Context: an optimization exercise on an open-source flow, tuned for small area, a short achievable clock period and few clock cycles per item. The choices shown serve that exercise and are no tape-out recipe. At most, simulation tests tie the RTL to the original design; equivalence was not proved. Not every run is shown, and edits may drop behaviour that the tests do not exercise. Only the layout flow was run in runs 1 and 6 to 9; the RTL was not checked for function there.

--- flow/design.v: outline only ---
// module Zeta: 138 lines
// module Montgomery_Reduce: 1228 lines
// module Butterfly: 109 lines
// module ADD29: 75 lines
// module ADD16: 42 lines
// module ADD8: 20 lines
// module FA: 4 lines
// module HA: 4 lines
// module NTT: 138 lines
module NTT #(
  parameter KYBER_K = 2,
  parameter KYBER_N = 256,
  parameter KYBER_Q = 3329,
  parameter COEFF_SZ = 16
)(
  input clk,
  input reset_n,
  input enable,
  input [COEFF_SZ-1 : 0] Coef_RData,
  output reg  [7 : 0] Coef_RAd,
  output reg  [0 : 0] Coef_WEN,
  output reg  [7 : 0] Coef_WAd,
  output reg  [COEFF_SZ-1 : 0] Coef_WData,
  output reg Poly_NTT_done
);
  // ...
==> flow/run.sh <==
#!/bin/bash
# synth_recipe.tcl (not shown) runs the flow's synth.tcl, then flattens the netlist and writes it again
# the make line also repeats each setting of config.mk as NAME=value (left out here)
make -C /OpenROAD-flow-scripts/flow DESIGN_CONFIG=/design/flow/config.mk WORK_HOME=/design/flow/orfs CLKGATE_MAP_FILE= SYNTH_SCRIPT=/design/flow/synth_recipe.tcl finish
==> flow/config.mk <==
export PLATFORM = sky130hd
export DESIGN_NAME = NTT
export DESIGN_NICKNAME = NTT
export VERILOG_FILES = /design/flow/design.v
export SDC_FILE = /design/flow/constraint.sdc
export NUM_CORES = 8
export LEC_CHECK = 0
export CAP_MARGIN = 20
export CORE_MARGIN = 2
export CORE_UTILIZATION = 40
export CTS_BUF_LIST = sky130_fd_sc_hd__clkbuf_16
export CTS_CLUSTER_DIAMETER = 100
export CTS_CLUSTER_SIZE = 30
export PLACE_DENSITY = 0.6
export SETUP_SLACK_MARGIN = 5
export SLEW_MARGIN = 20
export SYNTH_HIERARCHICAL = 1
export SYNTH_MINIMUM_KEEP_SIZE = 0
==> flow/constraint.sdc <==
create_clock -name core_clock -period 8.0 [get_ports {clk}]
set_input_delay 1.6000 -clock core_clock [delete_from_list [all_inputs] [get_ports {clk}]]
set_output_delay 1.6000 -clock core_clock [all_outputs]
set_load 0.01 [all_outputs]
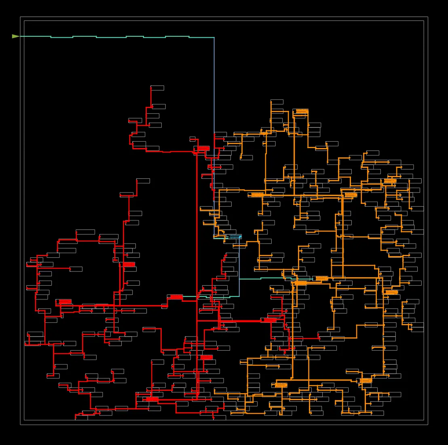
*Clock tree branches, run 1*
seq_cells: 385
H-tree lvl count: 1
TritonCTS sink count: 385

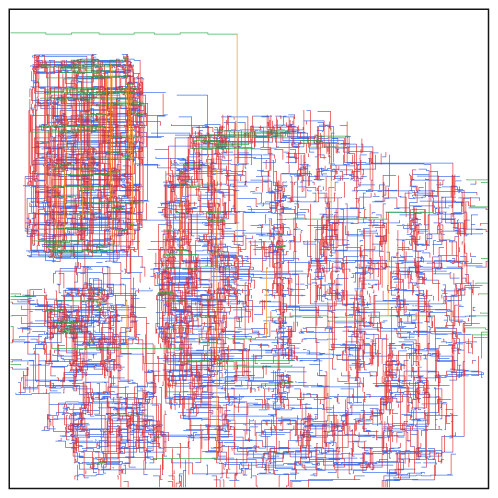
*Routed metal, one colour a layer, run 1*
(2 px per um)
Key: red = metal 2 [wire length 24.0 mm]; orange = metal 4 [wire length 1520 um]; blue = metal 1 [wire length 22.8 mm]; green = metal 3 [wire length 2790 um]
routed len/inst: 18.0 um
Via Count: 15100
global routing usage summed across all routing layers: 18.1%
detailed-route wire length: 51100 um

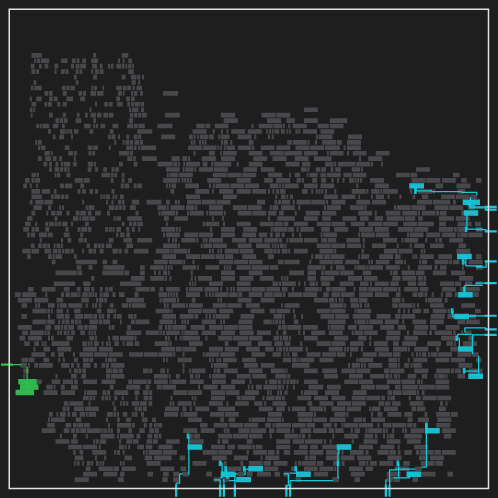
*Nets reached from selected ports, run 1*
(2 px per um)
Key: cyan = `Coef_RData` [bits 16, direction input, edge 8 east, 8 south, end cells 32, wire 431 um]; green = `reset_n` [bits 1, direction input, edge west, end cells 3, wire 18.4 um]
number of primary I/O pins: 53
count of input and output buffers: 52

==> tab_implementation.tex, run 1 <==
\begin{tabular}{lr}
\hline
Metric & Value \\
\hline
\multicolumn{2}{l}{\textbf{Yosys}} \\
\quad Count of warnings emitted by yosys & 9 \\
\quad Share of async-settable or async-resettable flops after synthesis & 0.779\% \\
\quad Syn Std Cell Area & roughly 22000 um\^{}2 \\
\quad Leading cell types by total area after synthesis & sky130\_fd\_sc\_hd\_\_dfxtp\_1 34\%, sky130\_fd\_sc\_hd\_\_fa\_1 23\%, sky130\_fd\_sc\_hd\_\_ha\_1 6.5\%, sky130\_fd\_sc\_hd\_\_nand2\_1 5.3\%, sky130\_fd\_sc\_hd\_\_inv\_1 3.3\% \\
\quad Most frequently used flop master after synthesis & sky130\_fd\_sc\_hd\_\_dfxtp\_1 \\
\quad Sequential element share of the synthesized area & between 30\% and 40\% \\
\quad Top cell type's share of synthesized area & between 30\% and 40\% \\
\quad Average instance area after synthesis & approximately 10 um\^{}2 \\
\quad Adder-cell area share of the yosys netlist & around 30\% \\
\quad Multiplexer share of the synthesized area & $\sim$3.6\% \\
\quad Number of synthesized register bits & approximately 390 \\
\quad Distinct cell type count of the synthesized netlist & 96 \\
\quad Share of the synthesized area in compound gates (AO/OA/AOI/OAI) & approximately 11\% \\
\quad Dominant combinational cell family by area after synthesis & adder cells \\
\quad Library cell with the largest summed area after synthesis & sky130\_fd\_sc\_hd\_\_dfxtp\_1 \\
\quad Instance count of the mapped netlist & approximately 2100 \\
\quad Synth Area in Simple Gates & 12.6\% \\
\quad Fraction of synthesized cell area in xor and xnor cells & under 10\% \\
\multicolumn{2}{l}{\textbf{Finish}} \\
\quad Number of flip-flops under the largest register name & 29 \\
\quad Clock buffer count in the final layout & 17 \\
\quad Fraction of area in non-clock buffers & 2.79\% \\
\quad Count of non-CTS buffers in the layout & 75 \\
\quad Final nets & between 2000 and 3000 \\
\quad Leading cell kind & multi-input gates \\
\quad Storage cell area & 7820 um\^{}2 \\
\quad Proportion of cell area spent on the clock network & about 2\% \\
\quad Layout cell share with drive strength beyond 1 & under 10\% \\
\quad Diodes inserted & 0 \\
\quad Non-Filler Instances & between 2000 and 3000 \\
\quad Growth of design area from synthesis to finish & 6.99\% \\
\quad Non-clock inverter instance count of the final layout & between 150 and 200 \\
\quad Most frequent standard cell in the layout excluding fill and tap cells & sky130\_fd\_sc\_hd\_\_dfxtp\_1 \\
\quad Multi-input logic area & roughly 13000 um\^{}2 \\
\quad Filler cells & between 5000 and 6000 \\
\quad Seq area share & 33.1\% \\
\quad Multi-input logic cell count & $\sim$1500 \\
\quad Commonest non-fill, non-tap cells in the layout & 346 x sky130\_fd\_sc\_hd\_\_dfxtp\_1, 308 x sky130\_fd\_sc\_hd\_\_nand2\_1, 242 x sky130\_fd\_sc\_hd\_\_fa\_1, 193 x sky130\_fd\_sc\_hd\_\_inv\_1, 109 x sky130\_fd\_sc\_hd\_\_ha\_1 \\
\multicolumn{2}{l}{\textbf{Floorplanning}} \\
\quad Area of the core & 54800 um\^{}2 \\
\quad \# rows & 86 \\
\quad Total Die Area & 57100 um\^{}2 \\
\quad Die X & roughly 240 um \\
\quad Tapcells inserted & a little over 700 \\
\quad Initial core utilization & approximately two fifths \\
\multicolumn{2}{l}{\textbf{STA}} \\
\quad Post-route clock skew & approximately 0.016 ns \\
\quad Transition at the pin with the smallest max-transition slack & about 0.87 ns \\
\quad Final cycle utilization of the critical path & about two fifths \\
\quad Setup repair after global routing missed its margin & yes \\
\quad Minimum clock period & around 3.1 ns \\
\quad Max-slew headroom at the worst pin & 41.8\% \\
\quad Max Fclk & 0.322 GHz \\
\quad Slew Limit Fails & 0 \\
\quad Hold Vio Cnt, Final & 0 \\
\quad Total of endpoints with negative setup slack in the final report & 0 \\
\multicolumn{2}{l}{\textbf{Hold path}} \\
\quad Cell depth of the worst hold path & 0 \\
\quad Worst min path class & reg -> reg \\
\multicolumn{2}{l}{\textbf{Global route}} \\
\quad Via count of the first global-routing pass & between 15000 and 20000 \\
\quad Met1 track demand over resource & about a quarter \\
\quad Global route hottest layer & met2 \\
\quad Pin count of the biggest net entering global routing & approximately 80 \\
\multicolumn{2}{l}{\textbf{Critical path}} \\
\quad Worst path max stage delay & just under 0.5 ns \\
\quad Sort of element at the end of the critical path & flop \\
\quad Cell type with the highest occurrence count on the critical path & sky130\_fd\_sc\_hd\_\_fa\_2 \\
\quad FF-to-FF setup slack & a little under 5 ns \\
\quad Critical path, cell by cell & fa\_1 -> ha\_2 -> fa\_2 -> a211oi\_2 -> o21a\_2 -> a211o\_1 -> buf\_4 -> nand2\_2 -> fa\_2 -> xor2\_2 -> mux2i\_1 -> o21ai\_0 \\
\quad Kind of critical path & reg -> reg \\
\quad Startpoint kind of the worst setup timing path & flop \\
\quad Path length in cells of the critical path & 12 \\
\quad CP Buf/Inv Count & 1 \\
\quad Cell family contributing the most delay on the critical path & adder cells \\
\quad Required time reported for the critical path endpoint & 8.42 ns \\
\multicolumn{2}{l}{\textbf{Detailed routing}} \\
\quad Vias per cell & $\sim$5.3 \\
\quad Top layer in use & met4 \\
\quad Length of routed met3 wiring & 2790 um \\
\quad Number of optimization iterations in the first detailed-route pass & 5 \\
\quad Routed met1 length & $\sim$23000 um \\
\quad Residual DRC count & 0 \\
\quad Antenna-violating nets left & 0 \\
\quad DRC violation total after the first TritonRoute iteration & 1081 \\
\quad Metal2 WL & between 20000 and 25000 um \\
\multicolumn{2}{l}{\textbf{CTS}} \\
\quad Skew-Pair Late Insertion Delay & 0.54 ns \\
\quad CTS clk-pin slew, worst paths & 0.11 ns \\
\quad Clock tree root driver cell & sky130\_fd\_sc\_hd\_\_clkbuf\_16 \\
\quad Number of buffers added for setup after CTS & 3 \\
\quad Post\_cts resized & between 70 and 80 \\
\quad Buffer levels on the longest clock path & 3 \\
\quad TritonCTS Buffers & 17 \\
\multicolumn{2}{l}{\textbf{Place}} \\
\quad GPL Wtd Cong & just over 0.9 \\
\quad HPWL reported at the end of detailed placement & around 37000 um \\
\quad Number of placed instances with taps included & around 2800 \\
\multicolumn{2}{l}{\textbf{Outcome}} \\
\quad Run status & no timing/DRC/antenna violations \\
\multicolumn{2}{l}{\textbf{Job}} \\
\quad Max-capacitance violation count & 0 \\
\hline
\end{tabular}
[run 1: Yosys cell counts, drive strengths merged, types with 7 or more instances]
cell type and instances:
a211oi 13, a21o 13, a21oi 86, a221oi 9
a311oi 7, a31oi 16, and2 54, buf 84
clkbuf 41, dfxtp 376, fa 250, ha 115
inv 194, mux2 25, mux2i 51, nand2 310
nand2b 21, nand3 46, nand4 17, nor2 57
nor2b 17, nor3 20, o211ai 29, o21a 9
o21ai 97, o22ai 8, o311ai 12, or3 12
xnor2 31, xor2 16
[run 1: through the flow]
step	utilization [%]	setup WS (ns)	area (um^2)	hold WS [ns]
after floorplan	-	5.14	22100	0.310
after global placement	41.8	4.72	22900	0.310
after detailed placement	41.8	4.70	22900	0.312
after CTS	42.9	4.92	23500	0.338
after global routing	43.1	4.80	23600	0.339
final	43.1	4.90	23600	0.336
### Power grid, run 1

(2 px per um) Pins as bars on the die edge. Tap cells in grey.
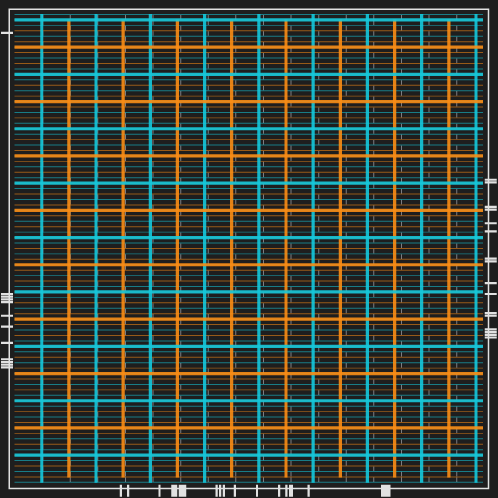

==> run 2, diff against run 1 <==
--- a/flow/design.v
+++ b/flow/design.v
@@ -1503,112 +1503,206 @@
 wire P13 = p[25] & p[24];
 wire G14 = g0[27] | (p[27] & g0[26]);
 wire P14 = p[27] & p[26];
-wire G15 = G2 | (P2 & G1);
-wire G16 = G4 | (P4 & G3);
-wire P16 = P4 & P3;
-wire G17 = G6 | (P6 & G5);
-wire P17 = P6 & P5;
-wire G18 = G8 | (P8 & G7);
-wire P18 = P8 & P7;
-wire G19 = G10 | (P10 & G9);
-wire P19 = P10 & P9;
-wire G20 = G12 | (P12 & G11);
-wire P20 = P12 & P11;
-wire G21 = G14 | (P14 & G13);
-wire P21 = P14 & P13;
-wire G22 = G16 | (P16 & G15);
-wire G23 = G18 | (P18 & G17);
-wire P23 = P18 & P17;
-wire G24 = G20 | (P20 & G19);
-wire P24 = P20 & P19;
-wire G25 = G23 | (P23 & G22);
-wire G26 = G24 | (P24 & G25);
-wire G27 = G17 | (P17 & G22);
-wire G28 = G19 | (P19 & G25);
-wire G29 = G21 | (P21 & G26);
-wire G30 = G3 | (P3 & G15);
-wire G31 = G5 | (P5 & G22);
-wire G32 = G7 | (P7 & G27);
-wire G33 = G9 | (P9 & G25);
-wire G34 = G11 | (P11 & G28);
-wire G35 = G13 | (P13 & G26);
-wire G36 = g0[2] | (p[2] & G1);
-wire G37 = g0[4] | (p[4] & G15);
-wire G38 = g0[6] | (p[6] & G30);
-wire G39 = g0[8] | (p[8] & G22);
-wire G40 = g0[10] | (p[10] & G31);
-wire G41 = g0[12] | (p[12] & G27);
-wire G42 = g0[14] | (p[14] & G32);
-wire G43 = g0[16] | (p[16] & G25);
-wire G44 = g0[18] | (p[18] & G33);
-wire G45 = g0[20] | (p[20] & G28);
-wire G46 = g0[22] | (p[22] & G34);
-wire G47 = g0[24] | (p[24] & G26);
-wire G48 = g0[26] | (p[26] & G35);
-wire G49 = g0[28] | (p[28] & G29);
-assign s = p ^ {G29, G48, G35, G47, G26, G46, G34, G45, G28, G44, G33, G43, G25, G42, G32, G41, G27, G40, G31, G39, G22, G38, G30, G37, G15, G36, G1, g0[0], 1'b0};
+wire G15 = g0[2] | (p[2] & G1);
+wire G16 = G2 | (P2 & G1);
+wire G17 = g0[6] | (p[6] & G3);
+wire P17 = p[6] & P3;
+wire G18 = G4 | (P4 & G3);
+wire P18 = P4 & P3;
+wire G19 = g0[10] | (p[10] & G5);
+wire P19 = p[10] & P5;
+wire G20 = G6 | (P6 & G5);
+wire P20 = P6 & P5;
+wire G21 = g0[14] | (p[14] & G7);
+wire P21 = p[14] & P7;
+wire G22 = G8 | (P8 & G7);
+wire P22 = P8 & P7;
+wire G23 = g0[18] | (p[18] & G9);
+wire P23 = p[18] & P9;
+wire G24 = G10 | (P10 & G9);
+wire P24 = P10 & P9;
+wire G25 = g0[22] | (p[22] & G11);
+wire P25 = p[22] & P11;
+wire G26 = G12 | (P12 & G11);
+wire P26 = P12 & P11;
+wire G27 = g0[26] | (p[26] & G13);
+wire P27 = p[26] & P13;
+wire G28 = G14 | (P14 & G13);
+wire P28 = P14 & P13;
+wire G29 = g0[4] | (p[4] & G16);
+wire G30 = G3 | (P3 & G16);
+wire G31 = G17 | (P17 & G16);
+wire G32 = G18 | (P18 & G16);
+wire G33 = g0[12] | (p[12] & G20);
+wire P33 = p[12] & P20;
+wire G34 = G7 | (P7 & G20);
+wire P34 = P7 & P20;
+wire G35 = G21 | (P21 & G20);
+wire P35 = P21 & P20;
+wire G36 = G22 | (P22 & G20);
+wire P36 = P22 & P20;
+wire G37 = g0[20] | (p[20] & G24);
+wire P37 = p[20] & P24;
+wire G38 = G11 | (P11 & G24);
+wire P38 = P11 & P24;
+wire G39 = G25 | (P25 & G24);
+wire P39 = P25 & P24;
+wire G40 = G26 | (P26 & G24);
+wire P40 = P26 & P24;
+wire G41 = g0[28] | (p[28] & G28);
+wire P41 = p[28] & P28;
+wire G42 = g0[8] | (p[8] & G32);
+wire G43 = G5 | (P5 & G32);
+wire G44 = G19 | (P19 & G32);
+wire G45 = G20 | (P20 & G32);
+wire G46 = G33 | (P33 & G32);
+wire G47 = G34 | (P34 & G32);
+wire G48 = G35 | (P35 & G32);
+wire G49 = G36 | (P36 & G32);
+wire G50 = g0[24] | (p[24] & G40);
+wire P50 = p[24] & P40;
+wire G51 = G13 | (P13 & G40);
+wire P51 = P13 & P40;
+wire G52 = G27 | (P27 & G40);
+wire P52 = P27 & P40;
+wire G53 = G28 | (P28 & G40);
+wire P53 = P28 & P40;
+wire G54 = G41 | (P41 & G40);
+wire P54 = P41 & P40;
+wire G55 = g0[16] | (p[16] & G49);
+wire G56 = G9 | (P9 & G49);
+wire G57 = G23 | (P23 & G49);
+wire G58 = G24 | (P24 & G49);
+wire G59 = G37 | (P37 & G49);
+wire G60 = G38 | (P38 & G49);
+wire G61 = G39 | (P39 & G49);
+wire G62 = G40 | (P40 & G49);
+wire G63 = G50 | (P50 & G49);
+wire G64 = G51 | (P51 & G49);
+wire G65 = G52 | (P52 & G49);
+wire G66 = G53 | (P53 & G49);
+wire G67 = G54 | (P54 & G49);
+assign s = p ^ {G66, G65, G64, G63, G62, G61, G60, G59, G58, G57, G56, G55, G49, G48, G47, G46, G45, G44, G43, G42, G32, G31, G30, G29, G16, G15, G1, g0[0], 1'b0};
 endmodule
 module ADD16 (input [15:0] a, input [15:0] b, output [15:0] s);
 wire [15:0] p = a ^ b;
 wire [15:0] g0 = a & b;
-wire G1 = g0[1] | (p[1] & g0[0]);
-wire G2 = g0[3] | (p[3] & g0[2]);
-wire P2 = p[3] & p[2];
-wire G3 = g0[5] | (p[5] & g0[4]);
-wire P3 = p[5] & p[4];
-wire G4 = g0[7] | (p[7] & g0[6]);
-wire P4 = p[7] & p[6];
-wire G5 = g0[9] | (p[9] & g0[8]);
-wire P5 = p[9] & p[8];
-wire G6 = g0[11] | (p[11] & g0[10]);
-wire P6 = p[11] & p[10];
-wire G7 = g0[13] | (p[13] & g0[12]);
-wire P7 = p[13] & p[12];
-wire G8 = g0[15] | (p[15] & g0[14]);
-wire P8 = p[15] & p[14];
-wire G9 = G2 | (P2 & G1);
-wire G10 = G4 | (P4 & G3);
-wire P10 = P4 & P3;
-wire G11 = G6 | (P6 & G5);
-wire P11 = P6 & P5;
-wire G12 = G8 | (P8 & G7);
-wire P12 = P8 & P7;
-wire G13 = G10 | (P10 & G9);
-wire G14 = G12 | (P12 & G11);
-wire P14 = P12 & P11;
-wire G15 = G14 | (P14 & G13);
-wire G16 = G11 | (P11 & G13);
-wire G17 = G3 | (P3 & G9);
-wire G18 = G5 | (P5 & G13);
-wire G19 = G7 | (P7 & G16);
-wire G20 = g0[2] | (p[2] & G1);
-wire G21 = g0[4] | (p[4] & G9);
-wire G22 = g0[6] | (p[6] & G17);
-wire G23 = g0[8] | (p[8] & G13);
-wire G24 = g0[10] | (p[10] & G18);
-wire G25 = g0[12] | (p[12] & G16);
-wire G26 = g0[14] | (p[14] & G19);
-assign s = p ^ {G26, G19, G25, G16, G24, G18, G23, G13, G22, G17, G21, G9, G20, G1, g0[0], 1'b0};
+wire G1 = g0[15] | (p[15] & g0[14]);
+wire P1 = p[15] & p[14];
+wire G2 = g0[14] | (p[14] & g0[13]);
+wire P2 = p[14] & p[13];
+wire G3 = g0[13] | (p[13] & g0[12]);
+wire P3 = p[13] & p[12];
+wire G4 = g0[12] | (p[12] & g0[11]);
+wire P4 = p[12] & p[11];
+wire G5 = g0[11] | (p[11] & g0[10]);
+wire P5 = p[11] & p[10];
+wire G6 = g0[10] | (p[10] & g0[9]);
+wire P6 = p[10] & p[9];
+wire G7 = g0[9] | (p[9] & g0[8]);
+wire P7 = p[9] & p[8];
+wire G8 = g0[8] | (p[8] & g0[7]);
+wire P8 = p[8] & p[7];
+wire G9 = g0[7] | (p[7] & g0[6]);
+wire P9 = p[7] & p[6];
+wire G10 = g0[6] | (p[6] & g0[5]);
+wire P10 = p[6] & p[5];
+wire G11 = g0[5] | (p[5] & g0[4]);
+wire P11 = p[5] & p[4];
+wire G12 = g0[4] | (p[4] & g0[3]);
+wire P12 = p[4] & p[3];
+wire G13 = g0[3] | (p[3] & g0[2]);
+wire P13 = p[3] & p[2];
+wire G14 = g0[2] | (p[2] & g0[1]);
+wire P14 = p[2] & p[1];
+wire G15 = g0[1] | (p[1] & g0[0]);
+wire G16 = G1 | (P1 & G3);
+wire P16 = P1 & P3;
+wire G17 = G2 | (P2 & G4);
+wire P17 = P2 & P4;
+wire G18 = G3 | (P3 & G5);
+wire P18 = P3 & P5;
+wire G19 = G4 | (P4 & G6);
+wire P19 = P4 & P6;
+wire G20 = G5 | (P5 & G7);
+wire P20 = P5 & P7;
+wire G21 = G6 | (P6 & G8);
+wire P21 = P6 & P8;
+wire G22 = G7 | (P7 & G9);
+wire P22 = P7 & P9;
+wire G23 = G8 | (P8 & G10);
+wire P23 = P8 & P10;
+wire G24 = G9 | (P9 & G11);
+wire P24 = P9 & P11;
+wire G25 = G10 | (P10 & G12);
+wire P25 = P10 & P12;
+wire G26 = G11 | (P11 & G13);
+wire P26 = P11 & P13;
+wire G27 = G12 | (P12 & G14);
+wire P27 = P12 & P14;
+wire G28 = G13 | (P13 & G15);
+wire G29 = G14 | (P14 & g0[0]);
+wire G30 = G16 | (P16 & G20);
+wire P30 = P16 & P20;
+wire G31 = G17 | (P17 & G21);
+wire P31 = P17 & P21;
+wire G32 = G18 | (P18 & G22);
+wire P32 = P18 & P22;
+wire G33 = G19 | (P19 & G23);
+wire P33 = P19 & P23;
+wire G34 = G20 | (P20 & G24);
+wire P34 = P20 & P24;
+wire G35 = G21 | (P21 & G25);
+wire P35 = P21 & P25;
+wire G36 = G22 | (P22 & G26);
+wire P36 = P22 & P26;
+wire G37 = G23 | (P23 & G27);
+wire P37 = P23 & P27;
+wire G38 = G24 | (P24 & G28);
+wire G39 = G25 | (P25 & G29);
+wire G40 = G26 | (P26 & G15);
+wire G41 = G27 | (P27 & g0[0]);
+wire G42 = G30 | (P30 & G38);
+wire G43 = G31 | (P31 & G39);
+wire G44 = G32 | (P32 & G40);
+wire G45 = G33 | (P33 & G41);
+wire G46 = G34 | (P34 & G28);
+wire G47 = G35 | (P35 & G29);
+wire G48 = G36 | (P36 & G15);
+wire G49 = G37 | (P37 & g0[0]);
+assign s = p ^ {G43, G44, G45, G46, G47, G48, G49, G38, G39, G40, G41, G28, G29, G15, g0[0], 1'b0};
 endmodule
 module ADD8 (input [7:0] a, input [7:0] b, output [7:0] s);
 wire [7:0] p = a ^ b;
 wire [7:0] g0 = a & b;
-wire G1 = g0[1] | (p[1] & g0[0]);
-wire G2 = g0[3] | (p[3] & g0[2]);
-wire P2 = p[3] & p[2];
+wire G1 = g0[7] | (p[7] & g0[6]);
+wire P1 = p[7] & p[6];
+wire G2 = g0[6] | (p[6] & g0[5]);
+wire P2 = p[6] & p[5];
 wire G3 = g0[5] | (p[5] & g0[4]);
 wire P3 = p[5] & p[4];
-wire G4 = g0[7] | (p[7] & g0[6]);
-wire P4 = p[7] & p[6];
-wire G5 = G2 | (P2 & G1);
-wire G6 = G4 | (P4 & G3);
-wire P6 = P4 & P3;
-wire G7 = G6 | (P6 & G5);
-wire G8 = G3 | (P3 & G5);
-wire G9 = g0[2] | (p[2] & G1);
-wire G10 = g0[4] | (p[4] & G5);
-wire G11 = g0[6] | (p[6] & G8);
-assign s = p ^ {G11, G8, G10, G5, G9, G1, g0[0], 1'b0};
+wire G4 = g0[4] | (p[4] & g0[3]);
+wire P4 = p[4] & p[3];
+wire G5 = g0[3] | (p[3] & g0[2]);
+wire P5 = p[3] & p[2];
+wire G6 = g0[2] | (p[2] & g0[1]);
+wire P6 = p[2] & p[1];
+wire G7 = g0[1] | (p[1] & g0[0]);
+wire G8 = G1 | (P1 & G3);
+wire P8 = P1 & P3;
+wire G9 = G2 | (P2 & G4);
+wire P9 = P2 & P4;
+wire G10 = G3 | (P3 & G5);
+wire P10 = P3 & P5;
+wire G11 = G4 | (P4 & G6);
+wire P11 = P4 & P6;
+wire G12 = G5 | (P5 & G7);
+wire G13 = G6 | (P6 & g0[0]);
+wire G14 = G8 | (P8 & G12);
+wire G15 = G9 | (P9 & G13);
+wire G16 = G10 | (P10 & G7);
+wire G17 = G11 | (P11 & g0[0]);
+assign s = p ^ {G15, G16, G17, G12, G13, G7, g0[0], 1'b0};
 endmodule
 module FA (input a, input b, input c, output s, output co);
 assign s = a ^ b ^ c;
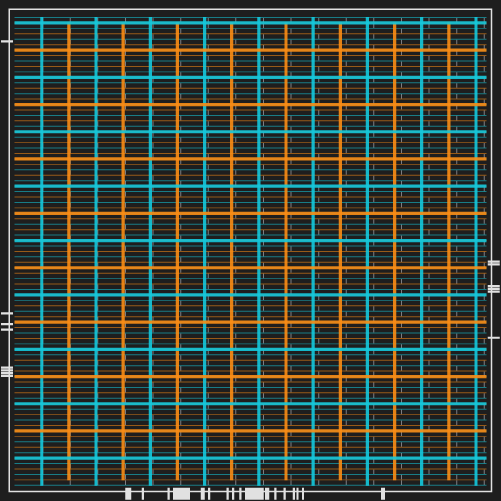
*Power grid, run 2*
(2 px per um) Pins as bars on the die edge. Tap cells in grey.
Key: orange = VDD; cyan = VSS
53 signal pins sit on the boundary. The core has 86 rows. 748 tap cells.
area of the core: 55200 um^2

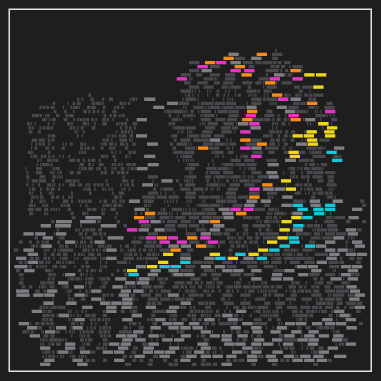
*Sequential cells grouped by signal name, run 2*
(1.5 px per um) Other sequential cells in the stronger grey, the rest of the logic in the fainter grey.
Key: yellow = `P0.ar` [placed flops 29]; magenta = `P0.m0` [placed flops 26]; cyan = `P0.a2` [placed flops 22]; orange = `P0.m2` [placed flops 25]
Another 283 sequential cells are not coloured.
core occupancy in the finished layout: 43.2%
Seq area share: 32.8%
Storage cell area: 7820 um^2

==> run 2 against run 1 <==
  * Still clean on timing, DRC and antenna
  * Global-route usage rose by 0.83 points
  * Synthesized cell count rose by 2.3%
  * Non-clock buffer count fell by 9
  * Routed wire length rose by 4.6%
  * Clock skew rose by 0.039 ns
  * Final cell count rose by 3.0%
  * Critical path depth fell by 6
  * Critical endpoint is now M0.douta[10]$_DFF_P_
  * Highest routed layer unchanged
==> tab_implementation.tex, run 2 <==
\begin{tabular}{lr}
\hline
Metric & Value \\
\hline
\multicolumn{2}{l}{\textbf{Critical path}} \\
\quad Kind of critical path & reg -> reg (unchanged) \\
\quad Sort of element at the end of the critical path & flop (unchanged) \\
\quad Path length in cells of the critical path & 6 (was 12) \\
\quad Required time reported for the critical path endpoint & 8.44 ns (was 8.42 ns) \\
\quad Worst path max stage delay & 0.74 ns (was 0.49 ns) \\
\quad CP Buf/Inv Count & 1 (unchanged) \\
\quad Critical path, cell by cell & buf\_4 -> ha\_1 -> nor2b\_1 -> o21ai\_0 -> a221oi\_1 -> o211a\_1 (was fa\_1 -> ha\_2 -> fa\_2 -> a211oi\_2 -> o21a\_2 -> a211o\_1 -> buf\_4 -> nand2\_2 -> fa\_2 -> xor2\_2 -> mux2i\_1 -> o21ai\_0) \\
\multicolumn{2}{l}{\textbf{STA}} \\
\quad Slack of the critical path & 5.11 ns (was 4.90 ns) \\
\quad Slew Limit Fails & 0 (unchanged) \\
\quad Max Fclk & 0.345 GHz (was 0.322 GHz) \\
\quad Post-route clock skew & 0.0542 ns (was 0.0156 ns) \\
\quad Final cycle utilization of the critical path & 36.2\% (was 38.8\%) \\
\quad Transition at the pin with the smallest max-transition slack & 0.923 ns (was 0.872 ns) \\
\quad Post-route worst hold slack & 0.316 ns (was 0.336 ns) \\
\quad Setup repair after global routing missed its margin & yes (unchanged) \\
\quad Max-slew headroom at the worst pin & 38.4\% (was 41.8\%) \\
\quad Minimum clock period & 2.89 ns (was 3.10 ns) \\
\multicolumn{2}{l}{\textbf{Yosys}} \\
\quad Fraction of synthesized cell area in xor and xnor cells & 2.74\% (was 1.87\%) \\
\quad Share of the synthesized area in compound gates (AO/OA/AOI/OAI) & 12.4\% (was 10.9\%) \\
\quad Top cell type's share of synthesized area & 33.7\% (was 34.1\%) \\
\quad Distinct cell type count of the synthesized netlist & 105 (was 96) \\
\quad Multiplexer share of the synthesized area & 3.68\% (was 3.59\%) \\
\quad Library cell with the largest summed area after synthesis & sky130\_fd\_sc\_hd\_\_dfxtp\_1 (unchanged) \\
\quad Most frequent cell after synthesis & sky130\_fd\_sc\_hd\_\_dfxtp\_1 (unchanged) \\
\quad Most frequently used flop master after synthesis & sky130\_fd\_sc\_hd\_\_dfxtp\_1 (unchanged) \\
\quad Dominant combinational cell family by area after synthesis & adder cells (unchanged) \\
\quad Number of synthesized register bits & 385 (unchanged) \\
\quad Sequential element share of the synthesized area & 34.8\% (was 35.3\%) \\
\quad Share of async-settable or async-resettable flops after synthesis & 0.779\% (unchanged) \\
\quad Instance count of the mapped netlist & 2197 (was 2147) \\
\quad Average instance area after synthesis & 10.2 um\^{}2 (was 10.3 um\^{}2) \\
\quad Adder-cell area share of the yosys netlist & 26.8\% (was 29.2\%) \\
\multicolumn{2}{l}{\textbf{Detailed routing}} \\
\quad Vias per cell & 5.35 (was 5.32) \\
\quad Detailed-route wire length & 53500 um (was 51100 um) \\
\quad DRC violation total after the first TritonRoute iteration & 1339 (was 1081) \\
\quad Number of optimization iterations in the first detailed-route pass & 5 (unchanged) \\
\quad Routed len/inst & 18.3 um (was 18.0 um) \\
\quad Via Count & 15600 (was 15100) \\
\quad Residual DRC count & 0 (unchanged) \\
\quad Antenna-violating nets left & 0 (unchanged) \\
\multicolumn{2}{l}{\textbf{Floorplanning}} \\
\quad Total Die Area & 57800 um\^{}2 (was 57100 um\^{}2) \\
\quad Number of primary I/O pins & 53 (unchanged) \\
\quad \# rows & 86 (unchanged) \\
\quad Die X & 240 um (was 239 um) \\
\multicolumn{2}{l}{\textbf{Finish}} \\
\quad Layout cell share with drive strength beyond 1 & 7.74\% (was 8.17\%) \\
\quad Number of flip-flops under the largest register name & 29 (unchanged) \\
\quad Filler cells & 5291 (was 5213) \\
\quad Non-Filler Instances & 2919 (was 2834) \\
\quad Growth of design area from synthesis to finish & 6.69\% (was 6.99\%) \\
\quad Final nets & 2531 (was 2510) \\
\quad Summed area of non-filler cells in the final layout & 23800 um\^{}2 (was 23600 um\^{}2) \\
\multicolumn{2}{l}{\textbf{Place}} \\
\quad GPL Wtd Cong & 0.909 (was 0.915) \\
\quad HPWL reported at the end of detailed placement & 39700 um (was 37200 um) \\
\quad Number of placed instances with taps included & 2896 (was 2802) \\
\quad Count of input and output buffers & 52 (unchanged) \\
\quad Worst slack, placed & 4.87 ns (was 4.70 ns) \\
\multicolumn{2}{l}{\textbf{CTS}} \\
\quad Skew-Pair Late Insertion Delay & 0.56 ns (was 0.54 ns) \\
\quad TritonCTS Buffers & 17 (unchanged) \\
\quad CTS clk-pin slew, worst paths & 0.11 ns (about the same) \\
\quad Number of buffers added for setup after CTS & 0 (was 3) \\
\quad Buffer levels on the longest clock path & 3 (unchanged) \\
\quad TritonCTS sink count & 385 (unchanged) \\
\multicolumn{2}{l}{\textbf{Global route}} \\
\quad Via count of the first global-routing pass & 15800 (was 15500) \\
\quad Global routing usage summed across all routing layers & 19.0\% (was 18.1\%) \\
\multicolumn{2}{l}{\textbf{Job}} \\
\quad Max-capacitance violation count & 0 (unchanged) \\
\multicolumn{2}{l}{\textbf{Outcome}} \\
\quad Run status & no timing/DRC/antenna violations (unchanged) \\
\multicolumn{2}{l}{\textbf{Hold path}} \\
\quad Worst min path class & reg -> reg (unchanged) \\
\hline
\end{tabular}
Testbench counts for the RTL of run 2, summed over its fixed seeds: cycles 33,248, ntts 32.
## run 2: cell type report
class | count | share of cell area, %
inverter | 152 | 2.39
tap | 748 | 3.92
multi-input combinational | 1545 | 56.3
clock inverter | 6 | 0.331
timing repair buffer | 66 | 2.48
clock buffer | 17 | 1.78
sequential | 385 | 32.8
## run 2: repair_timing
action / CTS / global route
pin swaps: 0 / 6
hold endpoints to repair: 0 / 0
endpoints found under the setup margin: 54 / 31
gates resized for setup: 55 / 26
gates cloned: 0 / 0
## run 2: metal layers
layer	global-route usage (%)	wire length, um
met1	26.3	23900
met2	31.0	24900
met3	2.51	3130
met4	5.40	1510
met5	0	0
## run 2: per-stage QoR
stage / utilization, %
floorplan: -
global placement: 42.1
detailed placement: 42.1
CTS: 43.0
global route: 43.2
finish: 43.2
==> run 3, diff against run 2 <==
--- a/flow/config.mk
+++ b/flow/config.mk
@@ -5,6 +5,7 @@
 export SDC_FILE = /design/flow/constraint.sdc
 export NUM_CORES = 8
 export LEC_CHECK = 0
+export ABC_AREA = 1
 export CAP_MARGIN = 20
 export CORE_MARGIN = 2
 export CORE_UTILIZATION = 40
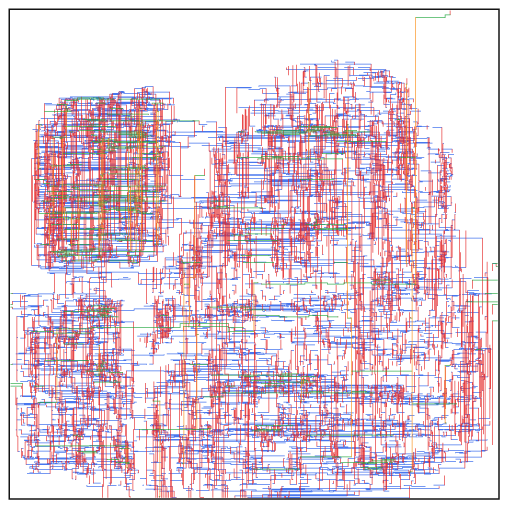
*Routed metal, one colour a layer, run 3*
(2 px per um)
routed len/inst: 16.7 um
Via Count: 17400
detailed-route wire length: 58200 um

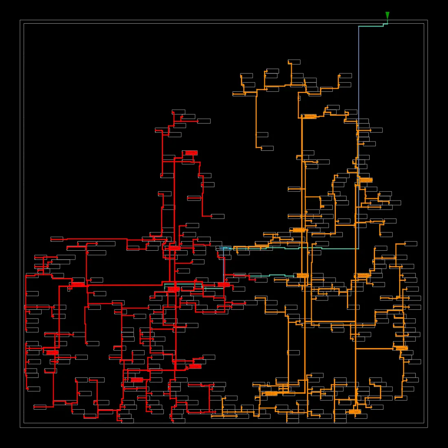
*Clock tree branches, run 3*
TritonCTS Buffers: 17
clock tree root driver cell: sky130_fd_sc_hd__clkbuf_16

==> run 3 against run 2 <==
  * Still clean
  * Non-clock buffer count decreased by 4
  * Worst hold slack better by 0.021 ns
  * Register-to-register slack is essentially flat
  * Area after synthesis increased by 3.2%
  * Fmax shrank 0.31%
  * Synthesized cell count increased by 25%
  * Final cell count rose by 20%
  * Critical path type unchanged
==> tab_implementation.tex, run 3 <==
\begin{tabular}{lr}
\hline
Metric & Value \\
\hline
\multicolumn{2}{l}{\textbf{Hold path}} \\
\quad Cell depth of the worst hold path & 0 (unchanged) \\
\quad Worst min path class & reg -> reg (unchanged) \\
\multicolumn{2}{l}{\textbf{Critical path}} \\
\quad FF-to-FF setup slack & 5.10 ns (was 5.11 ns) \\
\quad Cell type with the highest occurrence count on the critical path & sky130\_fd\_sc\_hd\_\_fa\_1 \\
\quad Critical path, cell by cell & nand2\_1 -> fa\_1 -> fa\_1 -> fa\_1 -> fa\_1 (was buf\_4 -> ha\_1 -> nor2b\_1 -> o21ai\_0 -> a221oi\_1 -> o211a\_1) \\
\quad Path length in cells of the critical path & 5 (was 6) \\
\quad Required time reported for the critical path endpoint & 8.49 ns (was 8.44 ns) \\
\quad Sort of element at the end of the critical path & flop (unchanged) \\
\quad Kind of critical path & reg -> reg (unchanged) \\
\multicolumn{2}{l}{\textbf{Floorplanning}} \\
\quad Number of primary I/O pins & 53 (unchanged) \\
\quad Initial core utilization & 40.2\% (was 40.5\%) \\
\quad Die X & 244 um (was 240 um) \\
\quad \# rows & 88 (was 86) \\
\quad Area of the core & 57400 um\^{}2 (was 55200 um\^{}2) \\
\quad Total Die Area & 59600 um\^{}2 (was 57800 um\^{}2) \\
\multicolumn{2}{l}{\textbf{Detailed routing}} \\
\quad Vias per cell & 4.98 (was 5.35) \\
\quad Residual DRC count & 0 (unchanged) \\
\quad Number of optimization iterations in the first detailed-route pass & 8 (was 5) \\
\quad Length of routed met3 wiring & 3090 um (was 3130 um) \\
\quad DRC violation total after the first TritonRoute iteration & 1576 (was 1339) \\
\quad Antenna-violating nets left & 0 (unchanged) \\
\multicolumn{2}{l}{\textbf{Yosys}} \\
\quad Most frequent cells after synthesis & 826 x sky130\_fd\_sc\_hd\_\_nand2\_1, 376 x sky130\_fd\_sc\_hd\_\_dfxtp\_1, 333 x sky130\_fd\_sc\_hd\_\_inv\_1 (was 376 x sky130\_fd\_sc\_hd\_\_dfxtp\_1, 311 x sky130\_fd\_sc\_hd\_\_nand2\_1, 224 x sky130\_fd\_sc\_hd\_\_fa\_1) \\
\quad Library cell with the largest summed area after synthesis & sky130\_fd\_sc\_hd\_\_dfxtp\_1 (unchanged) \\
\quad Number of synthesized register bits & 385 (unchanged) \\
\quad Instance count of the mapped netlist & 2739 (was 2197) \\
\quad Share of async-settable or async-resettable flops after synthesis & 0.779\% (unchanged) \\
\quad Average instance area after synthesis & 8.42 um\^{}2 (was 10.2 um\^{}2) \\
\quad Top cell type's share of synthesized area & 32.6\% (was 33.7\%) \\
\quad Leading cell types by total area after synthesis & sky130\_fd\_sc\_hd\_\_dfxtp\_1 33\%, sky130\_fd\_sc\_hd\_\_fa\_1 19\%, sky130\_fd\_sc\_hd\_\_nand2\_1 13\%, sky130\_fd\_sc\_hd\_\_ha\_1 6.6\%, sky130\_fd\_sc\_hd\_\_inv\_1 5.4\% (was sky130\_fd\_sc\_hd\_\_dfxtp\_1 34\%, sky130\_fd\_sc\_hd\_\_fa\_1 20\%, sky130\_fd\_sc\_hd\_\_ha\_1 6.8\%, sky130\_fd\_sc\_hd\_\_nand2\_1 5.2\%, sky130\_fd\_sc\_hd\_\_inv\_1 2.5\%) \\
\quad Sequential element share of the synthesized area & 33.7\% (was 34.8\%) \\
\multicolumn{2}{l}{\textbf{Finish}} \\
\quad Growth of design area from synthesis to finish & 5.59\% (was 6.69\%) \\
\quad Final nets & 3085 (was 2531) \\
\quad Filler cells & 5686 (was 5291) \\
\quad Storage cell area & 7820 um\^{}2 (about the same) \\
\quad Layout cell share with drive strength beyond 1 & 5.83\% (was 7.74\%) \\
\multicolumn{2}{l}{\textbf{CTS}} \\
\quad TritonCTS sink count & 385 (unchanged) \\
\quad H-tree lvl count & 1 (unchanged) \\
\quad Number of buffers added for setup after CTS & 0 (unchanged) \\
\multicolumn{2}{l}{\textbf{Job}} \\
\quad Max-capacitance violation count & 0 (unchanged) \\
\multicolumn{2}{l}{\textbf{STA}} \\
\quad Hold Vio Cnt, Final & 0 (unchanged) \\
\quad Post-route clock skew & 0.0270 ns (was 0.0542 ns) \\
\quad Minimum clock period & 2.90 ns (was 2.89 ns) \\
\quad Setup repair after global routing missed its margin & no (was yes) \\
\quad Total of endpoints with negative setup slack in the final report & 0 (unchanged) \\
\quad Slew Limit Fails & 0 (unchanged) \\
\quad Post-route worst hold slack & 0.337 ns (was 0.316 ns) \\
\multicolumn{2}{l}{\textbf{Global route}} \\
\quad Global route hottest layer & met2 (unchanged) \\
\multicolumn{2}{l}{\textbf{Outcome}} \\
\quad Run status & no timing/DRC/antenna violations (unchanged) \\
\multicolumn{2}{l}{\textbf{Place}} \\
\quad Count of input and output buffers & 52 (unchanged) \\
\quad HPWL reported at the end of detailed placement & 44400 um (was 39700 um) \\
\hline
\end{tabular}
-- run 3: cell type report --
type / instances / area share [%]
clock buffer: 17 / 1.75
sequential: 385 / 32.1
multi-input combinational: 1904 / 54.3
inverter: 351 / 5.43
clock inverter: 7 / 0.221
tap: 765 / 3.93
timing repair buffer: 62 / 2.27
-- run 3: metrics by stage --
step	instances	util [%]	worst slack (ns)
5_1_grt	3491	42.5	5.01
3_3_place_gp	3467	41.6	4.88
6_report	3491	42.5	5.10
3_5_place_dp	3467	41.6	4.79
4_1_cts	3491	42.4	4.97
2_1_floorplan	2749	-	5.30
-- run 3: logic make-up (layout without fill, tap and decap cells) --
family | after synthesis | count (layout) | share of synthesized area [%]
other | 2 | 12 | 0.0326
AND/OR/NAND/NOR | 1254 | 1254 | 23.1
buffers and inverters | 460 | 437 | 9.07
XOR/XNOR | 34 | 34 | 1.37
flip-flops | 385 | 385 | 33.7
multiplexers | 16 | 16 | 0.944
adder cells (fa/ha/maj) | 345 | 345 | 26.0
AO/OA/AOI/OAI | 243 | 243 | 5.73
-- run 3: timing repair --
action,in CTS,in global routing
setup endpoints to repair,52,14
pin swaps,0,0
gates resized for setup,50,9
### Power grid, run 3

(2 px per um) Pins as bars on the die edge. Tap cells in grey.
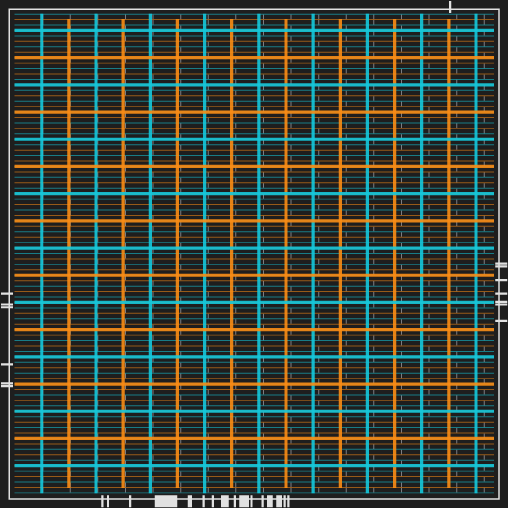

==> run 4, diff against run 3 <==
--- a/flow/config.mk
+++ b/flow/config.mk
@@ -5,14 +5,13 @@
 export SDC_FILE = /design/flow/constraint.sdc
 export NUM_CORES = 8
 export LEC_CHECK = 0
-export ABC_AREA = 1
 export CAP_MARGIN = 20
 export CORE_MARGIN = 2
-export CORE_UTILIZATION = 40
+export CORE_UTILIZATION = 65
 export CTS_BUF_LIST = sky130_fd_sc_hd__clkbuf_16
 export CTS_CLUSTER_DIAMETER = 100
 export CTS_CLUSTER_SIZE = 30
-export PLACE_DENSITY = 0.6
+export PLACE_DENSITY = 0.78
 export SETUP_SLACK_MARGIN = 5
 export SLEW_MARGIN = 20
 export SYNTH_HIERARCHICAL = 1
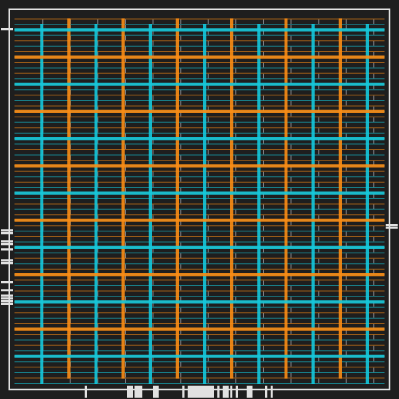
*Power grid, run 4*
(2 px per um) Pins as bars on the die edge. Tap cells in grey.
Key: orange = VDD; cyan = VSS
13 straps on met5. 448 tap cells. 53 signal pins sit on the boundary. The core has 67 rows. 13 straps on met4.
Die X: 189 um
die height: 189 um
area of the core: 33700 um^2

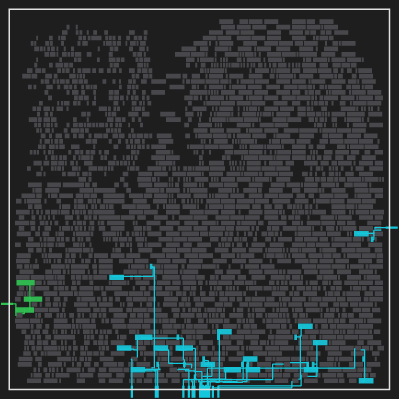
*Nets reached from selected ports, run 4*
(2 px per um)

==> run 4 against run 3 <==
  * Critical endpoint is now P0.m1[14]$_DFF_P_
  * Die area shrank 40%
  * Routed wire length shrank 12%
  * Highest routed layer unchanged
  * Critical path type unchanged
  * Largest cell class unchanged
  * First-iteration DRC count shrank 5.0%
  * Worst hold slack is essentially flat
  * Cell area shrank 4.0%
  * Still clean
  * Worst setup slack lost 0.049 ns
==> tab_implementation.tex, run 4 <==
\begin{tabular}{lr}
\hline
Metric & Value \\
\hline
\multicolumn{2}{l}{\textbf{Yosys}} \\
\quad Most frequent cell after synthesis & sky130\_fd\_sc\_hd\_\_dfxtp\_1 (was sky130\_fd\_sc\_hd\_\_nand2\_1) \\
\quad Count of warnings emitted by yosys & 9 (unchanged) \\
\quad Share of async-settable or async-resettable flops after synthesis & 0.779\% (unchanged) \\
\quad Instance count of the mapped netlist & 2197 (was 2739) \\
\quad Average instance area after synthesis & 10.2 um\^{}2 (was 8.42 um\^{}2) \\
\quad Sequential element share of the synthesized area & 34.8\% (was 33.7\%) \\
\quad Top cell type's share of synthesized area & 33.7\% (was 32.6\%) \\
\quad Syn Std Cell Area & 22400 um\^{}2 (was 23100 um\^{}2) \\
\quad Number of synthesized register bits & 385 (unchanged) \\
\quad Library cell with the largest summed area after synthesis & sky130\_fd\_sc\_hd\_\_dfxtp\_1 (unchanged) \\
\multicolumn{2}{l}{\textbf{Finish}} \\
\quad Diodes inserted & 0 (unchanged) \\
\quad Commonest non-fill, non-tap cells in the layout & 348 x sky130\_fd\_sc\_hd\_\_dfxtp\_1, 311 x sky130\_fd\_sc\_hd\_\_nand2\_1, 224 x sky130\_fd\_sc\_hd\_\_fa\_1, 153 x sky130\_fd\_sc\_hd\_\_inv\_1, 120 x sky130\_fd\_sc\_hd\_\_ha\_1 (was 826 x sky130\_fd\_sc\_hd\_\_nand2\_1, 352 x sky130\_fd\_sc\_hd\_\_dfxtp\_1, 336 x sky130\_fd\_sc\_hd\_\_inv\_1, 224 x sky130\_fd\_sc\_hd\_\_fa\_1, 210 x sky130\_fd\_sc\_hd\_\_nand3\_1) \\
\quad Proportion of cell area spent on the clock network & 1.96\% (was 1.97\%) \\
\quad Core occupancy in the finished layout & 69.4\% (was 42.5\%) \\
\quad Multi-input logic area & 13400 um\^{}2 (was 13200 um\^{}2) \\
\quad Fraction of area in non-clock buffers & 2.68\% (was 2.27\%) \\
\quad Fraction of standard cell area in multi-input logic & 57.1\% (was 54.3\%) \\
\quad Seq\_cells & 385 (unchanged) \\
\quad Seq area share & 33.4\% (was 32.1\%) \\
\quad Leading cell kind & multi-input gates (unchanged) \\
\quad Multi-input logic cell count & 1545 (was 1904) \\
\quad Count of non-CTS buffers in the layout & 67 (was 62) \\
\quad Non-clock inverter instance count of the final layout & 152 (was 351) \\
\quad Filler cells & 2537 (was 5686) \\
\quad Growth of design area from synthesis to finish & 4.67\% (was 5.59\%) \\
\quad Layout cell share with drive strength beyond 1 & 7.33\% (was 5.83\%) \\
\quad Final nets & 2531 (was 3085) \\
\multicolumn{2}{l}{\textbf{Floorplanning}} \\
\quad Number of primary I/O pins & 53 (unchanged) \\
\quad Initial core utilization & 66.3\% (was 40.2\%) \\
\quad Total Die Area & 35900 um\^{}2 (was 59600 um\^{}2) \\
\multicolumn{2}{l}{\textbf{Global route}} \\
\quad Pin count of the biggest net entering global routing & 79 (was 54) \\
\quad Global route hottest layer & met2 (unchanged) \\
\quad Met1 track demand over resource & 40.1\% (was 27.1\%) \\
\quad Met3 track utilization from global routing & 3.84\% (was 2.12\%) \\
\quad Via count of the first global-routing pass & 16000 (was 17300) \\
\multicolumn{2}{l}{\textbf{Detailed routing}} \\
\quad Detailed-route wire length & 51500 um (was 58200 um) \\
\quad Antenna-violating nets left & 0 (unchanged) \\
\quad Number of optimization iterations in the first detailed-route pass & 7 (was 8) \\
\quad Metal2 WL & 24300 um (was 27400 um) \\
\quad Residual DRC count & 0 (unchanged) \\
\quad Vias per cell & 6.04 (was 4.98) \\
\quad Routed met1 length & 21700 um (was 26000 um) \\
\quad DRC violation total after the first TritonRoute iteration & 1497 (was 1576) \\
\multicolumn{2}{l}{\textbf{Critical path}} \\
\quad Cell family contributing the most delay on the critical path & adder cells (unchanged) \\
\quad Startpoint kind of the worst setup timing path & flop (unchanged) \\
\quad Required time reported for the critical path endpoint & 8.47 ns (was 8.49 ns) \\
\quad Kind of critical path & reg -> reg (unchanged) \\
\quad Critical path, cell by cell & nand2\_1 -> fa\_1 -> fa\_1 -> fa\_1 -> fa\_1 (unchanged) \\
\quad Worst path max stage delay & 0.64 ns (was 0.70 ns) \\
\quad Cell type with the highest occurrence count on the critical path & sky130\_fd\_sc\_hd\_\_fa\_1 (unchanged) \\
\multicolumn{2}{l}{\textbf{STA}} \\
\quad Max Fclk & 0.339 GHz (was 0.344 GHz) \\
\quad Transition at the pin with the smallest max-transition slack & 0.959 ns (was 0.912 ns) \\
\quad Max-slew headroom at the worst pin & 35.8\% (was 39.2\%) \\
\quad Hold Vio Cnt, Final & 0 (unchanged) \\
\quad Slew Limit Fails & 0 (unchanged) \\
\quad Setup repair after global routing missed its margin & yes (was no) \\
\quad Minimum clock period & 2.95 ns (was 2.90 ns) \\
\quad Post-route worst hold slack & 0.337 ns (about the same) \\
\quad Total of endpoints with negative setup slack in the final report & 0 (unchanged) \\
\quad Final cycle utilization of the critical path & 36.9\% (was 36.3\%) \\
\multicolumn{2}{l}{\textbf{Place}} \\
\quad GPL Wtd Cong & 1.03 (was 0.967) \\
\quad Count of input and output buffers & 52 (unchanged) \\
\quad Post-placement cell area & 22900 um\^{}2 (was 23900 um\^{}2) \\
\quad HPWL reported at the end of detailed placement & 38300 um (was 44400 um) \\
\quad Worst slack, placed & 4.84 ns (was 4.79 ns) \\
\multicolumn{2}{l}{\textbf{CTS}} \\
\quad Clock tree root driver cell & sky130\_fd\_sc\_hd\_\_clkbuf\_16 (unchanged) \\
\quad TritonCTS sink count & 385 (unchanged) \\
\quad TritonCTS Buffers & 16 (was 17) \\
\quad Skew-Pair Late Insertion Delay & 0.53 ns (was 0.54 ns) \\
\quad H-tree lvl count & 1 (unchanged) \\
\quad Buffer levels on the longest clock path & 3 (unchanged) \\
\quad CTS clk-pin slew, worst paths & 0.12 ns (was 0.11 ns) \\
\multicolumn{2}{l}{\textbf{Hold path}} \\
\quad Cell depth of the worst hold path & 0 (unchanged) \\
\multicolumn{2}{l}{\textbf{Job}} \\
\quad Max-capacitance violation count & 0 (unchanged) \\
\multicolumn{2}{l}{\textbf{Outcome}} \\
\quad Run status & no timing/DRC/antenna violations (unchanged) \\
\hline
\end{tabular}
==> run 4: changes by cell type after synthesis, sizes merged, moves of 21 or more <==
| cell | change |
|---|---|
| o21ai | +42 |
| nand2b | +23 |
| mux2i | +54 |
| nor2 | -78 |
| nand3 | -165 |
| inv | -199 |
| nor2b | +21 |
| xnor2 | +27 |
| nand2 | -549 |
| a21oi | -52 |
| and2 | +52 |
==> run 4: through the flow <==
stage,std cells
floorplan,2207
global placement,2594
detailed placement,2595
CTS,2616
global route,2618
finish,2618
==> run 4: logic make-up after synthesis <==
| logic type | Yosys count | share of synthesized area, % |
|---|---|---|
| buffers and inverters | 277 | 5.76 |
| AND/OR/NAND/NOR | 633 | 13.7 |
| flip-flops | 385 | 34.8 |
| XOR/XNOR | 70 | 2.74 |
| adder cells (fa/ha/maj) | 345 | 26.8 |
| multiplexers | 79 | 3.68 |
| AO/OA/AOI/OAI | 406 | 12.4 |
| other | 2 | 0.0336 |
==> run 4: timing repair <==
action,in CTS,in global routing
hold buffers,0,0
endpoints found under the setup margin,42,37
pin swaps,0,7
gates resized for setup,40,30
buffers inserted,0,2
### Clock tree branches, run 4

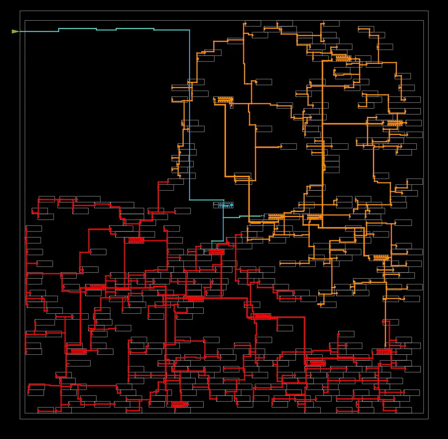

==> run 5, diff against run 4 <==
--- a/flow/config.mk
+++ b/flow/config.mk
@@ -7,11 +7,11 @@
 export LEC_CHECK = 0
 export CAP_MARGIN = 20
 export CORE_MARGIN = 2
-export CORE_UTILIZATION = 65
+export CORE_UTILIZATION = 55
 export CTS_BUF_LIST = sky130_fd_sc_hd__clkbuf_16
 export CTS_CLUSTER_DIAMETER = 100
 export CTS_CLUSTER_SIZE = 30
-export PLACE_DENSITY = 0.78
+export PLACE_DENSITY = 0.7
 export SETUP_SLACK_MARGIN = 5
 export SLEW_MARGIN = 20
 export SYNTH_HIERARCHICAL = 1
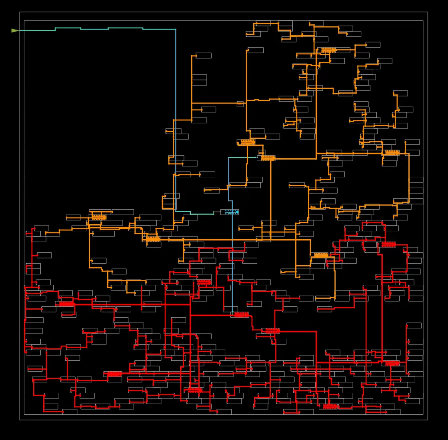
*Clock tree branches, run 5*

==> run 5 against run 4 <==
  * Cell area is 0.63% higher
  * Synthesized cell count is the same
  * Clock skew rose by 0.034 ns
  * Area after synthesis unchanged
  * Worst setup slack gained 0.0038 ns
  * Final cell count up 3.0%
  * Register-to-register slack barely moved
  * Routed wire length rose by 2.4%
  * Critical endpoint is now M0.douta[5]$_DFF_P_
  * Largest cell class unchanged
==> tab_implementation.tex, run 5 <==
\begin{tabular}{lr}
\hline
Metric & Value \\
\hline
\multicolumn{2}{l}{\textbf{Outcome}} \\
\quad Run status & no timing/DRC/antenna violations (unchanged) \\
\multicolumn{2}{l}{\textbf{Yosys}} \\
\quad Top cell type's share of synthesized area & 33.7\% (unchanged) \\
\quad Distinct cell type count of the synthesized netlist & 105 (unchanged) \\
\quad Leading cell types by total area after synthesis & sky130\_fd\_sc\_hd\_\_dfxtp\_1 34\%, sky130\_fd\_sc\_hd\_\_fa\_1 20\%, sky130\_fd\_sc\_hd\_\_ha\_1 6.8\%, sky130\_fd\_sc\_hd\_\_nand2\_1 5.2\%, sky130\_fd\_sc\_hd\_\_inv\_1 2.5\% (unchanged) \\
\quad Most frequent cell after synthesis & sky130\_fd\_sc\_hd\_\_dfxtp\_1 (unchanged) \\
\quad Most frequent cells after synthesis & 376 x sky130\_fd\_sc\_hd\_\_dfxtp\_1, 311 x sky130\_fd\_sc\_hd\_\_nand2\_1, 224 x sky130\_fd\_sc\_hd\_\_fa\_1 (unchanged) \\
\quad Average instance area after synthesis & 10.2 um\^{}2 (unchanged) \\
\quad Library cell with the largest summed area after synthesis & sky130\_fd\_sc\_hd\_\_dfxtp\_1 (unchanged) \\
\multicolumn{2}{l}{\textbf{Finish}} \\
\quad Non-Filler Instances & 2697 (was 2618) \\
\quad Diodes inserted & 0 (unchanged) \\
\quad Commonest non-fill, non-tap cells in the layout & 348 x sky130\_fd\_sc\_hd\_\_dfxtp\_1, 311 x sky130\_fd\_sc\_hd\_\_nand2\_1, 224 x sky130\_fd\_sc\_hd\_\_fa\_1, 153 x sky130\_fd\_sc\_hd\_\_inv\_1, 119 x sky130\_fd\_sc\_hd\_\_ha\_1 (was 348 x sky130\_fd\_sc\_hd\_\_dfxtp\_1, 311 x sky130\_fd\_sc\_hd\_\_nand2\_1, 224 x sky130\_fd\_sc\_hd\_\_fa\_1, 153 x sky130\_fd\_sc\_hd\_\_inv\_1, 120 x sky130\_fd\_sc\_hd\_\_ha\_1) \\
\quad Layout cell share with drive strength beyond 1 & 7.60\% (was 7.33\%) \\
\quad Most frequent standard cell in the layout excluding fill and tap cells & sky130\_fd\_sc\_hd\_\_dfxtp\_1 (unchanged) \\
\quad Filler cells & 3373 (was 2537) \\
\quad Final nets & 2532 (was 2531) \\
\multicolumn{2}{l}{\textbf{Detailed routing}} \\
\quad Routed len/inst & 19.5 um (was 19.7 um) \\
\quad Length of routed met3 wiring & 3070 um (was 3330 um) \\
\quad Top layer in use & met5 (was met4) \\
\quad DRC violation total after the first TritonRoute iteration & 1268 (was 1497) \\
\quad Number of optimization iterations in the first detailed-route pass & 5 (was 7) \\
\quad Detailed-route wire length & 52700 um (was 51500 um) \\
\quad Via Count & 15600 (was 15800) \\
\quad Routed met1 length & 22800 um (was 21700 um) \\
\quad Antenna-violating nets left & 0 (unchanged) \\
\multicolumn{2}{l}{\textbf{Floorplanning}} \\
\quad Die X & 206 um (was 189 um) \\
\quad Number of primary I/O pins & 53 (unchanged) \\
\quad Die height & 206 um (was 189 um) \\
\quad \# rows & 73 (was 67) \\
\multicolumn{2}{l}{\textbf{CTS}} \\
\quad TritonCTS sink count & 385 (unchanged) \\
\quad CTS clk-pin slew, worst paths & 0.12 ns (about the same) \\
\quad TritonCTS Buffers & 17 (was 16) \\
\quad Quantity of hold-fixing buffers added after cts & 0 (unchanged) \\
\quad Buffer levels on the longest clock path & 3 (unchanged) \\
\multicolumn{2}{l}{\textbf{STA}} \\
\quad Max-slew headroom at the worst pin & 36.6\% (was 35.8\%) \\
\quad Max Fclk & 0.339 GHz (about the same) \\
\quad Transition at the pin with the smallest max-transition slack & 0.949 ns (was 0.959 ns) \\
\quad Minimum clock period & 2.95 ns (about the same) \\
\quad Final cycle utilization of the critical path & 36.9\% (about the same) \\
\quad Total of endpoints with negative setup slack in the final report & 0 (unchanged) \\
\multicolumn{2}{l}{\textbf{Critical path}} \\
\quad Kind of critical path & reg -> reg (unchanged) \\
\quad Critical path, cell by cell & buf\_4 -> ha\_1 -> nor2b\_1 -> a221oi\_1 -> a31oi\_1 -> a211o\_1 -> o2111a\_1 (was nand2\_1 -> fa\_1 -> fa\_1 -> fa\_1 -> fa\_1) \\
\quad Startpoint kind of the worst setup timing path & flop (unchanged) \\
\quad Sort of element at the end of the critical path & flop (unchanged) \\
\quad Path length in cells of the critical path & 7 (was 5) \\
\quad Required time reported for the critical path endpoint & 8.48 ns (was 8.47 ns) \\
\multicolumn{2}{l}{\textbf{Job}} \\
\quad Max-capacitance violation count & 0 (unchanged) \\
\multicolumn{2}{l}{\textbf{Hold path}} \\
\quad Worst min path class & reg -> reg (unchanged) \\
\multicolumn{2}{l}{\textbf{Global route}} \\
\quad Global routing usage summed across all routing layers & 25.8\% (was 29.3\%) \\
\multicolumn{2}{l}{\textbf{Place}} \\
\quad Number of placed instances with taps included & 2672 (was 2595) \\
\quad HPWL reported at the end of detailed placement & 38900 um (was 38300 um) \\
\hline
\end{tabular}
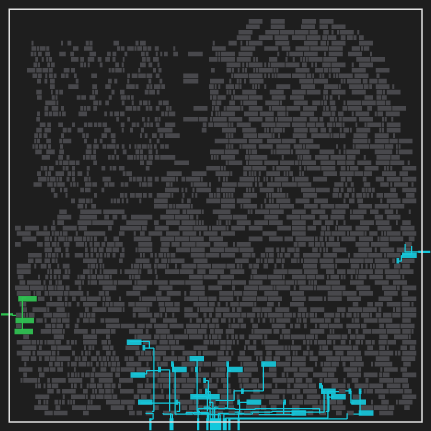
*Nets reached from selected ports, run 5*
(2 px per um)

run 5: logic make-up after synthesis:
family / share of synthesized area [%]
multiplexers: 3.68
adder cells (fa/ha/maj): 26.8
AO/OA/AOI/OAI: 12.4
AND/OR/NAND/NOR: 13.7
XOR/XNOR: 2.74
flip-flops: 34.8
other: 0.0336
buffers and inverters: 5.76
run 5: through the flow:
stage / cell area [um^2] / hold slack [ns]
floorplan: 22400 / 0.310
global placement: 23000 / 0.312
detailed placement: 23000 / 0.312
CTS: 23400 / 0.331
global route: 23500 / 0.338
finish: 23500 / 0.328
run 5: metal layers:
layer / up-vias / global-route usage (%)
met2: 489 / 41.9
met3: 109 / 3.36
li1: 7325 / -
met4: 2 / 9.61
met1: 7657 / 35.2
met5: - / 0
run 5: repair_timing:
item,CTS,global route
pin swaps,0,9
setup buffers,0,2
setup endpoints to repair,53,32
gates resized for setup,51,26
hold endpoints to repair,0,0
run 5: cell type report:
cell class,instances,share of cell area [%]
clock buffer,17,1.81
clock inverter,6,0.250
inverter,152,2.42
multi-input combinational,1545,57.0
sequential,385,33.2
tap,525,2.79
timing repair buffer,67,2.52
==> run 6, diff against run 5 <==
--- a/flow/design.v
+++ b/flow/design.v
@@ -1758,6 +1758,7 @@
 reg       running;
 reg [3:0] sl;             
 reg [8:0] nF, nFm1;       
+reg [7:0] nFm2;           
 reg       wdbl;           
 wire [3:0] ns = {sl[2:0], sl[3]};    
 wire [7:0] rG   = (ns[0] | ns[2]) ? nF[7:0] : nFm1[7:0];
@@ -1770,7 +1771,7 @@
     ns[1]:   zidx_n = zidx1(nF[7:0]);
     ns[2]:   zidx_n = zidx1(nFm1[7:0]);
     ns[3]:   zidx_n = zidx2(nFm1[7:0]);
-    default: zidx_n = {zidx[6:1], 1'b1};
+    default: zidx_n = zidx2(nFm2) | 7'd1;
   endcase
 wire [11:0] zeta;
 Zeta M0 (.clka(clk), .addra(zidx), .douta(zeta));
@@ -1818,6 +1819,7 @@
     if (sl[2]) begin
       nF   <= nF + 9'd1;
       nFm1 <= nF;
+      nFm2 <= nFm1[7:0];
       if (nF == 9'd66) wdbl <= 1'b1;
       else begin
         wP <= wP + 9'd1;
@@ -1828,6 +1830,7 @@
     sl       <= 4'd1;
     nF       <= 9'd0;
     nFm1     <= 9'h1ff;
+    nFm2     <= 8'hfe;
     wP       <= 9'h1fe;
     wQ       <= 9'h1fd;
     wdbl     <= 1'b0;
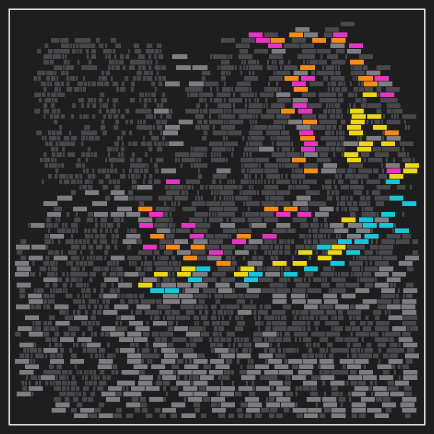
*Sequential cells grouped by signal name, run 6*
(2 px per um) Other sequential cells in the stronger grey, the rest of the logic in the fainter grey.
Key: cyan = `P0.a2` [placed flops 22]; orange = `P0.m2` [placed flops 25]; magenta = `P0.m0` [placed flops 26]; yellow = `P0.ar` [placed flops 29]
Seq area share: 32.9%
core occupancy in the finished layout: 58.9%
Storage cell area: 7910 um^2

==> run 6 against run 5 <==
  * Register-to-register slack is essentially flat
  * Clock skew shrank 0.040 ns
  * Worst hold slack gained 0.0075 ns
  * Worst setup slack lost 0.014 ns
  * Non-clock buffer count grew 4
  * Synthesized cell count grew 1.0%
  * Highest routed layer is now met4
==> tab_implementation.tex, run 6 <==
\begin{tabular}{lr}
\hline
Metric & Value \\
\hline
\multicolumn{2}{l}{\textbf{Floorplanning}} \\
\quad Area of the core & 40700 um\^{}2 (was 39900 um\^{}2) \\
\quad \# rows & 74 (was 73) \\
\quad Number of primary I/O pins & 53 (unchanged) \\
\quad Total Die Area & 42800 um\^{}2 (was 42300 um\^{}2) \\
\quad Tapcells inserted & 532 (was 525) \\
\quad Die height & 207 um (was 206 um) \\
\multicolumn{2}{l}{\textbf{Global route}} \\
\quad Global-route track usage on met2 & 41.2\% (was 41.9\%) \\
\quad Global route hottest layer & met2 (unchanged) \\
\quad Met3 track utilization from global routing & 3.69\% (was 3.36\%) \\
\multicolumn{2}{l}{\textbf{Yosys}} \\
\quad Syn Std Cell Area & 22700 um\^{}2 (was 22400 um\^{}2) \\
\quad Fraction of synthesized cell area in xor and xnor cells & 2.63\% (was 2.74\%) \\
\quad Multiplexer share of the synthesized area & 5.46\% (was 3.68\%) \\
\quad Leading cell types by total area after synthesis & sky130\_fd\_sc\_hd\_\_dfxtp\_1 34\%, sky130\_fd\_sc\_hd\_\_fa\_1 20\%, sky130\_fd\_sc\_hd\_\_ha\_1 6.8\%, sky130\_fd\_sc\_hd\_\_nand2\_1 5.2\%, sky130\_fd\_sc\_hd\_\_mux2i\_1 3.0\% (was sky130\_fd\_sc\_hd\_\_dfxtp\_1 34\%, sky130\_fd\_sc\_hd\_\_fa\_1 20\%, sky130\_fd\_sc\_hd\_\_ha\_1 6.8\%, sky130\_fd\_sc\_hd\_\_nand2\_1 5.2\%, sky130\_fd\_sc\_hd\_\_inv\_1 2.5\%) \\
\quad Most frequent cells after synthesis & 389 x sky130\_fd\_sc\_hd\_\_dfxtp\_1, 311 x sky130\_fd\_sc\_hd\_\_nand2\_1, 224 x sky130\_fd\_sc\_hd\_\_fa\_1 (was 376 x sky130\_fd\_sc\_hd\_\_dfxtp\_1, 311 x sky130\_fd\_sc\_hd\_\_nand2\_1, 224 x sky130\_fd\_sc\_hd\_\_fa\_1) \\
\quad Most frequent cell after synthesis & sky130\_fd\_sc\_hd\_\_dfxtp\_1 (unchanged) \\
\quad Share of async-settable or async-resettable flops after synthesis & 0.765\% (was 0.779\%) \\
\quad Sequential element share of the synthesized area & 34.7\% (was 34.8\%) \\
\quad Most frequently used flop master after synthesis & sky130\_fd\_sc\_hd\_\_dfxtp\_1 (unchanged) \\
\quad Adder-cell area share of the yosys netlist & 26.6\% (was 26.8\%) \\
\multicolumn{2}{l}{\textbf{Detailed routing}} \\
\quad Via Count & 15900 (was 15600) \\
\quad Length of routed met3 wiring & 3370 um (was 3070 um) \\
\quad Vias per cell & 5.84 (was 5.78) \\
\quad Antenna-violating nets left & 0 (unchanged) \\
\multicolumn{2}{l}{\textbf{STA}} \\
\quad Hold Vio Cnt, Final & 0 (unchanged) \\
\quad Max-slew headroom at the worst pin & 33.1\% (was 36.6\%) \\
\multicolumn{2}{l}{\textbf{Finish}} \\
\quad Number of flip-flops under the largest register name & 29 (unchanged) \\
\quad Commonest non-fill, non-tap cells in the layout & 355 x sky130\_fd\_sc\_hd\_\_dfxtp\_1, 311 x sky130\_fd\_sc\_hd\_\_nand2\_1, 222 x sky130\_fd\_sc\_hd\_\_fa\_1, 158 x sky130\_fd\_sc\_hd\_\_inv\_1, 115 x sky130\_fd\_sc\_hd\_\_ha\_1 (was 348 x sky130\_fd\_sc\_hd\_\_dfxtp\_1, 311 x sky130\_fd\_sc\_hd\_\_nand2\_1, 224 x sky130\_fd\_sc\_hd\_\_fa\_1, 153 x sky130\_fd\_sc\_hd\_\_inv\_1, 119 x sky130\_fd\_sc\_hd\_\_ha\_1) \\
\quad Count of non-CTS buffers in the layout & 71 (was 67) \\
\quad Layout cell share with drive strength beyond 1 & 8.49\% (was 7.60\%) \\
\quad Leading cell kind & multi-input gates (unchanged) \\
\quad Multi-input logic cell count & 1546 (was 1545) \\
\quad Non-Filler Instances & 2723 (was 2697) \\
\quad Filler cells & 3464 (was 3373) \\
\quad Seq\_cells & 392 (was 385) \\
\quad Final nets & 2554 (was 2532) \\
\quad Growth of design area from synthesis to finish & 5.98\% (was 5.33\%) \\
\multicolumn{2}{l}{\textbf{Place}} \\
\quad Count of input and output buffers & 52 (unchanged) \\
\quad Worst slack, placed & 4.89 ns (about the same) \\
\quad Post-placement cell area & 23300 um\^{}2 (was 23000 um\^{}2) \\
\quad GPL Wtd Cong & 0.963 (was 0.958) \\
\multicolumn{2}{l}{\textbf{Critical path}} \\
\quad CP Buf/Inv Count & 2 (was 1) \\
\quad Startpoint kind of the worst setup timing path & flop (unchanged) \\
\quad Sort of element at the end of the critical path & flop (unchanged) \\
\quad Cell family contributing the most delay on the critical path & adder cells (was compound AO/OA/AOI/OAI gates) \\
\multicolumn{2}{l}{\textbf{CTS}} \\
\quad Number of buffers added for setup after CTS & 2 (was 0) \\
\quad CTS clk-pin slew, worst paths & 0.11 ns (was 0.12 ns) \\
\quad TritonCTS Buffers & 17 (unchanged) \\
\quad Clock tree root driver cell & sky130\_fd\_sc\_hd\_\_clkbuf\_16 (unchanged) \\
\multicolumn{2}{l}{\textbf{Job}} \\
\quad Max-capacitance violation count & 0 (unchanged) \\
\multicolumn{2}{l}{\textbf{Outcome}} \\
\quad Run status & no timing/DRC/antenna violations (unchanged) \\
\multicolumn{2}{l}{\textbf{Hold path}} \\
\quad Cell depth of the worst hold path & 0 (unchanged) \\
\hline
\end{tabular}
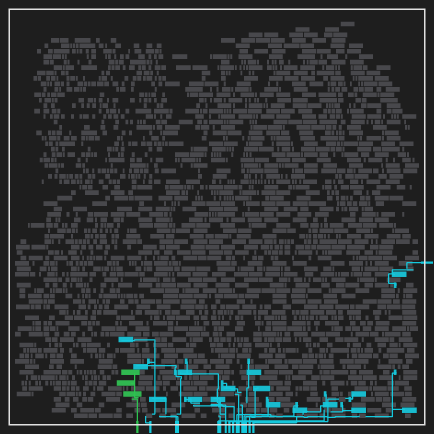
*Nets reached from selected ports, run 6*
(2 px per um)
Key: green = `reset_n` [bits 1, direction input, edge south, end cells 3, wire 31.4 um]; cyan = `Coef_RData` [bits 16, direction input, edge 15 south, 1 east, end cells 32, wire 746 um]

[run 6: cell count changes in the layout (fill, tap and decap cells not counted), moves of 7 or more]
cell,before,now
sky130_fd_sc_hd__nand3_1,48,38
sky130_fd_sc_hd__or3_1,13,5
sky130_fd_sc_hd__dfxtp_1,348,355
sky130_fd_sc_hd__a211o_1,2,9
sky130_fd_sc_hd__mux2i_1,54,67
sky130_fd_sc_hd__a211oi_1,11,18
sky130_fd_sc_hd__a21oi_1,87,77
sky130_fd_sc_hd__nand4_1,19,6
sky130_fd_sc_hd__nor3_1,26,38
sky130_fd_sc_hd__mux4_2,0,11
[run 6: kinds of logic (layout without fill, tap and decap cells)]
group           Yosys count  after routing
mux                     106            106
compound gates          403            403
simple gates            610            610
buf+inv                 292            253
other cells               2             12
xor+xnor                 68             68
flops                   392            392
fa+ha+maj               347            347
==> run 7, diff against run 6 <==
--- a/flow/design.v
+++ b/flow/design.v
@@ -1757,11 +1757,11 @@
 endfunction
 reg       running;
 reg [3:0] sl;             
-reg [8:0] nF, nFm1;       
-reg [7:0] nFm2;           
+reg [8:0] nF;             
+wire [7:0] nFm1 = nF[7:0] - 8'd1;
 reg       wdbl;           
 wire [3:0] ns = {sl[2:0], sl[3]};    
-wire [7:0] rG   = (ns[0] | ns[2]) ? nF[7:0] : nFm1[7:0];
+wire [7:0] rG   = (ns[0] | ns[2]) ? nF[7:0] : nFm1;
 wire [1:0] rsel = {ns[0] | ns[1], ns[0] | ns[2]};
 wire [7:0] raddr_n = addr(rG, rsel);
 reg  [6:0] zidx;
@@ -1769,15 +1769,16 @@
 always @(*)
   case (1'b1)
     ns[1]:   zidx_n = zidx1(nF[7:0]);
-    ns[2]:   zidx_n = zidx1(nFm1[7:0]);
-    ns[3]:   zidx_n = zidx2(nFm1[7:0]);
-    default: zidx_n = zidx2(nFm2) | 7'd1;
+    ns[2]:   zidx_n = zidx1(nFm1);
+    ns[3]:   zidx_n = zidx2(nFm1);
+    default: zidx_n = {zidx[6:1], 1'b1};
   endcase
 wire [11:0] zeta;
 Zeta M0 (.clka(clk), .addra(zidx), .douta(zeta));
-reg  [8:0] wP, wQ;
+reg  [8:0] wP;
 wire       wuseP = wdbl ? (ns[2] | ns[3]) : (ns[0] | ns[2]);
-wire [8:0] wG = wuseP ? wP : wQ;
+wire [8:0] wPm1 = wP - 9'd1;
+wire [8:0] wG = wuseP ? wP : wPm1;
 reg  [1:0] wsel;
 always @(*)
   case (1'b1)
@@ -1818,21 +1819,13 @@
     Coef_RAd <= raddr_n;
     if (sl[2]) begin
       nF   <= nF + 9'd1;
-      nFm1 <= nF;
-      nFm2 <= nFm1[7:0];
       if (nF == 9'd66) wdbl <= 1'b1;
-      else begin
-        wP <= wP + 9'd1;
-        wQ <= wP;
-      end
+      else wP <= wP + 9'd1;
     end
   end else begin
     sl       <= 4'd1;
     nF       <= 9'd0;
-    nFm1     <= 9'h1ff;
-    nFm2     <= 8'hfe;
     wP       <= 9'h1fe;
-    wQ       <= 9'h1fd;
     wdbl     <= 1'b0;
     Coef_RAd <= addr(8'd0, 2'd3);
   end
==> run 7 against run 6 <==
  * Critical path type unchanged
  * Clock-buffer cell count unchanged
  * Area after synthesis decreased by 3.1%
  * Synthesized cell count shrank 2.4%
  * Critical endpoint is now P0.ar[27]$_DFF_P_
  * Still clean on timing, DRC and antenna
  * Routed wire length barely moved
==> tab_implementation.tex, run 7 <==
\begin{tabular}{lr}
\hline
Metric & Value \\
\hline
\multicolumn{2}{l}{\textbf{Finish}} \\
\quad Diodes inserted & 0 (unchanged) \\
\quad Layout cell share with drive strength beyond 1 & 7.46\% (was 8.49\%) \\
\quad Most frequent standard cell in the layout excluding fill and tap cells & sky130\_fd\_sc\_hd\_\_dfxtp\_1 (unchanged) \\
\quad Commonest non-fill, non-tap cells in the layout & 330 x sky130\_fd\_sc\_hd\_\_dfxtp\_1, 282 x sky130\_fd\_sc\_hd\_\_nand2\_1, 224 x sky130\_fd\_sc\_hd\_\_fa\_1, 145 x sky130\_fd\_sc\_hd\_\_inv\_1, 115 x sky130\_fd\_sc\_hd\_\_ha\_1 (was 355 x sky130\_fd\_sc\_hd\_\_dfxtp\_1, 311 x sky130\_fd\_sc\_hd\_\_nand2\_1, 222 x sky130\_fd\_sc\_hd\_\_fa\_1, 158 x sky130\_fd\_sc\_hd\_\_inv\_1, 115 x sky130\_fd\_sc\_hd\_\_ha\_1) \\
\multicolumn{2}{l}{\textbf{Floorplanning}} \\
\quad Die height & 204 um (was 207 um) \\
\quad \# rows & 73 (was 74) \\
\quad Initial core utilization & 55.5\% (was 55.6\%) \\
\quad Area of the core & 39500 um\^{}2 (was 40700 um\^{}2) \\
\quad Die X & 204 um (was 207 um) \\
\quad Total Die Area & 41500 um\^{}2 (was 42800 um\^{}2) \\
\multicolumn{2}{l}{\textbf{Place}} \\
\quad Count of input and output buffers & 52 (unchanged) \\
\quad Post-placement cell area & 22500 um\^{}2 (was 23300 um\^{}2) \\
\multicolumn{2}{l}{\textbf{Critical path}} \\
\quad Startpoint kind of the worst setup timing path & flop (unchanged) \\
\quad Path length in cells of the critical path & 10 (was 8) \\
\quad Critical path, cell by cell & fa\_1 -> ha\_4 -> o211ai\_1 -> o211ai\_1 -> nand4\_1 -> o211ai\_1 -> o41a\_1 -> buf\_4 -> xor2\_1 -> inv\_1 (was buf\_4 -> inv\_1 -> ha\_1 -> nor3b\_1 -> nor2\_1 -> a32oi\_1 -> mux4\_2 -> o2bb2ai\_1) \\
\quad FF-to-FF setup slack & 4.99 ns (was 5.04 ns) \\
\quad Worst path max stage delay & 0.57 ns (was 0.64 ns) \\
\multicolumn{2}{l}{\textbf{Detailed routing}} \\
\quad Via Count & 15600 (was 15900) \\
\quad Number of optimization iterations in the first detailed-route pass & 5 (unchanged) \\
\multicolumn{2}{l}{\textbf{Yosys}} \\
\quad Average instance area after synthesis & 10.1 um\^{}2 (was 10.2 um\^{}2) \\
\quad Most frequently used flop master after synthesis & sky130\_fd\_sc\_hd\_\_dfxtp\_1 (unchanged) \\
\quad Number of synthesized register bits & 368 (was 392) \\
\quad Top cell type's share of synthesized area & 32.7\% (was 34.4\%) \\
\quad Sequential element share of the synthesized area & 33.9\% (was 34.7\%) \\
\quad Leading cell types by total area after synthesis & sky130\_fd\_sc\_hd\_\_dfxtp\_1 33\%, sky130\_fd\_sc\_hd\_\_fa\_1 20\%, sky130\_fd\_sc\_hd\_\_ha\_1 7.0\%, sky130\_fd\_sc\_hd\_\_nand2\_1 4.8\%, sky130\_fd\_sc\_hd\_\_inv\_1 2.4\% (was sky130\_fd\_sc\_hd\_\_dfxtp\_1 34\%, sky130\_fd\_sc\_hd\_\_fa\_1 20\%, sky130\_fd\_sc\_hd\_\_ha\_1 6.8\%, sky130\_fd\_sc\_hd\_\_nand2\_1 5.2\%, sky130\_fd\_sc\_hd\_\_mux2i\_1 3.0\%) \\
\quad Library cell with the largest summed area after synthesis & sky130\_fd\_sc\_hd\_\_dfxtp\_1 (unchanged) \\
\quad Count of warnings emitted by yosys & 9 (unchanged) \\
\multicolumn{2}{l}{\textbf{CTS}} \\
\quad H-tree lvl count & 1 (unchanged) \\
\quad Buffer levels on the longest clock path & 3 (unchanged) \\
\quad Clock tree root driver cell & sky130\_fd\_sc\_hd\_\_clkbuf\_16 (unchanged) \\
\quad Skew-Pair Late Insertion Delay & 0.55 ns (was 0.53 ns) \\
\multicolumn{2}{l}{\textbf{Outcome}} \\
\quad Run status & no timing/DRC/antenna violations (unchanged) \\
\multicolumn{2}{l}{\textbf{STA}} \\
\quad Post-route clock skew & 0.0690 ns (was 0.0137 ns) \\
\quad Max-slew headroom at the worst pin & 31.7\% (was 33.1\%) \\
\quad Transition at the pin with the smallest max-transition slack & 1.02 ns (was 1.00 ns) \\
\multicolumn{2}{l}{\textbf{Global route}} \\
\quad Pin count of the biggest net entering global routing & 79 (was 82) \\
\quad Via count of the first global-routing pass & 15900 (was 16100) \\
\hline
\end{tabular}
run 7: stage by stage:
step           instances  hold slack, ns  setup WS (ns)
6_report            2669           0.317           4.99
5_1_grt             2669           0.335           4.92
4_1_cts             2663           0.308           4.89
3_5_place_dp        2638           0.312           4.90
3_3_place_gp        2638           0.311           4.91
2_1_floorplan       2177           0.310           5.28
run 7: final cells by class:
class                      count  area [um^2]
clock inverter                 7         75.1
fill                        3344        16300
timing repair buffer          70          666
tap                          525          657
clock buffer                  17          425
sequential                   368         7480
multi-input combinational   1537        13400
inverter                     145          544
run 7: cells by family after synthesis:
group                      count (synthesis)  synth area share [%]
and+or+nand+nor                          630                  14.1
buffers and inverters                    272                  5.85
adders and majority gates                347                  27.4
xor gates and xnor gates                  90                  3.66
muxes                                     62                  2.96
AOI/OAI and AO/OA                        396                  12.1
other                                      2                0.0342
DFF                                      368                  33.9
run 7: metal layers:
| metal | global-route usage, % | part of all wire [%] |
|---|---|---|
| met5 | 0 | 0.052 |
| met4 | 8.76 | 3.6 |
| met3 | 4.62 | 7.3 |
| met2 | 41.9 | 47 |
| met1 | 34.2 | 42 |
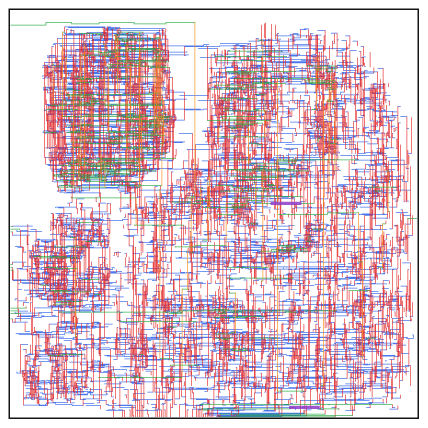
*Routed metal, one colour a layer, run 7*
(2 px per um)
Key: purple = metal 5 [wire length 27.6 um]; blue = metal 1 [wire length 21.8 mm]; orange = metal 4 [wire length 1890 um]; red = metal 2 [wire length 24.7 mm]; green = metal 3 [wire length 3820 um]
global routing usage summed across all routing layers: 25.6%
routed len/inst: 19.6 um
detailed-route wire length: 52300 um

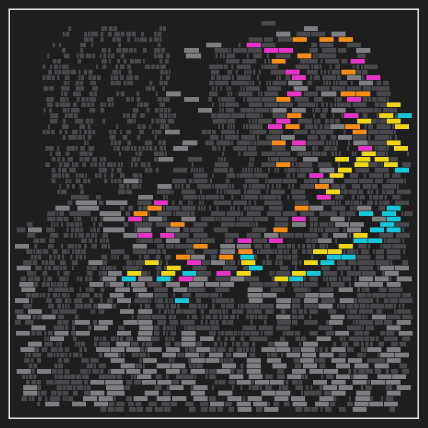
*Sequential cells grouped by signal name, run 7*
(2 px per um) Other sequential cells in the stronger grey, the rest of the logic in the fainter grey.
Key: yellow = `P0.ar` [placed flops 29]; cyan = `P0.a2` [placed flops 22]; orange = `P0.m2` [placed flops 25]; magenta = `P0.m0` [placed flops 26]
Another 266 sequential cells are not coloured.
Storage cell area: 7480 um^2
core occupancy in the finished layout: 58.9%

==> run 8, diff against run 7 <==
--- a/flow/design.v
+++ b/flow/design.v
@@ -1476,113 +1476,207 @@
 module ADD29 (input [28:0] a, input [28:0] b, output [28:0] s);
 wire [28:0] p = a ^ b;
 wire [28:0] g0 = a & b;
-wire G1 = g0[1] | (p[1] & g0[0]);
-wire G2 = g0[3] | (p[3] & g0[2]);
-wire P2 = p[3] & p[2];
-wire G3 = g0[5] | (p[5] & g0[4]);
-wire P3 = p[5] & p[4];
-wire G4 = g0[7] | (p[7] & g0[6]);
-wire P4 = p[7] & p[6];
-wire G5 = g0[9] | (p[9] & g0[8]);
-wire P5 = p[9] & p[8];
-wire G6 = g0[11] | (p[11] & g0[10]);
-wire P6 = p[11] & p[10];
-wire G7 = g0[13] | (p[13] & g0[12]);
-wire P7 = p[13] & p[12];
-wire G8 = g0[15] | (p[15] & g0[14]);
-wire P8 = p[15] & p[14];
-wire G9 = g0[17] | (p[17] & g0[16]);
-wire P9 = p[17] & p[16];
+wire G1 = g0[28] | (p[28] & g0[27]);
+wire P1 = p[28] & p[27];
+wire G2 = g0[27] | (p[27] & g0[26]);
+wire P2 = p[27] & p[26];
+wire G3 = g0[26] | (p[26] & g0[25]);
+wire P3 = p[26] & p[25];
+wire G4 = g0[25] | (p[25] & g0[24]);
+wire P4 = p[25] & p[24];
+wire G5 = g0[24] | (p[24] & g0[23]);
+wire P5 = p[24] & p[23];
+wire G6 = g0[23] | (p[23] & g0[22]);
+wire P6 = p[23] & p[22];
+wire G7 = g0[22] | (p[22] & g0[21]);
+wire P7 = p[22] & p[21];
+wire G8 = g0[21] | (p[21] & g0[20]);
+wire P8 = p[21] & p[20];
+wire G9 = g0[20] | (p[20] & g0[19]);
+wire P9 = p[20] & p[19];
 wire G10 = g0[19] | (p[19] & g0[18]);
 wire P10 = p[19] & p[18];
-wire G11 = g0[21] | (p[21] & g0[20]);
-wire P11 = p[21] & p[20];
-wire G12 = g0[23] | (p[23] & g0[22]);
-wire P12 = p[23] & p[22];
-wire G13 = g0[25] | (p[25] & g0[24]);
-wire P13 = p[25] & p[24];
-wire G14 = g0[27] | (p[27] & g0[26]);
-wire P14 = p[27] & p[26];
-wire G15 = g0[2] | (p[2] & G1);
-wire G16 = G2 | (P2 & G1);
-wire G17 = g0[6] | (p[6] & G3);
-wire P17 = p[6] & P3;
-wire G18 = G4 | (P4 & G3);
-wire P18 = P4 & P3;
-wire G19 = g0[10] | (p[10] & G5);
-wire P19 = p[10] & P5;
-wire G20 = G6 | (P6 & G5);
-wire P20 = P6 & P5;
-wire G21 = g0[14] | (p[14] & G7);
-wire P21 = p[14] & P7;
-wire G22 = G8 | (P8 & G7);
-wire P22 = P8 & P7;
-wire G23 = g0[18] | (p[18] & G9);
-wire P23 = p[18] & P9;
-wire G24 = G10 | (P10 & G9);
-wire P24 = P10 & P9;
-wire G25 = g0[22] | (p[22] & G11);
-wire P25 = p[22] & P11;
-wire G26 = G12 | (P12 & G11);
-wire P26 = P12 & P11;
-wire G27 = g0[26] | (p[26] & G13);
-wire P27 = p[26] & P13;
-wire G28 = G14 | (P14 & G13);
-wire P28 = P14 & P13;
-wire G29 = g0[4] | (p[4] & G16);
-wire G30 = G3 | (P3 & G16);
-wire G31 = G17 | (P17 & G16);
-wire G32 = G18 | (P18 & G16);
-wire G33 = g0[12] | (p[12] & G20);
-wire P33 = p[12] & P20;
-wire G34 = G7 | (P7 & G20);
-wire P34 = P7 & P20;
-wire G35 = G21 | (P21 & G20);
-wire P35 = P21 & P20;
-wire G36 = G22 | (P22 & G20);
-wire P36 = P22 & P20;
-wire G37 = g0[20] | (p[20] & G24);
-wire P37 = p[20] & P24;
-wire G38 = G11 | (P11 & G24);
-wire P38 = P11 & P24;
-wire G39 = G25 | (P25 & G24);
-wire P39 = P25 & P24;
-wire G40 = G26 | (P26 & G24);
-wire P40 = P26 & P24;
-wire G41 = g0[28] | (p[28] & G28);
-wire P41 = p[28] & P28;
-wire G42 = g0[8] | (p[8] & G32);
-wire G43 = G5 | (P5 & G32);
-wire G44 = G19 | (P19 & G32);
-wire G45 = G20 | (P20 & G32);
-wire G46 = G33 | (P33 & G32);
-wire G47 = G34 | (P34 & G32);
-wire G48 = G35 | (P35 & G32);
-wire G49 = G36 | (P36 & G32);
-wire G50 = g0[24] | (p[24] & G40);
-wire P50 = p[24] & P40;
-wire G51 = G13 | (P13 & G40);
-wire P51 = P13 & P40;
-wire G52 = G27 | (P27 & G40);
-wire P52 = P27 & P40;
-wire G53 = G28 | (P28 & G40);
-wire P53 = P28 & P40;
-wire G54 = G41 | (P41 & G40);
-wire P54 = P41 & P40;
-wire G55 = g0[16] | (p[16] & G49);
-wire G56 = G9 | (P9 & G49);
-wire G57 = G23 | (P23 & G49);
-wire G58 = G24 | (P24 & G49);
-wire G59 = G37 | (P37 & G49);
-wire G60 = G38 | (P38 & G49);
-wire G61 = G39 | (P39 & G49);
-wire G62 = G40 | (P40 & G49);
-wire G63 = G50 | (P50 & G49);
-wire G64 = G51 | (P51 & G49);
-wire G65 = G52 | (P52 & G49);
-wire G66 = G53 | (P53 & G49);
-wire G67 = G54 | (P54 & G49);
-assign s = p ^ {G66, G65, G64, G63, G62, G61, G60, G59, G58, G57, G56, G55, G49, G48, G47, G46, G45, G44, G43, G42, G32, G31, G30, G29, G16, G15, G1, g0[0], 1'b0};
+wire G11 = g0[18] | (p[18] & g0[17]);
+wire P11 = p[18] & p[17];
+wire G12 = g0[17] | (p[17] & g0[16]);
+wire P12 = p[17] & p[16];
+wire G13 = g0[16] | (p[16] & g0[15]);
+wire P13 = p[16] & p[15];
+wire G14 = g0[15] | (p[15] & g0[14]);
+wire P14 = p[15] & p[14];
+wire G15 = g0[14] | (p[14] & g0[13]);
+wire P15 = p[14] & p[13];
+wire G16 = g0[13] | (p[13] & g0[12]);
+wire P16 = p[13] & p[12];
+wire G17 = g0[12] | (p[12] & g0[11]);
+wire P17 = p[12] & p[11];
+wire G18 = g0[11] | (p[11] & g0[10]);
+wire P18 = p[11] & p[10];
+wire G19 = g0[10] | (p[10] & g0[9]);
+wire P19 = p[10] & p[9];
+wire G20 = g0[9] | (p[9] & g0[8]);
+wire P20 = p[9] & p[8];
+wire G21 = g0[8] | (p[8] & g0[7]);
+wire P21 = p[8] & p[7];
+wire G22 = g0[7] | (p[7] & g0[6]);
+wire P22 = p[7] & p[6];
+wire G23 = g0[6] | (p[6] & g0[5]);
+wire P23 = p[6] & p[5];
+wire G24 = g0[5] | (p[5] & g0[4]);
+wire P24 = p[5] & p[4];
+wire G25 = g0[4] | (p[4] & g0[3]);
+wire P25 = p[4] & p[3];
+wire G26 = g0[3] | (p[3] & g0[2]);
+wire P26 = p[3] & p[2];
+wire G27 = g0[2] | (p[2] & g0[1]);
+wire P27 = p[2] & p[1];
+wire G28 = g0[1] | (p[1] & g0[0]);
+wire G29 = G1 | (P1 & G3);
+wire P29 = P1 & P3;
+wire G30 = G2 | (P2 & G4);
+wire P30 = P2 & P4;
+wire G31 = G3 | (P3 & G5);
+wire P31 = P3 & P5;
+wire G32 = G4 | (P4 & G6);
+wire P32 = P4 & P6;
+wire G33 = G5 | (P5 & G7);
+wire P33 = P5 & P7;
+wire G34 = G6 | (P6 & G8);
+wire P34 = P6 & P8;
+wire G35 = G7 | (P7 & G9);
+wire P35 = P7 & P9;
+wire G36 = G8 | (P8 & G10);
+wire P36 = P8 & P10;
+wire G37 = G9 | (P9 & G11);
+wire P37 = P9 & P11;
+wire G38 = G10 | (P10 & G12);
+wire P38 = P10 & P12;
+wire G39 = G11 | (P11 & G13);
+wire P39 = P11 & P13;
+wire G40 = G12 | (P12 & G14);
+wire P40 = P12 & P14;
+wire G41 = G13 | (P13 & G15);
+wire P41 = P13 & P15;
+wire G42 = G14 | (P14 & G16);
+wire P42 = P14 & P16;
+wire G43 = G15 | (P15 & G17);
+wire P43 = P15 & P17;
+wire G44 = G16 | (P16 & G18);
+wire P44 = P16 & P18;
+wire G45 = G17 | (P17 & G19);
+wire P45 = P17 & P19;
+wire G46 = G18 | (P18 & G20);
+wire P46 = P18 & P20;
+wire G47 = G19 | (P19 & G21);
+wire P47 = P19 & P21;
+wire G48 = G20 | (P20 & G22);
+wire P48 = P20 & P22;
+wire G49 = G21 | (P21 & G23);
+wire P49 = P21 & P23;
+wire G50 = G22 | (P22 & G24);
+wire P50 = P22 & P24;
+wire G51 = G23 | (P23 & G25);
+wire P51 = P23 & P25;
+wire G52 = G24 | (P24 & G26);
+wire P52 = P24 & P26;
+wire G53 = G25 | (P25 & G27);
+wire P53 = P25 & P27;
+wire G54 = G26 | (P26 & G28);
+wire G55 = G27 | (P27 & g0[0]);
+wire G56 = G29 | (P29 & G33);
+wire P56 = P29 & P33;
+wire G57 = G30 | (P30 & G34);
+wire P57 = P30 & P34;
+wire G58 = G31 | (P31 & G35);
+wire P58 = P31 & P35;
+wire G59 = G32 | (P32 & G36);
+wire P59 = P32 & P36;
+wire G60 = G33 | (P33 & G37);
+wire P60 = P33 & P37;
+wire G61 = G34 | (P34 & G38);
+wire P61 = P34 & P38;
+wire G62 = G35 | (P35 & G39);
+wire P62 = P35 & P39;
+wire G63 = G36 | (P36 & G40);
+wire P63 = P36 & P40;
+wire G64 = G37 | (P37 & G41);
+wire P64 = P37 & P41;
+wire G65 = G38 | (P38 & G42);
+wire P65 = P38 & P42;
+wire G66 = G39 | (P39 & G43);
+wire P66 = P39 & P43;
+wire G67 = G40 | (P40 & G44);
+wire P67 = P40 & P44;
+wire G68 = G41 | (P41 & G45);
+wire P68 = P41 & P45;
+wire G69 = G42 | (P42 & G46);
+wire P69 = P42 & P46;
+wire G70 = G43 | (P43 & G47);
+wire P70 = P43 & P47;
+wire G71 = G44 | (P44 & G48);
+wire P71 = P44 & P48;
+wire G72 = G45 | (P45 & G49);
+wire P72 = P45 & P49;
+wire G73 = G46 | (P46 & G50);
+wire P73 = P46 & P50;
+wire G74 = G47 | (P47 & G51);
+wire P74 = P47 & P51;
+wire G75 = G48 | (P48 & G52);
+wire P75 = P48 & P52;
+wire G76 = G49 | (P49 & G53);
+wire P76 = P49 & P53;
+wire G77 = G50 | (P50 & G54);
+wire G78 = G51 | (P51 & G55);
+wire G79 = G52 | (P52 & G28);
+wire G80 = G53 | (P53 & g0[0]);
+wire G81 = G56 | (P56 & G64);
+wire P81 = P56 & P64;
+wire G82 = G57 | (P57 & G65);
+wire P82 = P57 & P65;
+wire G83 = G58 | (P58 & G66);
+wire P83 = P58 & P66;
+wire G84 = G59 | (P59 & G67);
+wire P84 = P59 & P67;
+wire G85 = G60 | (P60 & G68);
+wire P85 = P60 & P68;
+wire G86 = G61 | (P61 & G69);
+wire P86 = P61 & P69;
+wire G87 = G62 | (P62 & G70);
+wire P87 = P62 & P70;
+wire G88 = G63 | (P63 & G71);
+wire P88 = P63 & P71;
+wire G89 = G64 | (P64 & G72);
+wire P89 = P64 & P72;
+wire G90 = G65 | (P65 & G73);
+wire P90 = P65 & P73;
+wire G91 = G66 | (P66 & G74);
+wire P91 = P66 & P74;
+wire G92 = G67 | (P67 & G75);
+wire P92 = P67 & P75;
+wire G93 = G68 | (P68 & G76);
+wire P93 = P68 & P76;
+wire G94 = G69 | (P69 & G77);
+wire G95 = G70 | (P70 & G78);
+wire G96 = G71 | (P71 & G79);
+wire G97 = G72 | (P72 & G80);
+wire G98 = G73 | (P73 & G54);
+wire G99 = G74 | (P74 & G55);
+wire G100 = G75 | (P75 & G28);
+wire G101 = G76 | (P76 & g0[0]);
+wire G102 = G81 | (P81 & G97);
+wire G103 = G82 | (P82 & G98);
+wire G104 = G83 | (P83 & G99);
+wire G105 = G84 | (P84 & G100);
+wire G106 = G85 | (P85 & G101);
+wire G107 = G86 | (P86 & G77);
+wire G108 = G87 | (P87 & G78);
+wire G109 = G88 | (P88 & G79);
+wire G110 = G89 | (P89 & G80);
+wire G111 = G90 | (P90 & G54);
+wire G112 = G91 | (P91 & G55);
+wire G113 = G92 | (P92 & G28);
+wire G114 = G93 | (P93 & g0[0]);
+assign s = p ^ {G103, G104, G105, G106, G107, G108, G109, G110, G111, G112, G113, G114, G94, G95, G96, G97, G98, G99, G100, G101, G77, G78, G79, G80, G54, G55, G28, g0[0], 1'b0};
 endmodule
 module ADD16 (input [15:0] a, input [15:0] b, output [15:0] s);
 wire [15:0] p = a ^ b;
@@ -1757,11 +1851,10 @@
 endfunction
 reg       running;
 reg [3:0] sl;             
-reg [8:0] nF;             
-wire [7:0] nFm1 = nF[7:0] - 8'd1;
+reg [8:0] nF, nFm1;       
 reg       wdbl;           
 wire [3:0] ns = {sl[2:0], sl[3]};    
-wire [7:0] rG   = (ns[0] | ns[2]) ? nF[7:0] : nFm1;
+wire [7:0] rG   = (ns[0] | ns[2]) ? nF[7:0] : nFm1[7:0];
 wire [1:0] rsel = {ns[0] | ns[1], ns[0] | ns[2]};
 wire [7:0] raddr_n = addr(rG, rsel);
 reg  [6:0] zidx;
@@ -1769,16 +1862,15 @@
 always @(*)
   case (1'b1)
     ns[1]:   zidx_n = zidx1(nF[7:0]);
-    ns[2]:   zidx_n = zidx1(nFm1);
-    ns[3]:   zidx_n = zidx2(nFm1);
+    ns[2]:   zidx_n = zidx1(nFm1[7:0]);
+    ns[3]:   zidx_n = zidx2(nFm1[7:0]);
     default: zidx_n = {zidx[6:1], 1'b1};
   endcase
 wire [11:0] zeta;
 Zeta M0 (.clka(clk), .addra(zidx), .douta(zeta));
-reg  [8:0] wP;
+reg  [8:0] wP, wQ;
 wire       wuseP = wdbl ? (ns[2] | ns[3]) : (ns[0] | ns[2]);
-wire [8:0] wPm1 = wP - 9'd1;
-wire [8:0] wG = wuseP ? wP : wPm1;
+wire [8:0] wG = wuseP ? wP : wQ;
 reg  [1:0] wsel;
 always @(*)
   case (1'b1)
@@ -1819,13 +1911,19 @@
     Coef_RAd <= raddr_n;
     if (sl[2]) begin
       nF   <= nF + 9'd1;
+      nFm1 <= nF;
       if (nF == 9'd66) wdbl <= 1'b1;
-      else wP <= wP + 9'd1;
+      else begin
+        wP <= wP + 9'd1;
+        wQ <= wP;
+      end
     end
   end else begin
     sl       <= 4'd1;
     nF       <= 9'd0;
+    nFm1     <= 9'h1ff;
     wP       <= 9'h1fe;
+    wQ       <= 9'h1fd;
     wdbl     <= 1'b0;
     Coef_RAd <= addr(8'd0, 2'd3);
   end
--- a/flow/config.mk
+++ b/flow/config.mk
@@ -7,11 +7,11 @@
 export LEC_CHECK = 0
 export CAP_MARGIN = 20
 export CORE_MARGIN = 2
-export CORE_UTILIZATION = 55
+export CORE_UTILIZATION = 40
 export CTS_BUF_LIST = sky130_fd_sc_hd__clkbuf_16
 export CTS_CLUSTER_DIAMETER = 100
 export CTS_CLUSTER_SIZE = 30
-export PLACE_DENSITY = 0.7
+export PLACE_DENSITY = 0.6
 export SETUP_SLACK_MARGIN = 5
 export SLEW_MARGIN = 20
 export SYNTH_HIERARCHICAL = 1
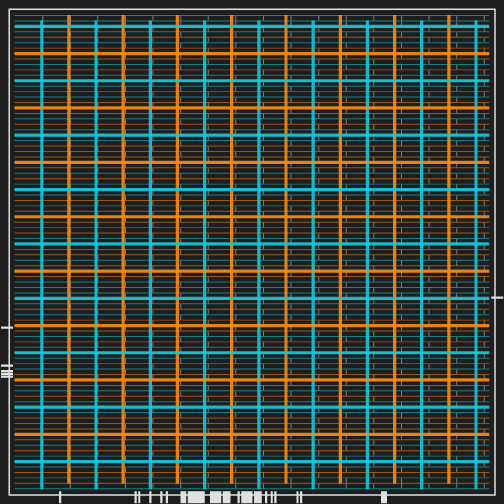
*Power grid, run 8*
(2 px per um) Pins as bars on the die edge. Tap cells in grey.
Key: cyan = VSS; orange = VDD
17 straps on met5. 756 tap cells. 53 signal pins sit on the boundary. 17 straps on met4.
Die X: 242 um
die height: 242 um
area of the core: 56200 um^2

==> run 8 against run 7 <==
  * Core utilization fell by 16 points
  * Non-clock buffer count fell by 2
  * Clock-buffer cell count rose by 2
  * Final cell count rose by 12%
  * Global-route usage fell by 6.5 points
  * Cell area rose by 4.0%
  * Critical path type unchanged
  * Highest routed layer is now met4
==> tab_implementation.tex, run 8 <==
\begin{tabular}{lr}
\hline
Metric & Value \\
\hline
\multicolumn{2}{l}{\textbf{Outcome}} \\
\quad Run status & no timing/DRC/antenna violations (unchanged) \\
\multicolumn{2}{l}{\textbf{CTS}} \\
\quad Buffer levels on the longest clock path & 3 (unchanged) \\
\quad TritonCTS sink count & 385 (was 368) \\
\quad Quantity of hold-fixing buffers added after cts & 0 (unchanged) \\
\quad TritonCTS Buffers & 18 (was 17) \\
\quad CTS clk-pin slew, worst paths & 0.11 ns (about the same) \\
\quad Number of buffers added for setup after CTS & 1 (unchanged) \\
\quad Post\_cts resized & 62 (was 37) \\
\quad Clock tree root driver cell & sky130\_fd\_sc\_hd\_\_clkbuf\_16 (unchanged) \\
\multicolumn{2}{l}{\textbf{STA}} \\
\quad Post-route worst hold slack & 0.330 ns (was 0.317 ns) \\
\quad Slew Limit Fails & 0 (unchanged) \\
\quad Slack of the critical path & 5.04 ns (was 4.99 ns) \\
\quad Max Fclk & 0.338 GHz (was 0.333 GHz) \\
\quad Post-route clock skew & 0.0280 ns (was 0.0690 ns) \\
\quad Final cycle utilization of the critical path & 37.0\% (was 37.6\%) \\
\quad Transition at the pin with the smallest max-transition slack & 0.972 ns (was 1.02 ns) \\
\quad Max-slew headroom at the worst pin & 35.0\% (was 31.7\%) \\
\quad Hold Vio Cnt, Final & 0 (unchanged) \\
\quad Minimum clock period & 2.96 ns (was 3.01 ns) \\
\quad Setup repair after global routing missed its margin & yes (unchanged) \\
\multicolumn{2}{l}{\textbf{Yosys}} \\
\quad Count of warnings emitted by yosys & 9 (unchanged) \\
\quad Library cell with the largest summed area after synthesis & sky130\_fd\_sc\_hd\_\_dfxtp\_1 (unchanged) \\
\quad Synth Area in Simple Gates & 13.5\% (was 14.1\%) \\
\quad Sequential element share of the synthesized area & 34.3\% (was 33.9\%) \\
\quad Share of async-settable or async-resettable flops after synthesis & 0.779\% (was 0.815\%) \\
\quad Share of the synthesized area in compound gates (AO/OA/AOI/OAI) & 13.6\% (was 12.1\%) \\
\quad Number of synthesized register bits & 385 (was 368) \\
\quad Most frequent cell after synthesis & sky130\_fd\_sc\_hd\_\_dfxtp\_1 (unchanged) \\
\quad Average instance area after synthesis & 10.0 um\^{}2 (was 10.1 um\^{}2) \\
\quad Most frequent cells after synthesis & 376 x sky130\_fd\_sc\_hd\_\_dfxtp\_1, 320 x sky130\_fd\_sc\_hd\_\_nand2\_1, 220 x sky130\_fd\_sc\_hd\_\_fa\_1 (was 359 x sky130\_fd\_sc\_hd\_\_dfxtp\_1, 282 x sky130\_fd\_sc\_hd\_\_nand2\_1, 224 x sky130\_fd\_sc\_hd\_\_fa\_1) \\
\quad Fraction of synthesized cell area in xor and xnor cells & 2.86\% (was 3.66\%) \\
\quad Syn Std Cell Area & 22700 um\^{}2 (was 22000 um\^{}2) \\
\quad Most frequently used flop master after synthesis & sky130\_fd\_sc\_hd\_\_dfxtp\_1 (unchanged) \\
\quad Instance count of the mapped netlist & 2264 (was 2167) \\
\quad Leading cell types by total area after synthesis & sky130\_fd\_sc\_hd\_\_dfxtp\_1 33\%, sky130\_fd\_sc\_hd\_\_fa\_1 19\%, sky130\_fd\_sc\_hd\_\_ha\_1 6.7\%, sky130\_fd\_sc\_hd\_\_nand2\_1 5.3\%, sky130\_fd\_sc\_hd\_\_a21oi\_1 2.6\% (was sky130\_fd\_sc\_hd\_\_dfxtp\_1 33\%, sky130\_fd\_sc\_hd\_\_fa\_1 20\%, sky130\_fd\_sc\_hd\_\_ha\_1 7.0\%, sky130\_fd\_sc\_hd\_\_nand2\_1 4.8\%, sky130\_fd\_sc\_hd\_\_inv\_1 2.4\%) \\
\quad Dominant combinational cell family by area after synthesis & adder cells (unchanged) \\
\quad Top cell type's share of synthesized area & 33.2\% (was 32.7\%) \\
\multicolumn{2}{l}{\textbf{Finish}} \\
\quad Summed area of non-filler cells in the final layout & 24200 um\^{}2 (was 23300 um\^{}2) \\
\quad Multi-input logic area & 13700 um\^{}2 (was 13400 um\^{}2) \\
\quad Most frequent standard cell in the layout excluding fill and tap cells & sky130\_fd\_sc\_hd\_\_dfxtp\_1 (unchanged) \\
\quad Non-Filler Instances & 2992 (was 2669) \\
\quad Layout cell share with drive strength beyond 1 & 7.65\% (was 7.46\%) \\
\quad Filler cells & 5445 (was 3344) \\
\quad Commonest non-fill, non-tap cells in the layout & 344 x sky130\_fd\_sc\_hd\_\_dfxtp\_1, 320 x sky130\_fd\_sc\_hd\_\_nand2\_1, 219 x sky130\_fd\_sc\_hd\_\_fa\_1, 150 x sky130\_fd\_sc\_hd\_\_inv\_1, 116 x sky130\_fd\_sc\_hd\_\_ha\_1 (was 330 x sky130\_fd\_sc\_hd\_\_dfxtp\_1, 282 x sky130\_fd\_sc\_hd\_\_nand2\_1, 224 x sky130\_fd\_sc\_hd\_\_fa\_1, 145 x sky130\_fd\_sc\_hd\_\_inv\_1, 115 x sky130\_fd\_sc\_hd\_\_ha\_1) \\
\quad Number of flip-flops under the largest register name & 29 (unchanged) \\
\quad Growth of design area from synthesis to finish & 6.80\% (was 6.04\%) \\
\multicolumn{2}{l}{\textbf{Critical path}} \\
\quad Worst path max stage delay & 0.55 ns (was 0.57 ns) \\
\quad FF-to-FF setup slack & 5.04 ns (was 4.99 ns) \\
\quad Kind of critical path & reg -> reg (unchanged) \\
\quad Path length in cells of the critical path & 10 (unchanged) \\
\quad CP Buf/Inv Count & 1 (was 2) \\
\quad Sort of element at the end of the critical path & flop (unchanged) \\
\quad Startpoint kind of the worst setup timing path & flop (unchanged) \\
\quad Cell family contributing the most delay on the critical path & compound AO/OA/AOI/OAI gates (unchanged) \\
\multicolumn{2}{l}{\textbf{Place}} \\
\quad HPWL reported at the end of detailed placement & 41900 um (was 39100 um) \\
\quad Worst slack, placed & 4.86 ns (was 4.90 ns) \\
\quad Post-placement cell area & 23500 um\^{}2 (was 22500 um\^{}2) \\
\quad Count of input and output buffers & 52 (unchanged) \\
\multicolumn{2}{l}{\textbf{Detailed routing}} \\
\quad Via Count & 16200 (was 15600) \\
\quad Residual DRC count & 0 (unchanged) \\
\quad Antenna-violating nets left & 0 (unchanged) \\
\quad Detailed-route wire length & 55900 um (was 52300 um) \\
\quad DRC violation total after the first TritonRoute iteration & 1452 (was 1201) \\
\quad Number of optimization iterations in the first detailed-route pass & 5 (unchanged) \\
\quad Routed len/inst & 18.7 um (was 19.6 um) \\
\quad Vias per cell & 5.42 (was 5.85) \\
\multicolumn{2}{l}{\textbf{Global route}} \\
\quad Pin count of the biggest net entering global routing & 79 (unchanged) \\
\quad Wire length of the first global-routing pass & 90600 um (was 84200 um) \\
\multicolumn{2}{l}{\textbf{Floorplanning}} \\
\quad Initial core utilization & 40.4\% (was 55.5\%) \\
\quad Number of primary I/O pins & 53 (unchanged) \\
\quad \# rows & 87 (was 73) \\
\quad Total Die Area & 58600 um\^{}2 (was 41500 um\^{}2) \\
\multicolumn{2}{l}{\textbf{Hold path}} \\
\quad Worst min path class & reg -> reg (unchanged) \\
\multicolumn{2}{l}{\textbf{Job}} \\
\quad Max-capacitance violation count & 0 (unchanged) \\
\hline
\end{tabular}
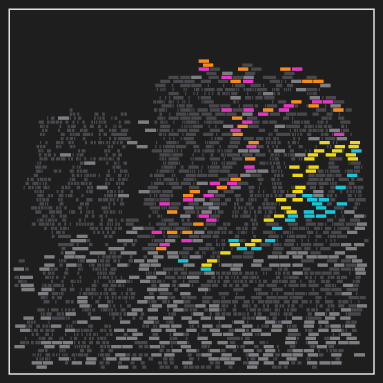
*Sequential cells grouped by signal name, run 8*
(1.5 px per um) Other sequential cells in the stronger grey, the rest of the logic in the fainter grey.
Key: cyan = `P0.a2` [placed flops 22, where east]; magenta = `P0.m0` [placed flops 26]; yellow = `P0.ar` [placed flops 29, where east]; orange = `P0.m2` [placed flops 25]
Another 283 sequential cells are not coloured.
core occupancy in the finished layout: 43.1%
Storage cell area: 7830 um^2

run 8: cell types whose count changed after synthesis, sizes merged, moves of 8 or more:
cell / change
dfxtp: +17
nand2: +39
o21ai: +14
nor2: -8
mux2i: +13
xnor2: -10
a21oi: +31
run 8: cells by family after synthesis:
kind of cell	Yosys count
simple gates	642
compound gates	456
flops	385
fa+ha+maj	342
buf+inv	283
mux	80
xor+xnor	74
other cells	2
run 8: final cells by class:
type	count	area share [%]
timing repair buffer	68	2.49
antenna	1	0.0103
clock buffer	19	1.96
tap	756	3.91
sequential	385	32.3
clock inverter	6	0.377
inverter	151	2.34
multi-input combinational	1606	56.6
run 8: layer usage:
layer | part of all wire (%) | global-route usage (%)
met1 | 45 | 26.3
met2 | 46 | 30.7
met3 | 5.7 | 2.63
met4 | 3.4 | 6.61
met5 | 0 | 0
run 8: worst reg2reg max path, delay by kind of cell (launching register included):
| family | cells | cell delay [ns] |
|---|---|---|
| compound gates | 6 | 1.29 |
| fa+ha+maj | 2 | 0.87 |
| flops | 1 | 0.33 |
| simple gates | 1 | 0.32 |
| buf+inv | 1 | 0.05 |
==> run 9, diff against run 8 <==
--- a/flow/design.v
+++ b/flow/design.v
@@ -1851,10 +1851,11 @@
 endfunction
 reg       running;
 reg [3:0] sl;             
-reg [8:0] nF, nFm1;       
+reg [8:0] nF;             
+wire [7:0] nFm1 = nF[7:0] - 8'd1;
 reg       wdbl;           
 wire [3:0] ns = {sl[2:0], sl[3]};    
-wire [7:0] rG   = (ns[0] | ns[2]) ? nF[7:0] : nFm1[7:0];
+wire [7:0] rG   = (ns[0] | ns[2]) ? nF[7:0] : nFm1;
 wire [1:0] rsel = {ns[0] | ns[1], ns[0] | ns[2]};
 wire [7:0] raddr_n = addr(rG, rsel);
 reg  [6:0] zidx;
@@ -1862,15 +1863,16 @@
 always @(*)
   case (1'b1)
     ns[1]:   zidx_n = zidx1(nF[7:0]);
-    ns[2]:   zidx_n = zidx1(nFm1[7:0]);
-    ns[3]:   zidx_n = zidx2(nFm1[7:0]);
+    ns[2]:   zidx_n = zidx1(nFm1);
+    ns[3]:   zidx_n = zidx2(nFm1);
     default: zidx_n = {zidx[6:1], 1'b1};
   endcase
 wire [11:0] zeta;
 Zeta M0 (.clka(clk), .addra(zidx), .douta(zeta));
-reg  [8:0] wP, wQ;
+reg  [8:0] wP;
 wire       wuseP = wdbl ? (ns[2] | ns[3]) : (ns[0] | ns[2]);
-wire [8:0] wG = wuseP ? wP : wQ;
+wire [8:0] wPm1 = wP - 9'd1;
+wire [8:0] wG = wuseP ? wP : wPm1;
 reg  [1:0] wsel;
 always @(*)
   case (1'b1)
@@ -1911,19 +1913,13 @@
     Coef_RAd <= raddr_n;
     if (sl[2]) begin
       nF   <= nF + 9'd1;
-      nFm1 <= nF;
       if (nF == 9'd66) wdbl <= 1'b1;
-      else begin
-        wP <= wP + 9'd1;
-        wQ <= wP;
-      end
+      else wP <= wP + 9'd1;
     end
   end else begin
     sl       <= 4'd1;
     nF       <= 9'd0;
-    nFm1     <= 9'h1ff;
     wP       <= 9'h1fe;
-    wQ       <= 9'h1fd;
     wdbl     <= 1'b0;
     Coef_RAd <= addr(8'd0, 2'd3);
   end
--- a/flow/config.mk
+++ b/flow/config.mk
@@ -7,11 +7,11 @@
 export LEC_CHECK = 0
 export CAP_MARGIN = 20
 export CORE_MARGIN = 2
-export CORE_UTILIZATION = 40
+export CORE_UTILIZATION = 55
 export CTS_BUF_LIST = sky130_fd_sc_hd__clkbuf_16
 export CTS_CLUSTER_DIAMETER = 100
 export CTS_CLUSTER_SIZE = 30
-export PLACE_DENSITY = 0.6
+export PLACE_DENSITY = 0.7
 export SETUP_SLACK_MARGIN = 5
 export SLEW_MARGIN = 20
 export SYNTH_HIERARCHICAL = 1
==> run 9 against run 8 <==
  * Still clean
  * Worst setup slack improved by 0.035 ns
  * Clock-buffer cell count decreased by 1
  * Global-route usage increased by 6.9 points
  * Worst hold slack got worse by 0.0091 ns
  * Clock skew increased by 0.0068 ns
  * Sequential share of layout area decreased by 0.64 points
  * Fmax increased by 1.2%
  * Cell area decreased by 2.5%
  * Via count decreased by 1.1%
  * Final cell count decreased by 8.8%
  * Highest routed layer unchanged
==> tab_implementation.tex, run 9 <==
\begin{tabular}{lr}
\hline
Metric & Value \\
\hline
\multicolumn{2}{l}{\textbf{Yosys}} \\
\quad Fraction of synthesized cell area in xor and xnor cells & 3.86\% (was 2.86\%) \\
\quad Number of synthesized register bits & 368 (was 385) \\
\quad Count of warnings emitted by yosys & 9 (unchanged) \\
\quad Distinct cell type count of the synthesized netlist & 118 (was 105) \\
\quad Library cell with the largest summed area after synthesis & sky130\_fd\_sc\_hd\_\_dfxtp\_1 (unchanged) \\
\quad Leading cell types by total area after synthesis & sky130\_fd\_sc\_hd\_\_dfxtp\_1 32\%, sky130\_fd\_sc\_hd\_\_fa\_1 20\%, sky130\_fd\_sc\_hd\_\_ha\_1 6.9\%, sky130\_fd\_sc\_hd\_\_nand2\_1 4.8\%, sky130\_fd\_sc\_hd\_\_inv\_1 2.6\% (was sky130\_fd\_sc\_hd\_\_dfxtp\_1 33\%, sky130\_fd\_sc\_hd\_\_fa\_1 19\%, sky130\_fd\_sc\_hd\_\_ha\_1 6.7\%, sky130\_fd\_sc\_hd\_\_nand2\_1 5.3\%, sky130\_fd\_sc\_hd\_\_a21oi\_1 2.6\%) \\
\quad Instance count of the mapped netlist & 2240 (was 2264) \\
\quad Most frequent cell after synthesis & sky130\_fd\_sc\_hd\_\_dfxtp\_1 (unchanged) \\
\quad Most frequently used flop master after synthesis & sky130\_fd\_sc\_hd\_\_dfxtp\_1 (unchanged) \\
\quad Average instance area after synthesis & 10.0 um\^{}2 (about the same) \\
\quad Adder-cell area share of the yosys netlist & 26.6\% (was 26.2\%) \\
\quad Most frequent cells after synthesis & 359 x sky130\_fd\_sc\_hd\_\_dfxtp\_1, 288 x sky130\_fd\_sc\_hd\_\_nand2\_1, 220 x sky130\_fd\_sc\_hd\_\_fa\_1 (was 376 x sky130\_fd\_sc\_hd\_\_dfxtp\_1, 320 x sky130\_fd\_sc\_hd\_\_nand2\_1, 220 x sky130\_fd\_sc\_hd\_\_fa\_1) \\
\multicolumn{2}{l}{\textbf{CTS}} \\
\quad TritonCTS Buffers & 16 (was 18) \\
\quad Skew-Pair Late Insertion Delay & 0.54 ns (was 0.55 ns) \\
\quad Quantity of hold-fixing buffers added after cts & 0 (unchanged) \\
\quad Buffer levels on the longest clock path & 3 (unchanged) \\
\quad Post\_cts resized & 29 (was 62) \\
\quad CTS clk-pin slew, worst paths & 0.12 ns (was 0.11 ns) \\
\multicolumn{2}{l}{\textbf{Floorplanning}} \\
\quad Die height & 206 um (was 242 um) \\
\quad Total Die Area & 42400 um\^{}2 (was 58600 um\^{}2) \\
\quad Die X & 206 um (was 242 um) \\
\quad \# rows & 73 (was 87) \\
\quad Initial core utilization & 56.0\% (was 40.4\%) \\
\multicolumn{2}{l}{\textbf{Critical path}} \\
\quad Required time reported for the critical path endpoint & 8.49 ns (was 8.45 ns) \\
\quad Kind of critical path & reg -> reg (unchanged) \\
\quad Startpoint kind of the worst setup timing path & flop (unchanged) \\
\multicolumn{2}{l}{\textbf{Finish}} \\
\quad Growth of design area from synthesis to finish & 5.39\% (was 6.80\%) \\
\multicolumn{2}{l}{\textbf{Hold path}} \\
\quad Worst min path class & reg -> reg (unchanged) \\
\multicolumn{2}{l}{\textbf{Global route}} \\
\quad Global-route track usage on met2 & 42.0\% (was 30.7\%) \\
\quad Global route hottest layer & met2 (unchanged) \\
\quad Pin count of the biggest net entering global routing & 87 (was 79) \\
\quad Met1 track demand over resource & 35.7\% (was 26.3\%) \\
\multicolumn{2}{l}{\textbf{STA}} \\
\quad Setup repair after global routing missed its margin & no (was yes) \\
\quad Minimum clock period & 2.93 ns (was 2.96 ns) \\
\quad Slew Limit Fails & 0 (unchanged) \\
\quad Total of endpoints with negative setup slack in the final report & 0 (unchanged) \\
\quad Post-route worst hold slack & 0.321 ns (was 0.330 ns) \\
\multicolumn{2}{l}{\textbf{Outcome}} \\
\quad Run status & no timing/DRC/antenna violations (unchanged) \\
\multicolumn{2}{l}{\textbf{Place}} \\
\quad Count of input and output buffers & 52 (unchanged) \\
\multicolumn{2}{l}{\textbf{Detailed routing}} \\
\quad Number of optimization iterations in the first detailed-route pass & 5 (unchanged) \\
\quad Routed len/inst & 19.9 um (was 18.7 um) \\
\hline
\end{tabular}
==> run 9: area by class of cell <==
class / instances / area (um^2) / area share, %
sequential: 368 / 7480 / 31.7
inverter: 155 / 582 / 2.46
tap: 525 / 657 / 2.78
clock buffer: 18 / 450 / 1.91
timing repair buffer: 66 / 662 / 2.80
multi-input combinational: 1593 / 13800 / 58.3
clock inverter: 4 / 25.0 / 0.106
==> run 9: stage by stage <==
stage,worst slack [ns],cells,utilization [%]
finish,5.07,2729,59.0
global placement,4.94,2704,57.3
floorplan,5.28,2250,-
detailed placement,4.81,2704,57.3
global route,5.00,2729,59.0
CTS,4.90,2728,58.6
==> run 9: critical path, stage by stage (launching register included) <==
cell                       delay (ns)
sky130_fd_sc_hd__edfxtp_1        0.75
sky130_fd_sc_hd__buf_4           0.62
sky130_fd_sc_hd__nand2b_1        0.56
sky130_fd_sc_hd__a31oi_1         0.16
sky130_fd_sc_hd__a221o_1         0.37
sky130_fd_sc_hd__a31oi_1         0.25
sky130_fd_sc_hd__or3_1           0.16
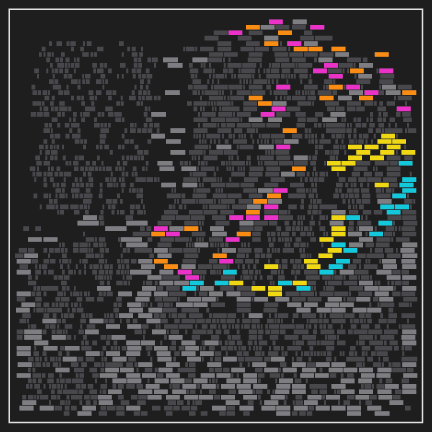
*Sequential cells grouped by signal name, run 9*
(2 px per um) Other sequential cells in the stronger grey, the rest of the logic in the fainter grey.
Key: yellow = `P0.ar` [placed flops 29]; orange = `P0.m2` [placed flops 25]; cyan = `P0.a2` [placed flops 22, where east]; magenta = `P0.m0` [placed flops 26]
Another 266 sequential cells are not coloured.
core occupancy in the finished layout: 59.0%
Seq area share: 31.7%
Storage cell area: 7480 um^2

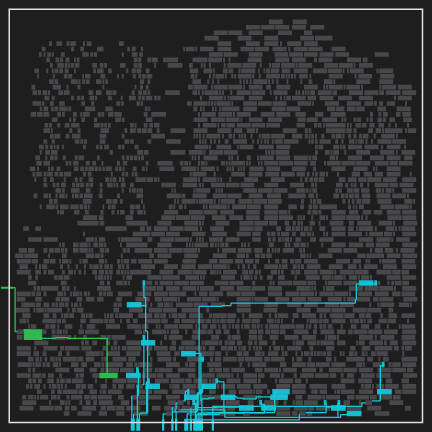
*Nets reached from selected ports, run 9*
(2 px per um)
Key: cyan = `Coef_RData` [bits 16, direction input, edge south, end cells 32, wire 940 um]; green = `reset_n` [bits 1, direction input, edge west, end cells 3, wire 85.2 um]

port drivers added, routing unchanged:
The results above use ideal ports. As a check the final layouts listed here were re-extracted and re-timed, cells and wires unchanged.
Step 1 sets driving cells, clkbuf_16 on the clock port and buf_2 on the other inputs (assumed; they add their load-dependent delay and slew).
Step 2 times the ports against the registers' clock, not the clock port: input delays grow and output delays shrink by t, the midpoint of the rising clock arrivals with the driver on.
Slacks: ideal / step 1 / step 2; pairs: ideal / step 1.
| run | t (ns) | slack for setup (ns) | worst hold slack (ns) | latest minus earliest clock arrival (ns) | cell pins on the clock port's net |
|---|---|---|---|---|---|
| run 1 | 0.590 | 4.896 / 4.896 / 4.896 | 0.336 / 0.336 / 0.336 | 0.018 / 0.018 | 1 |
| run 2 | 0.593 | 5.106 / 5.106 / 5.106 | 0.316 / 0.316 / 0.316 | 0.055 / 0.055 | 1 |
| run 3 | 0.587 | 5.096 / 5.096 / 5.096 | 0.337 / 0.337 / 0.337 | 0.027 / 0.027 | 1 |
| run 4 | 0.571 | 5.047 / 5.047 / 5.047 | 0.337 / 0.337 / 0.337 | 0.021 / 0.021 | 1 |
| run 5 | 0.573 | 5.051 / 5.051 / 5.051 | 0.328 / 0.328 / 0.328 | 0.054 / 0.054 | 1 |
| run 6 | 0.579 | 5.037 / 5.037 / 5.037 | 0.336 / 0.336 / 0.336 | 0.013 / 0.013 | 1 |
| run 7 | 0.567 | 4.993 / 4.993 / 4.993 | 0.317 / 0.317 / 0.317 | 0.069 / 0.069 | 1 |
| run 8 | 0.584 | 5.039 / 5.039 / 5.039 | 0.330 / 0.330 / 0.330 | 0.038 / 0.038 | 1 |
| run 9 | 0.582 | 5.074 / 5.074 / 5.074 | 0.321 / 0.321 / 0.321 | 0.038 / 0.038 | 1 |
After both steps setup and hold are still met in every run listed.
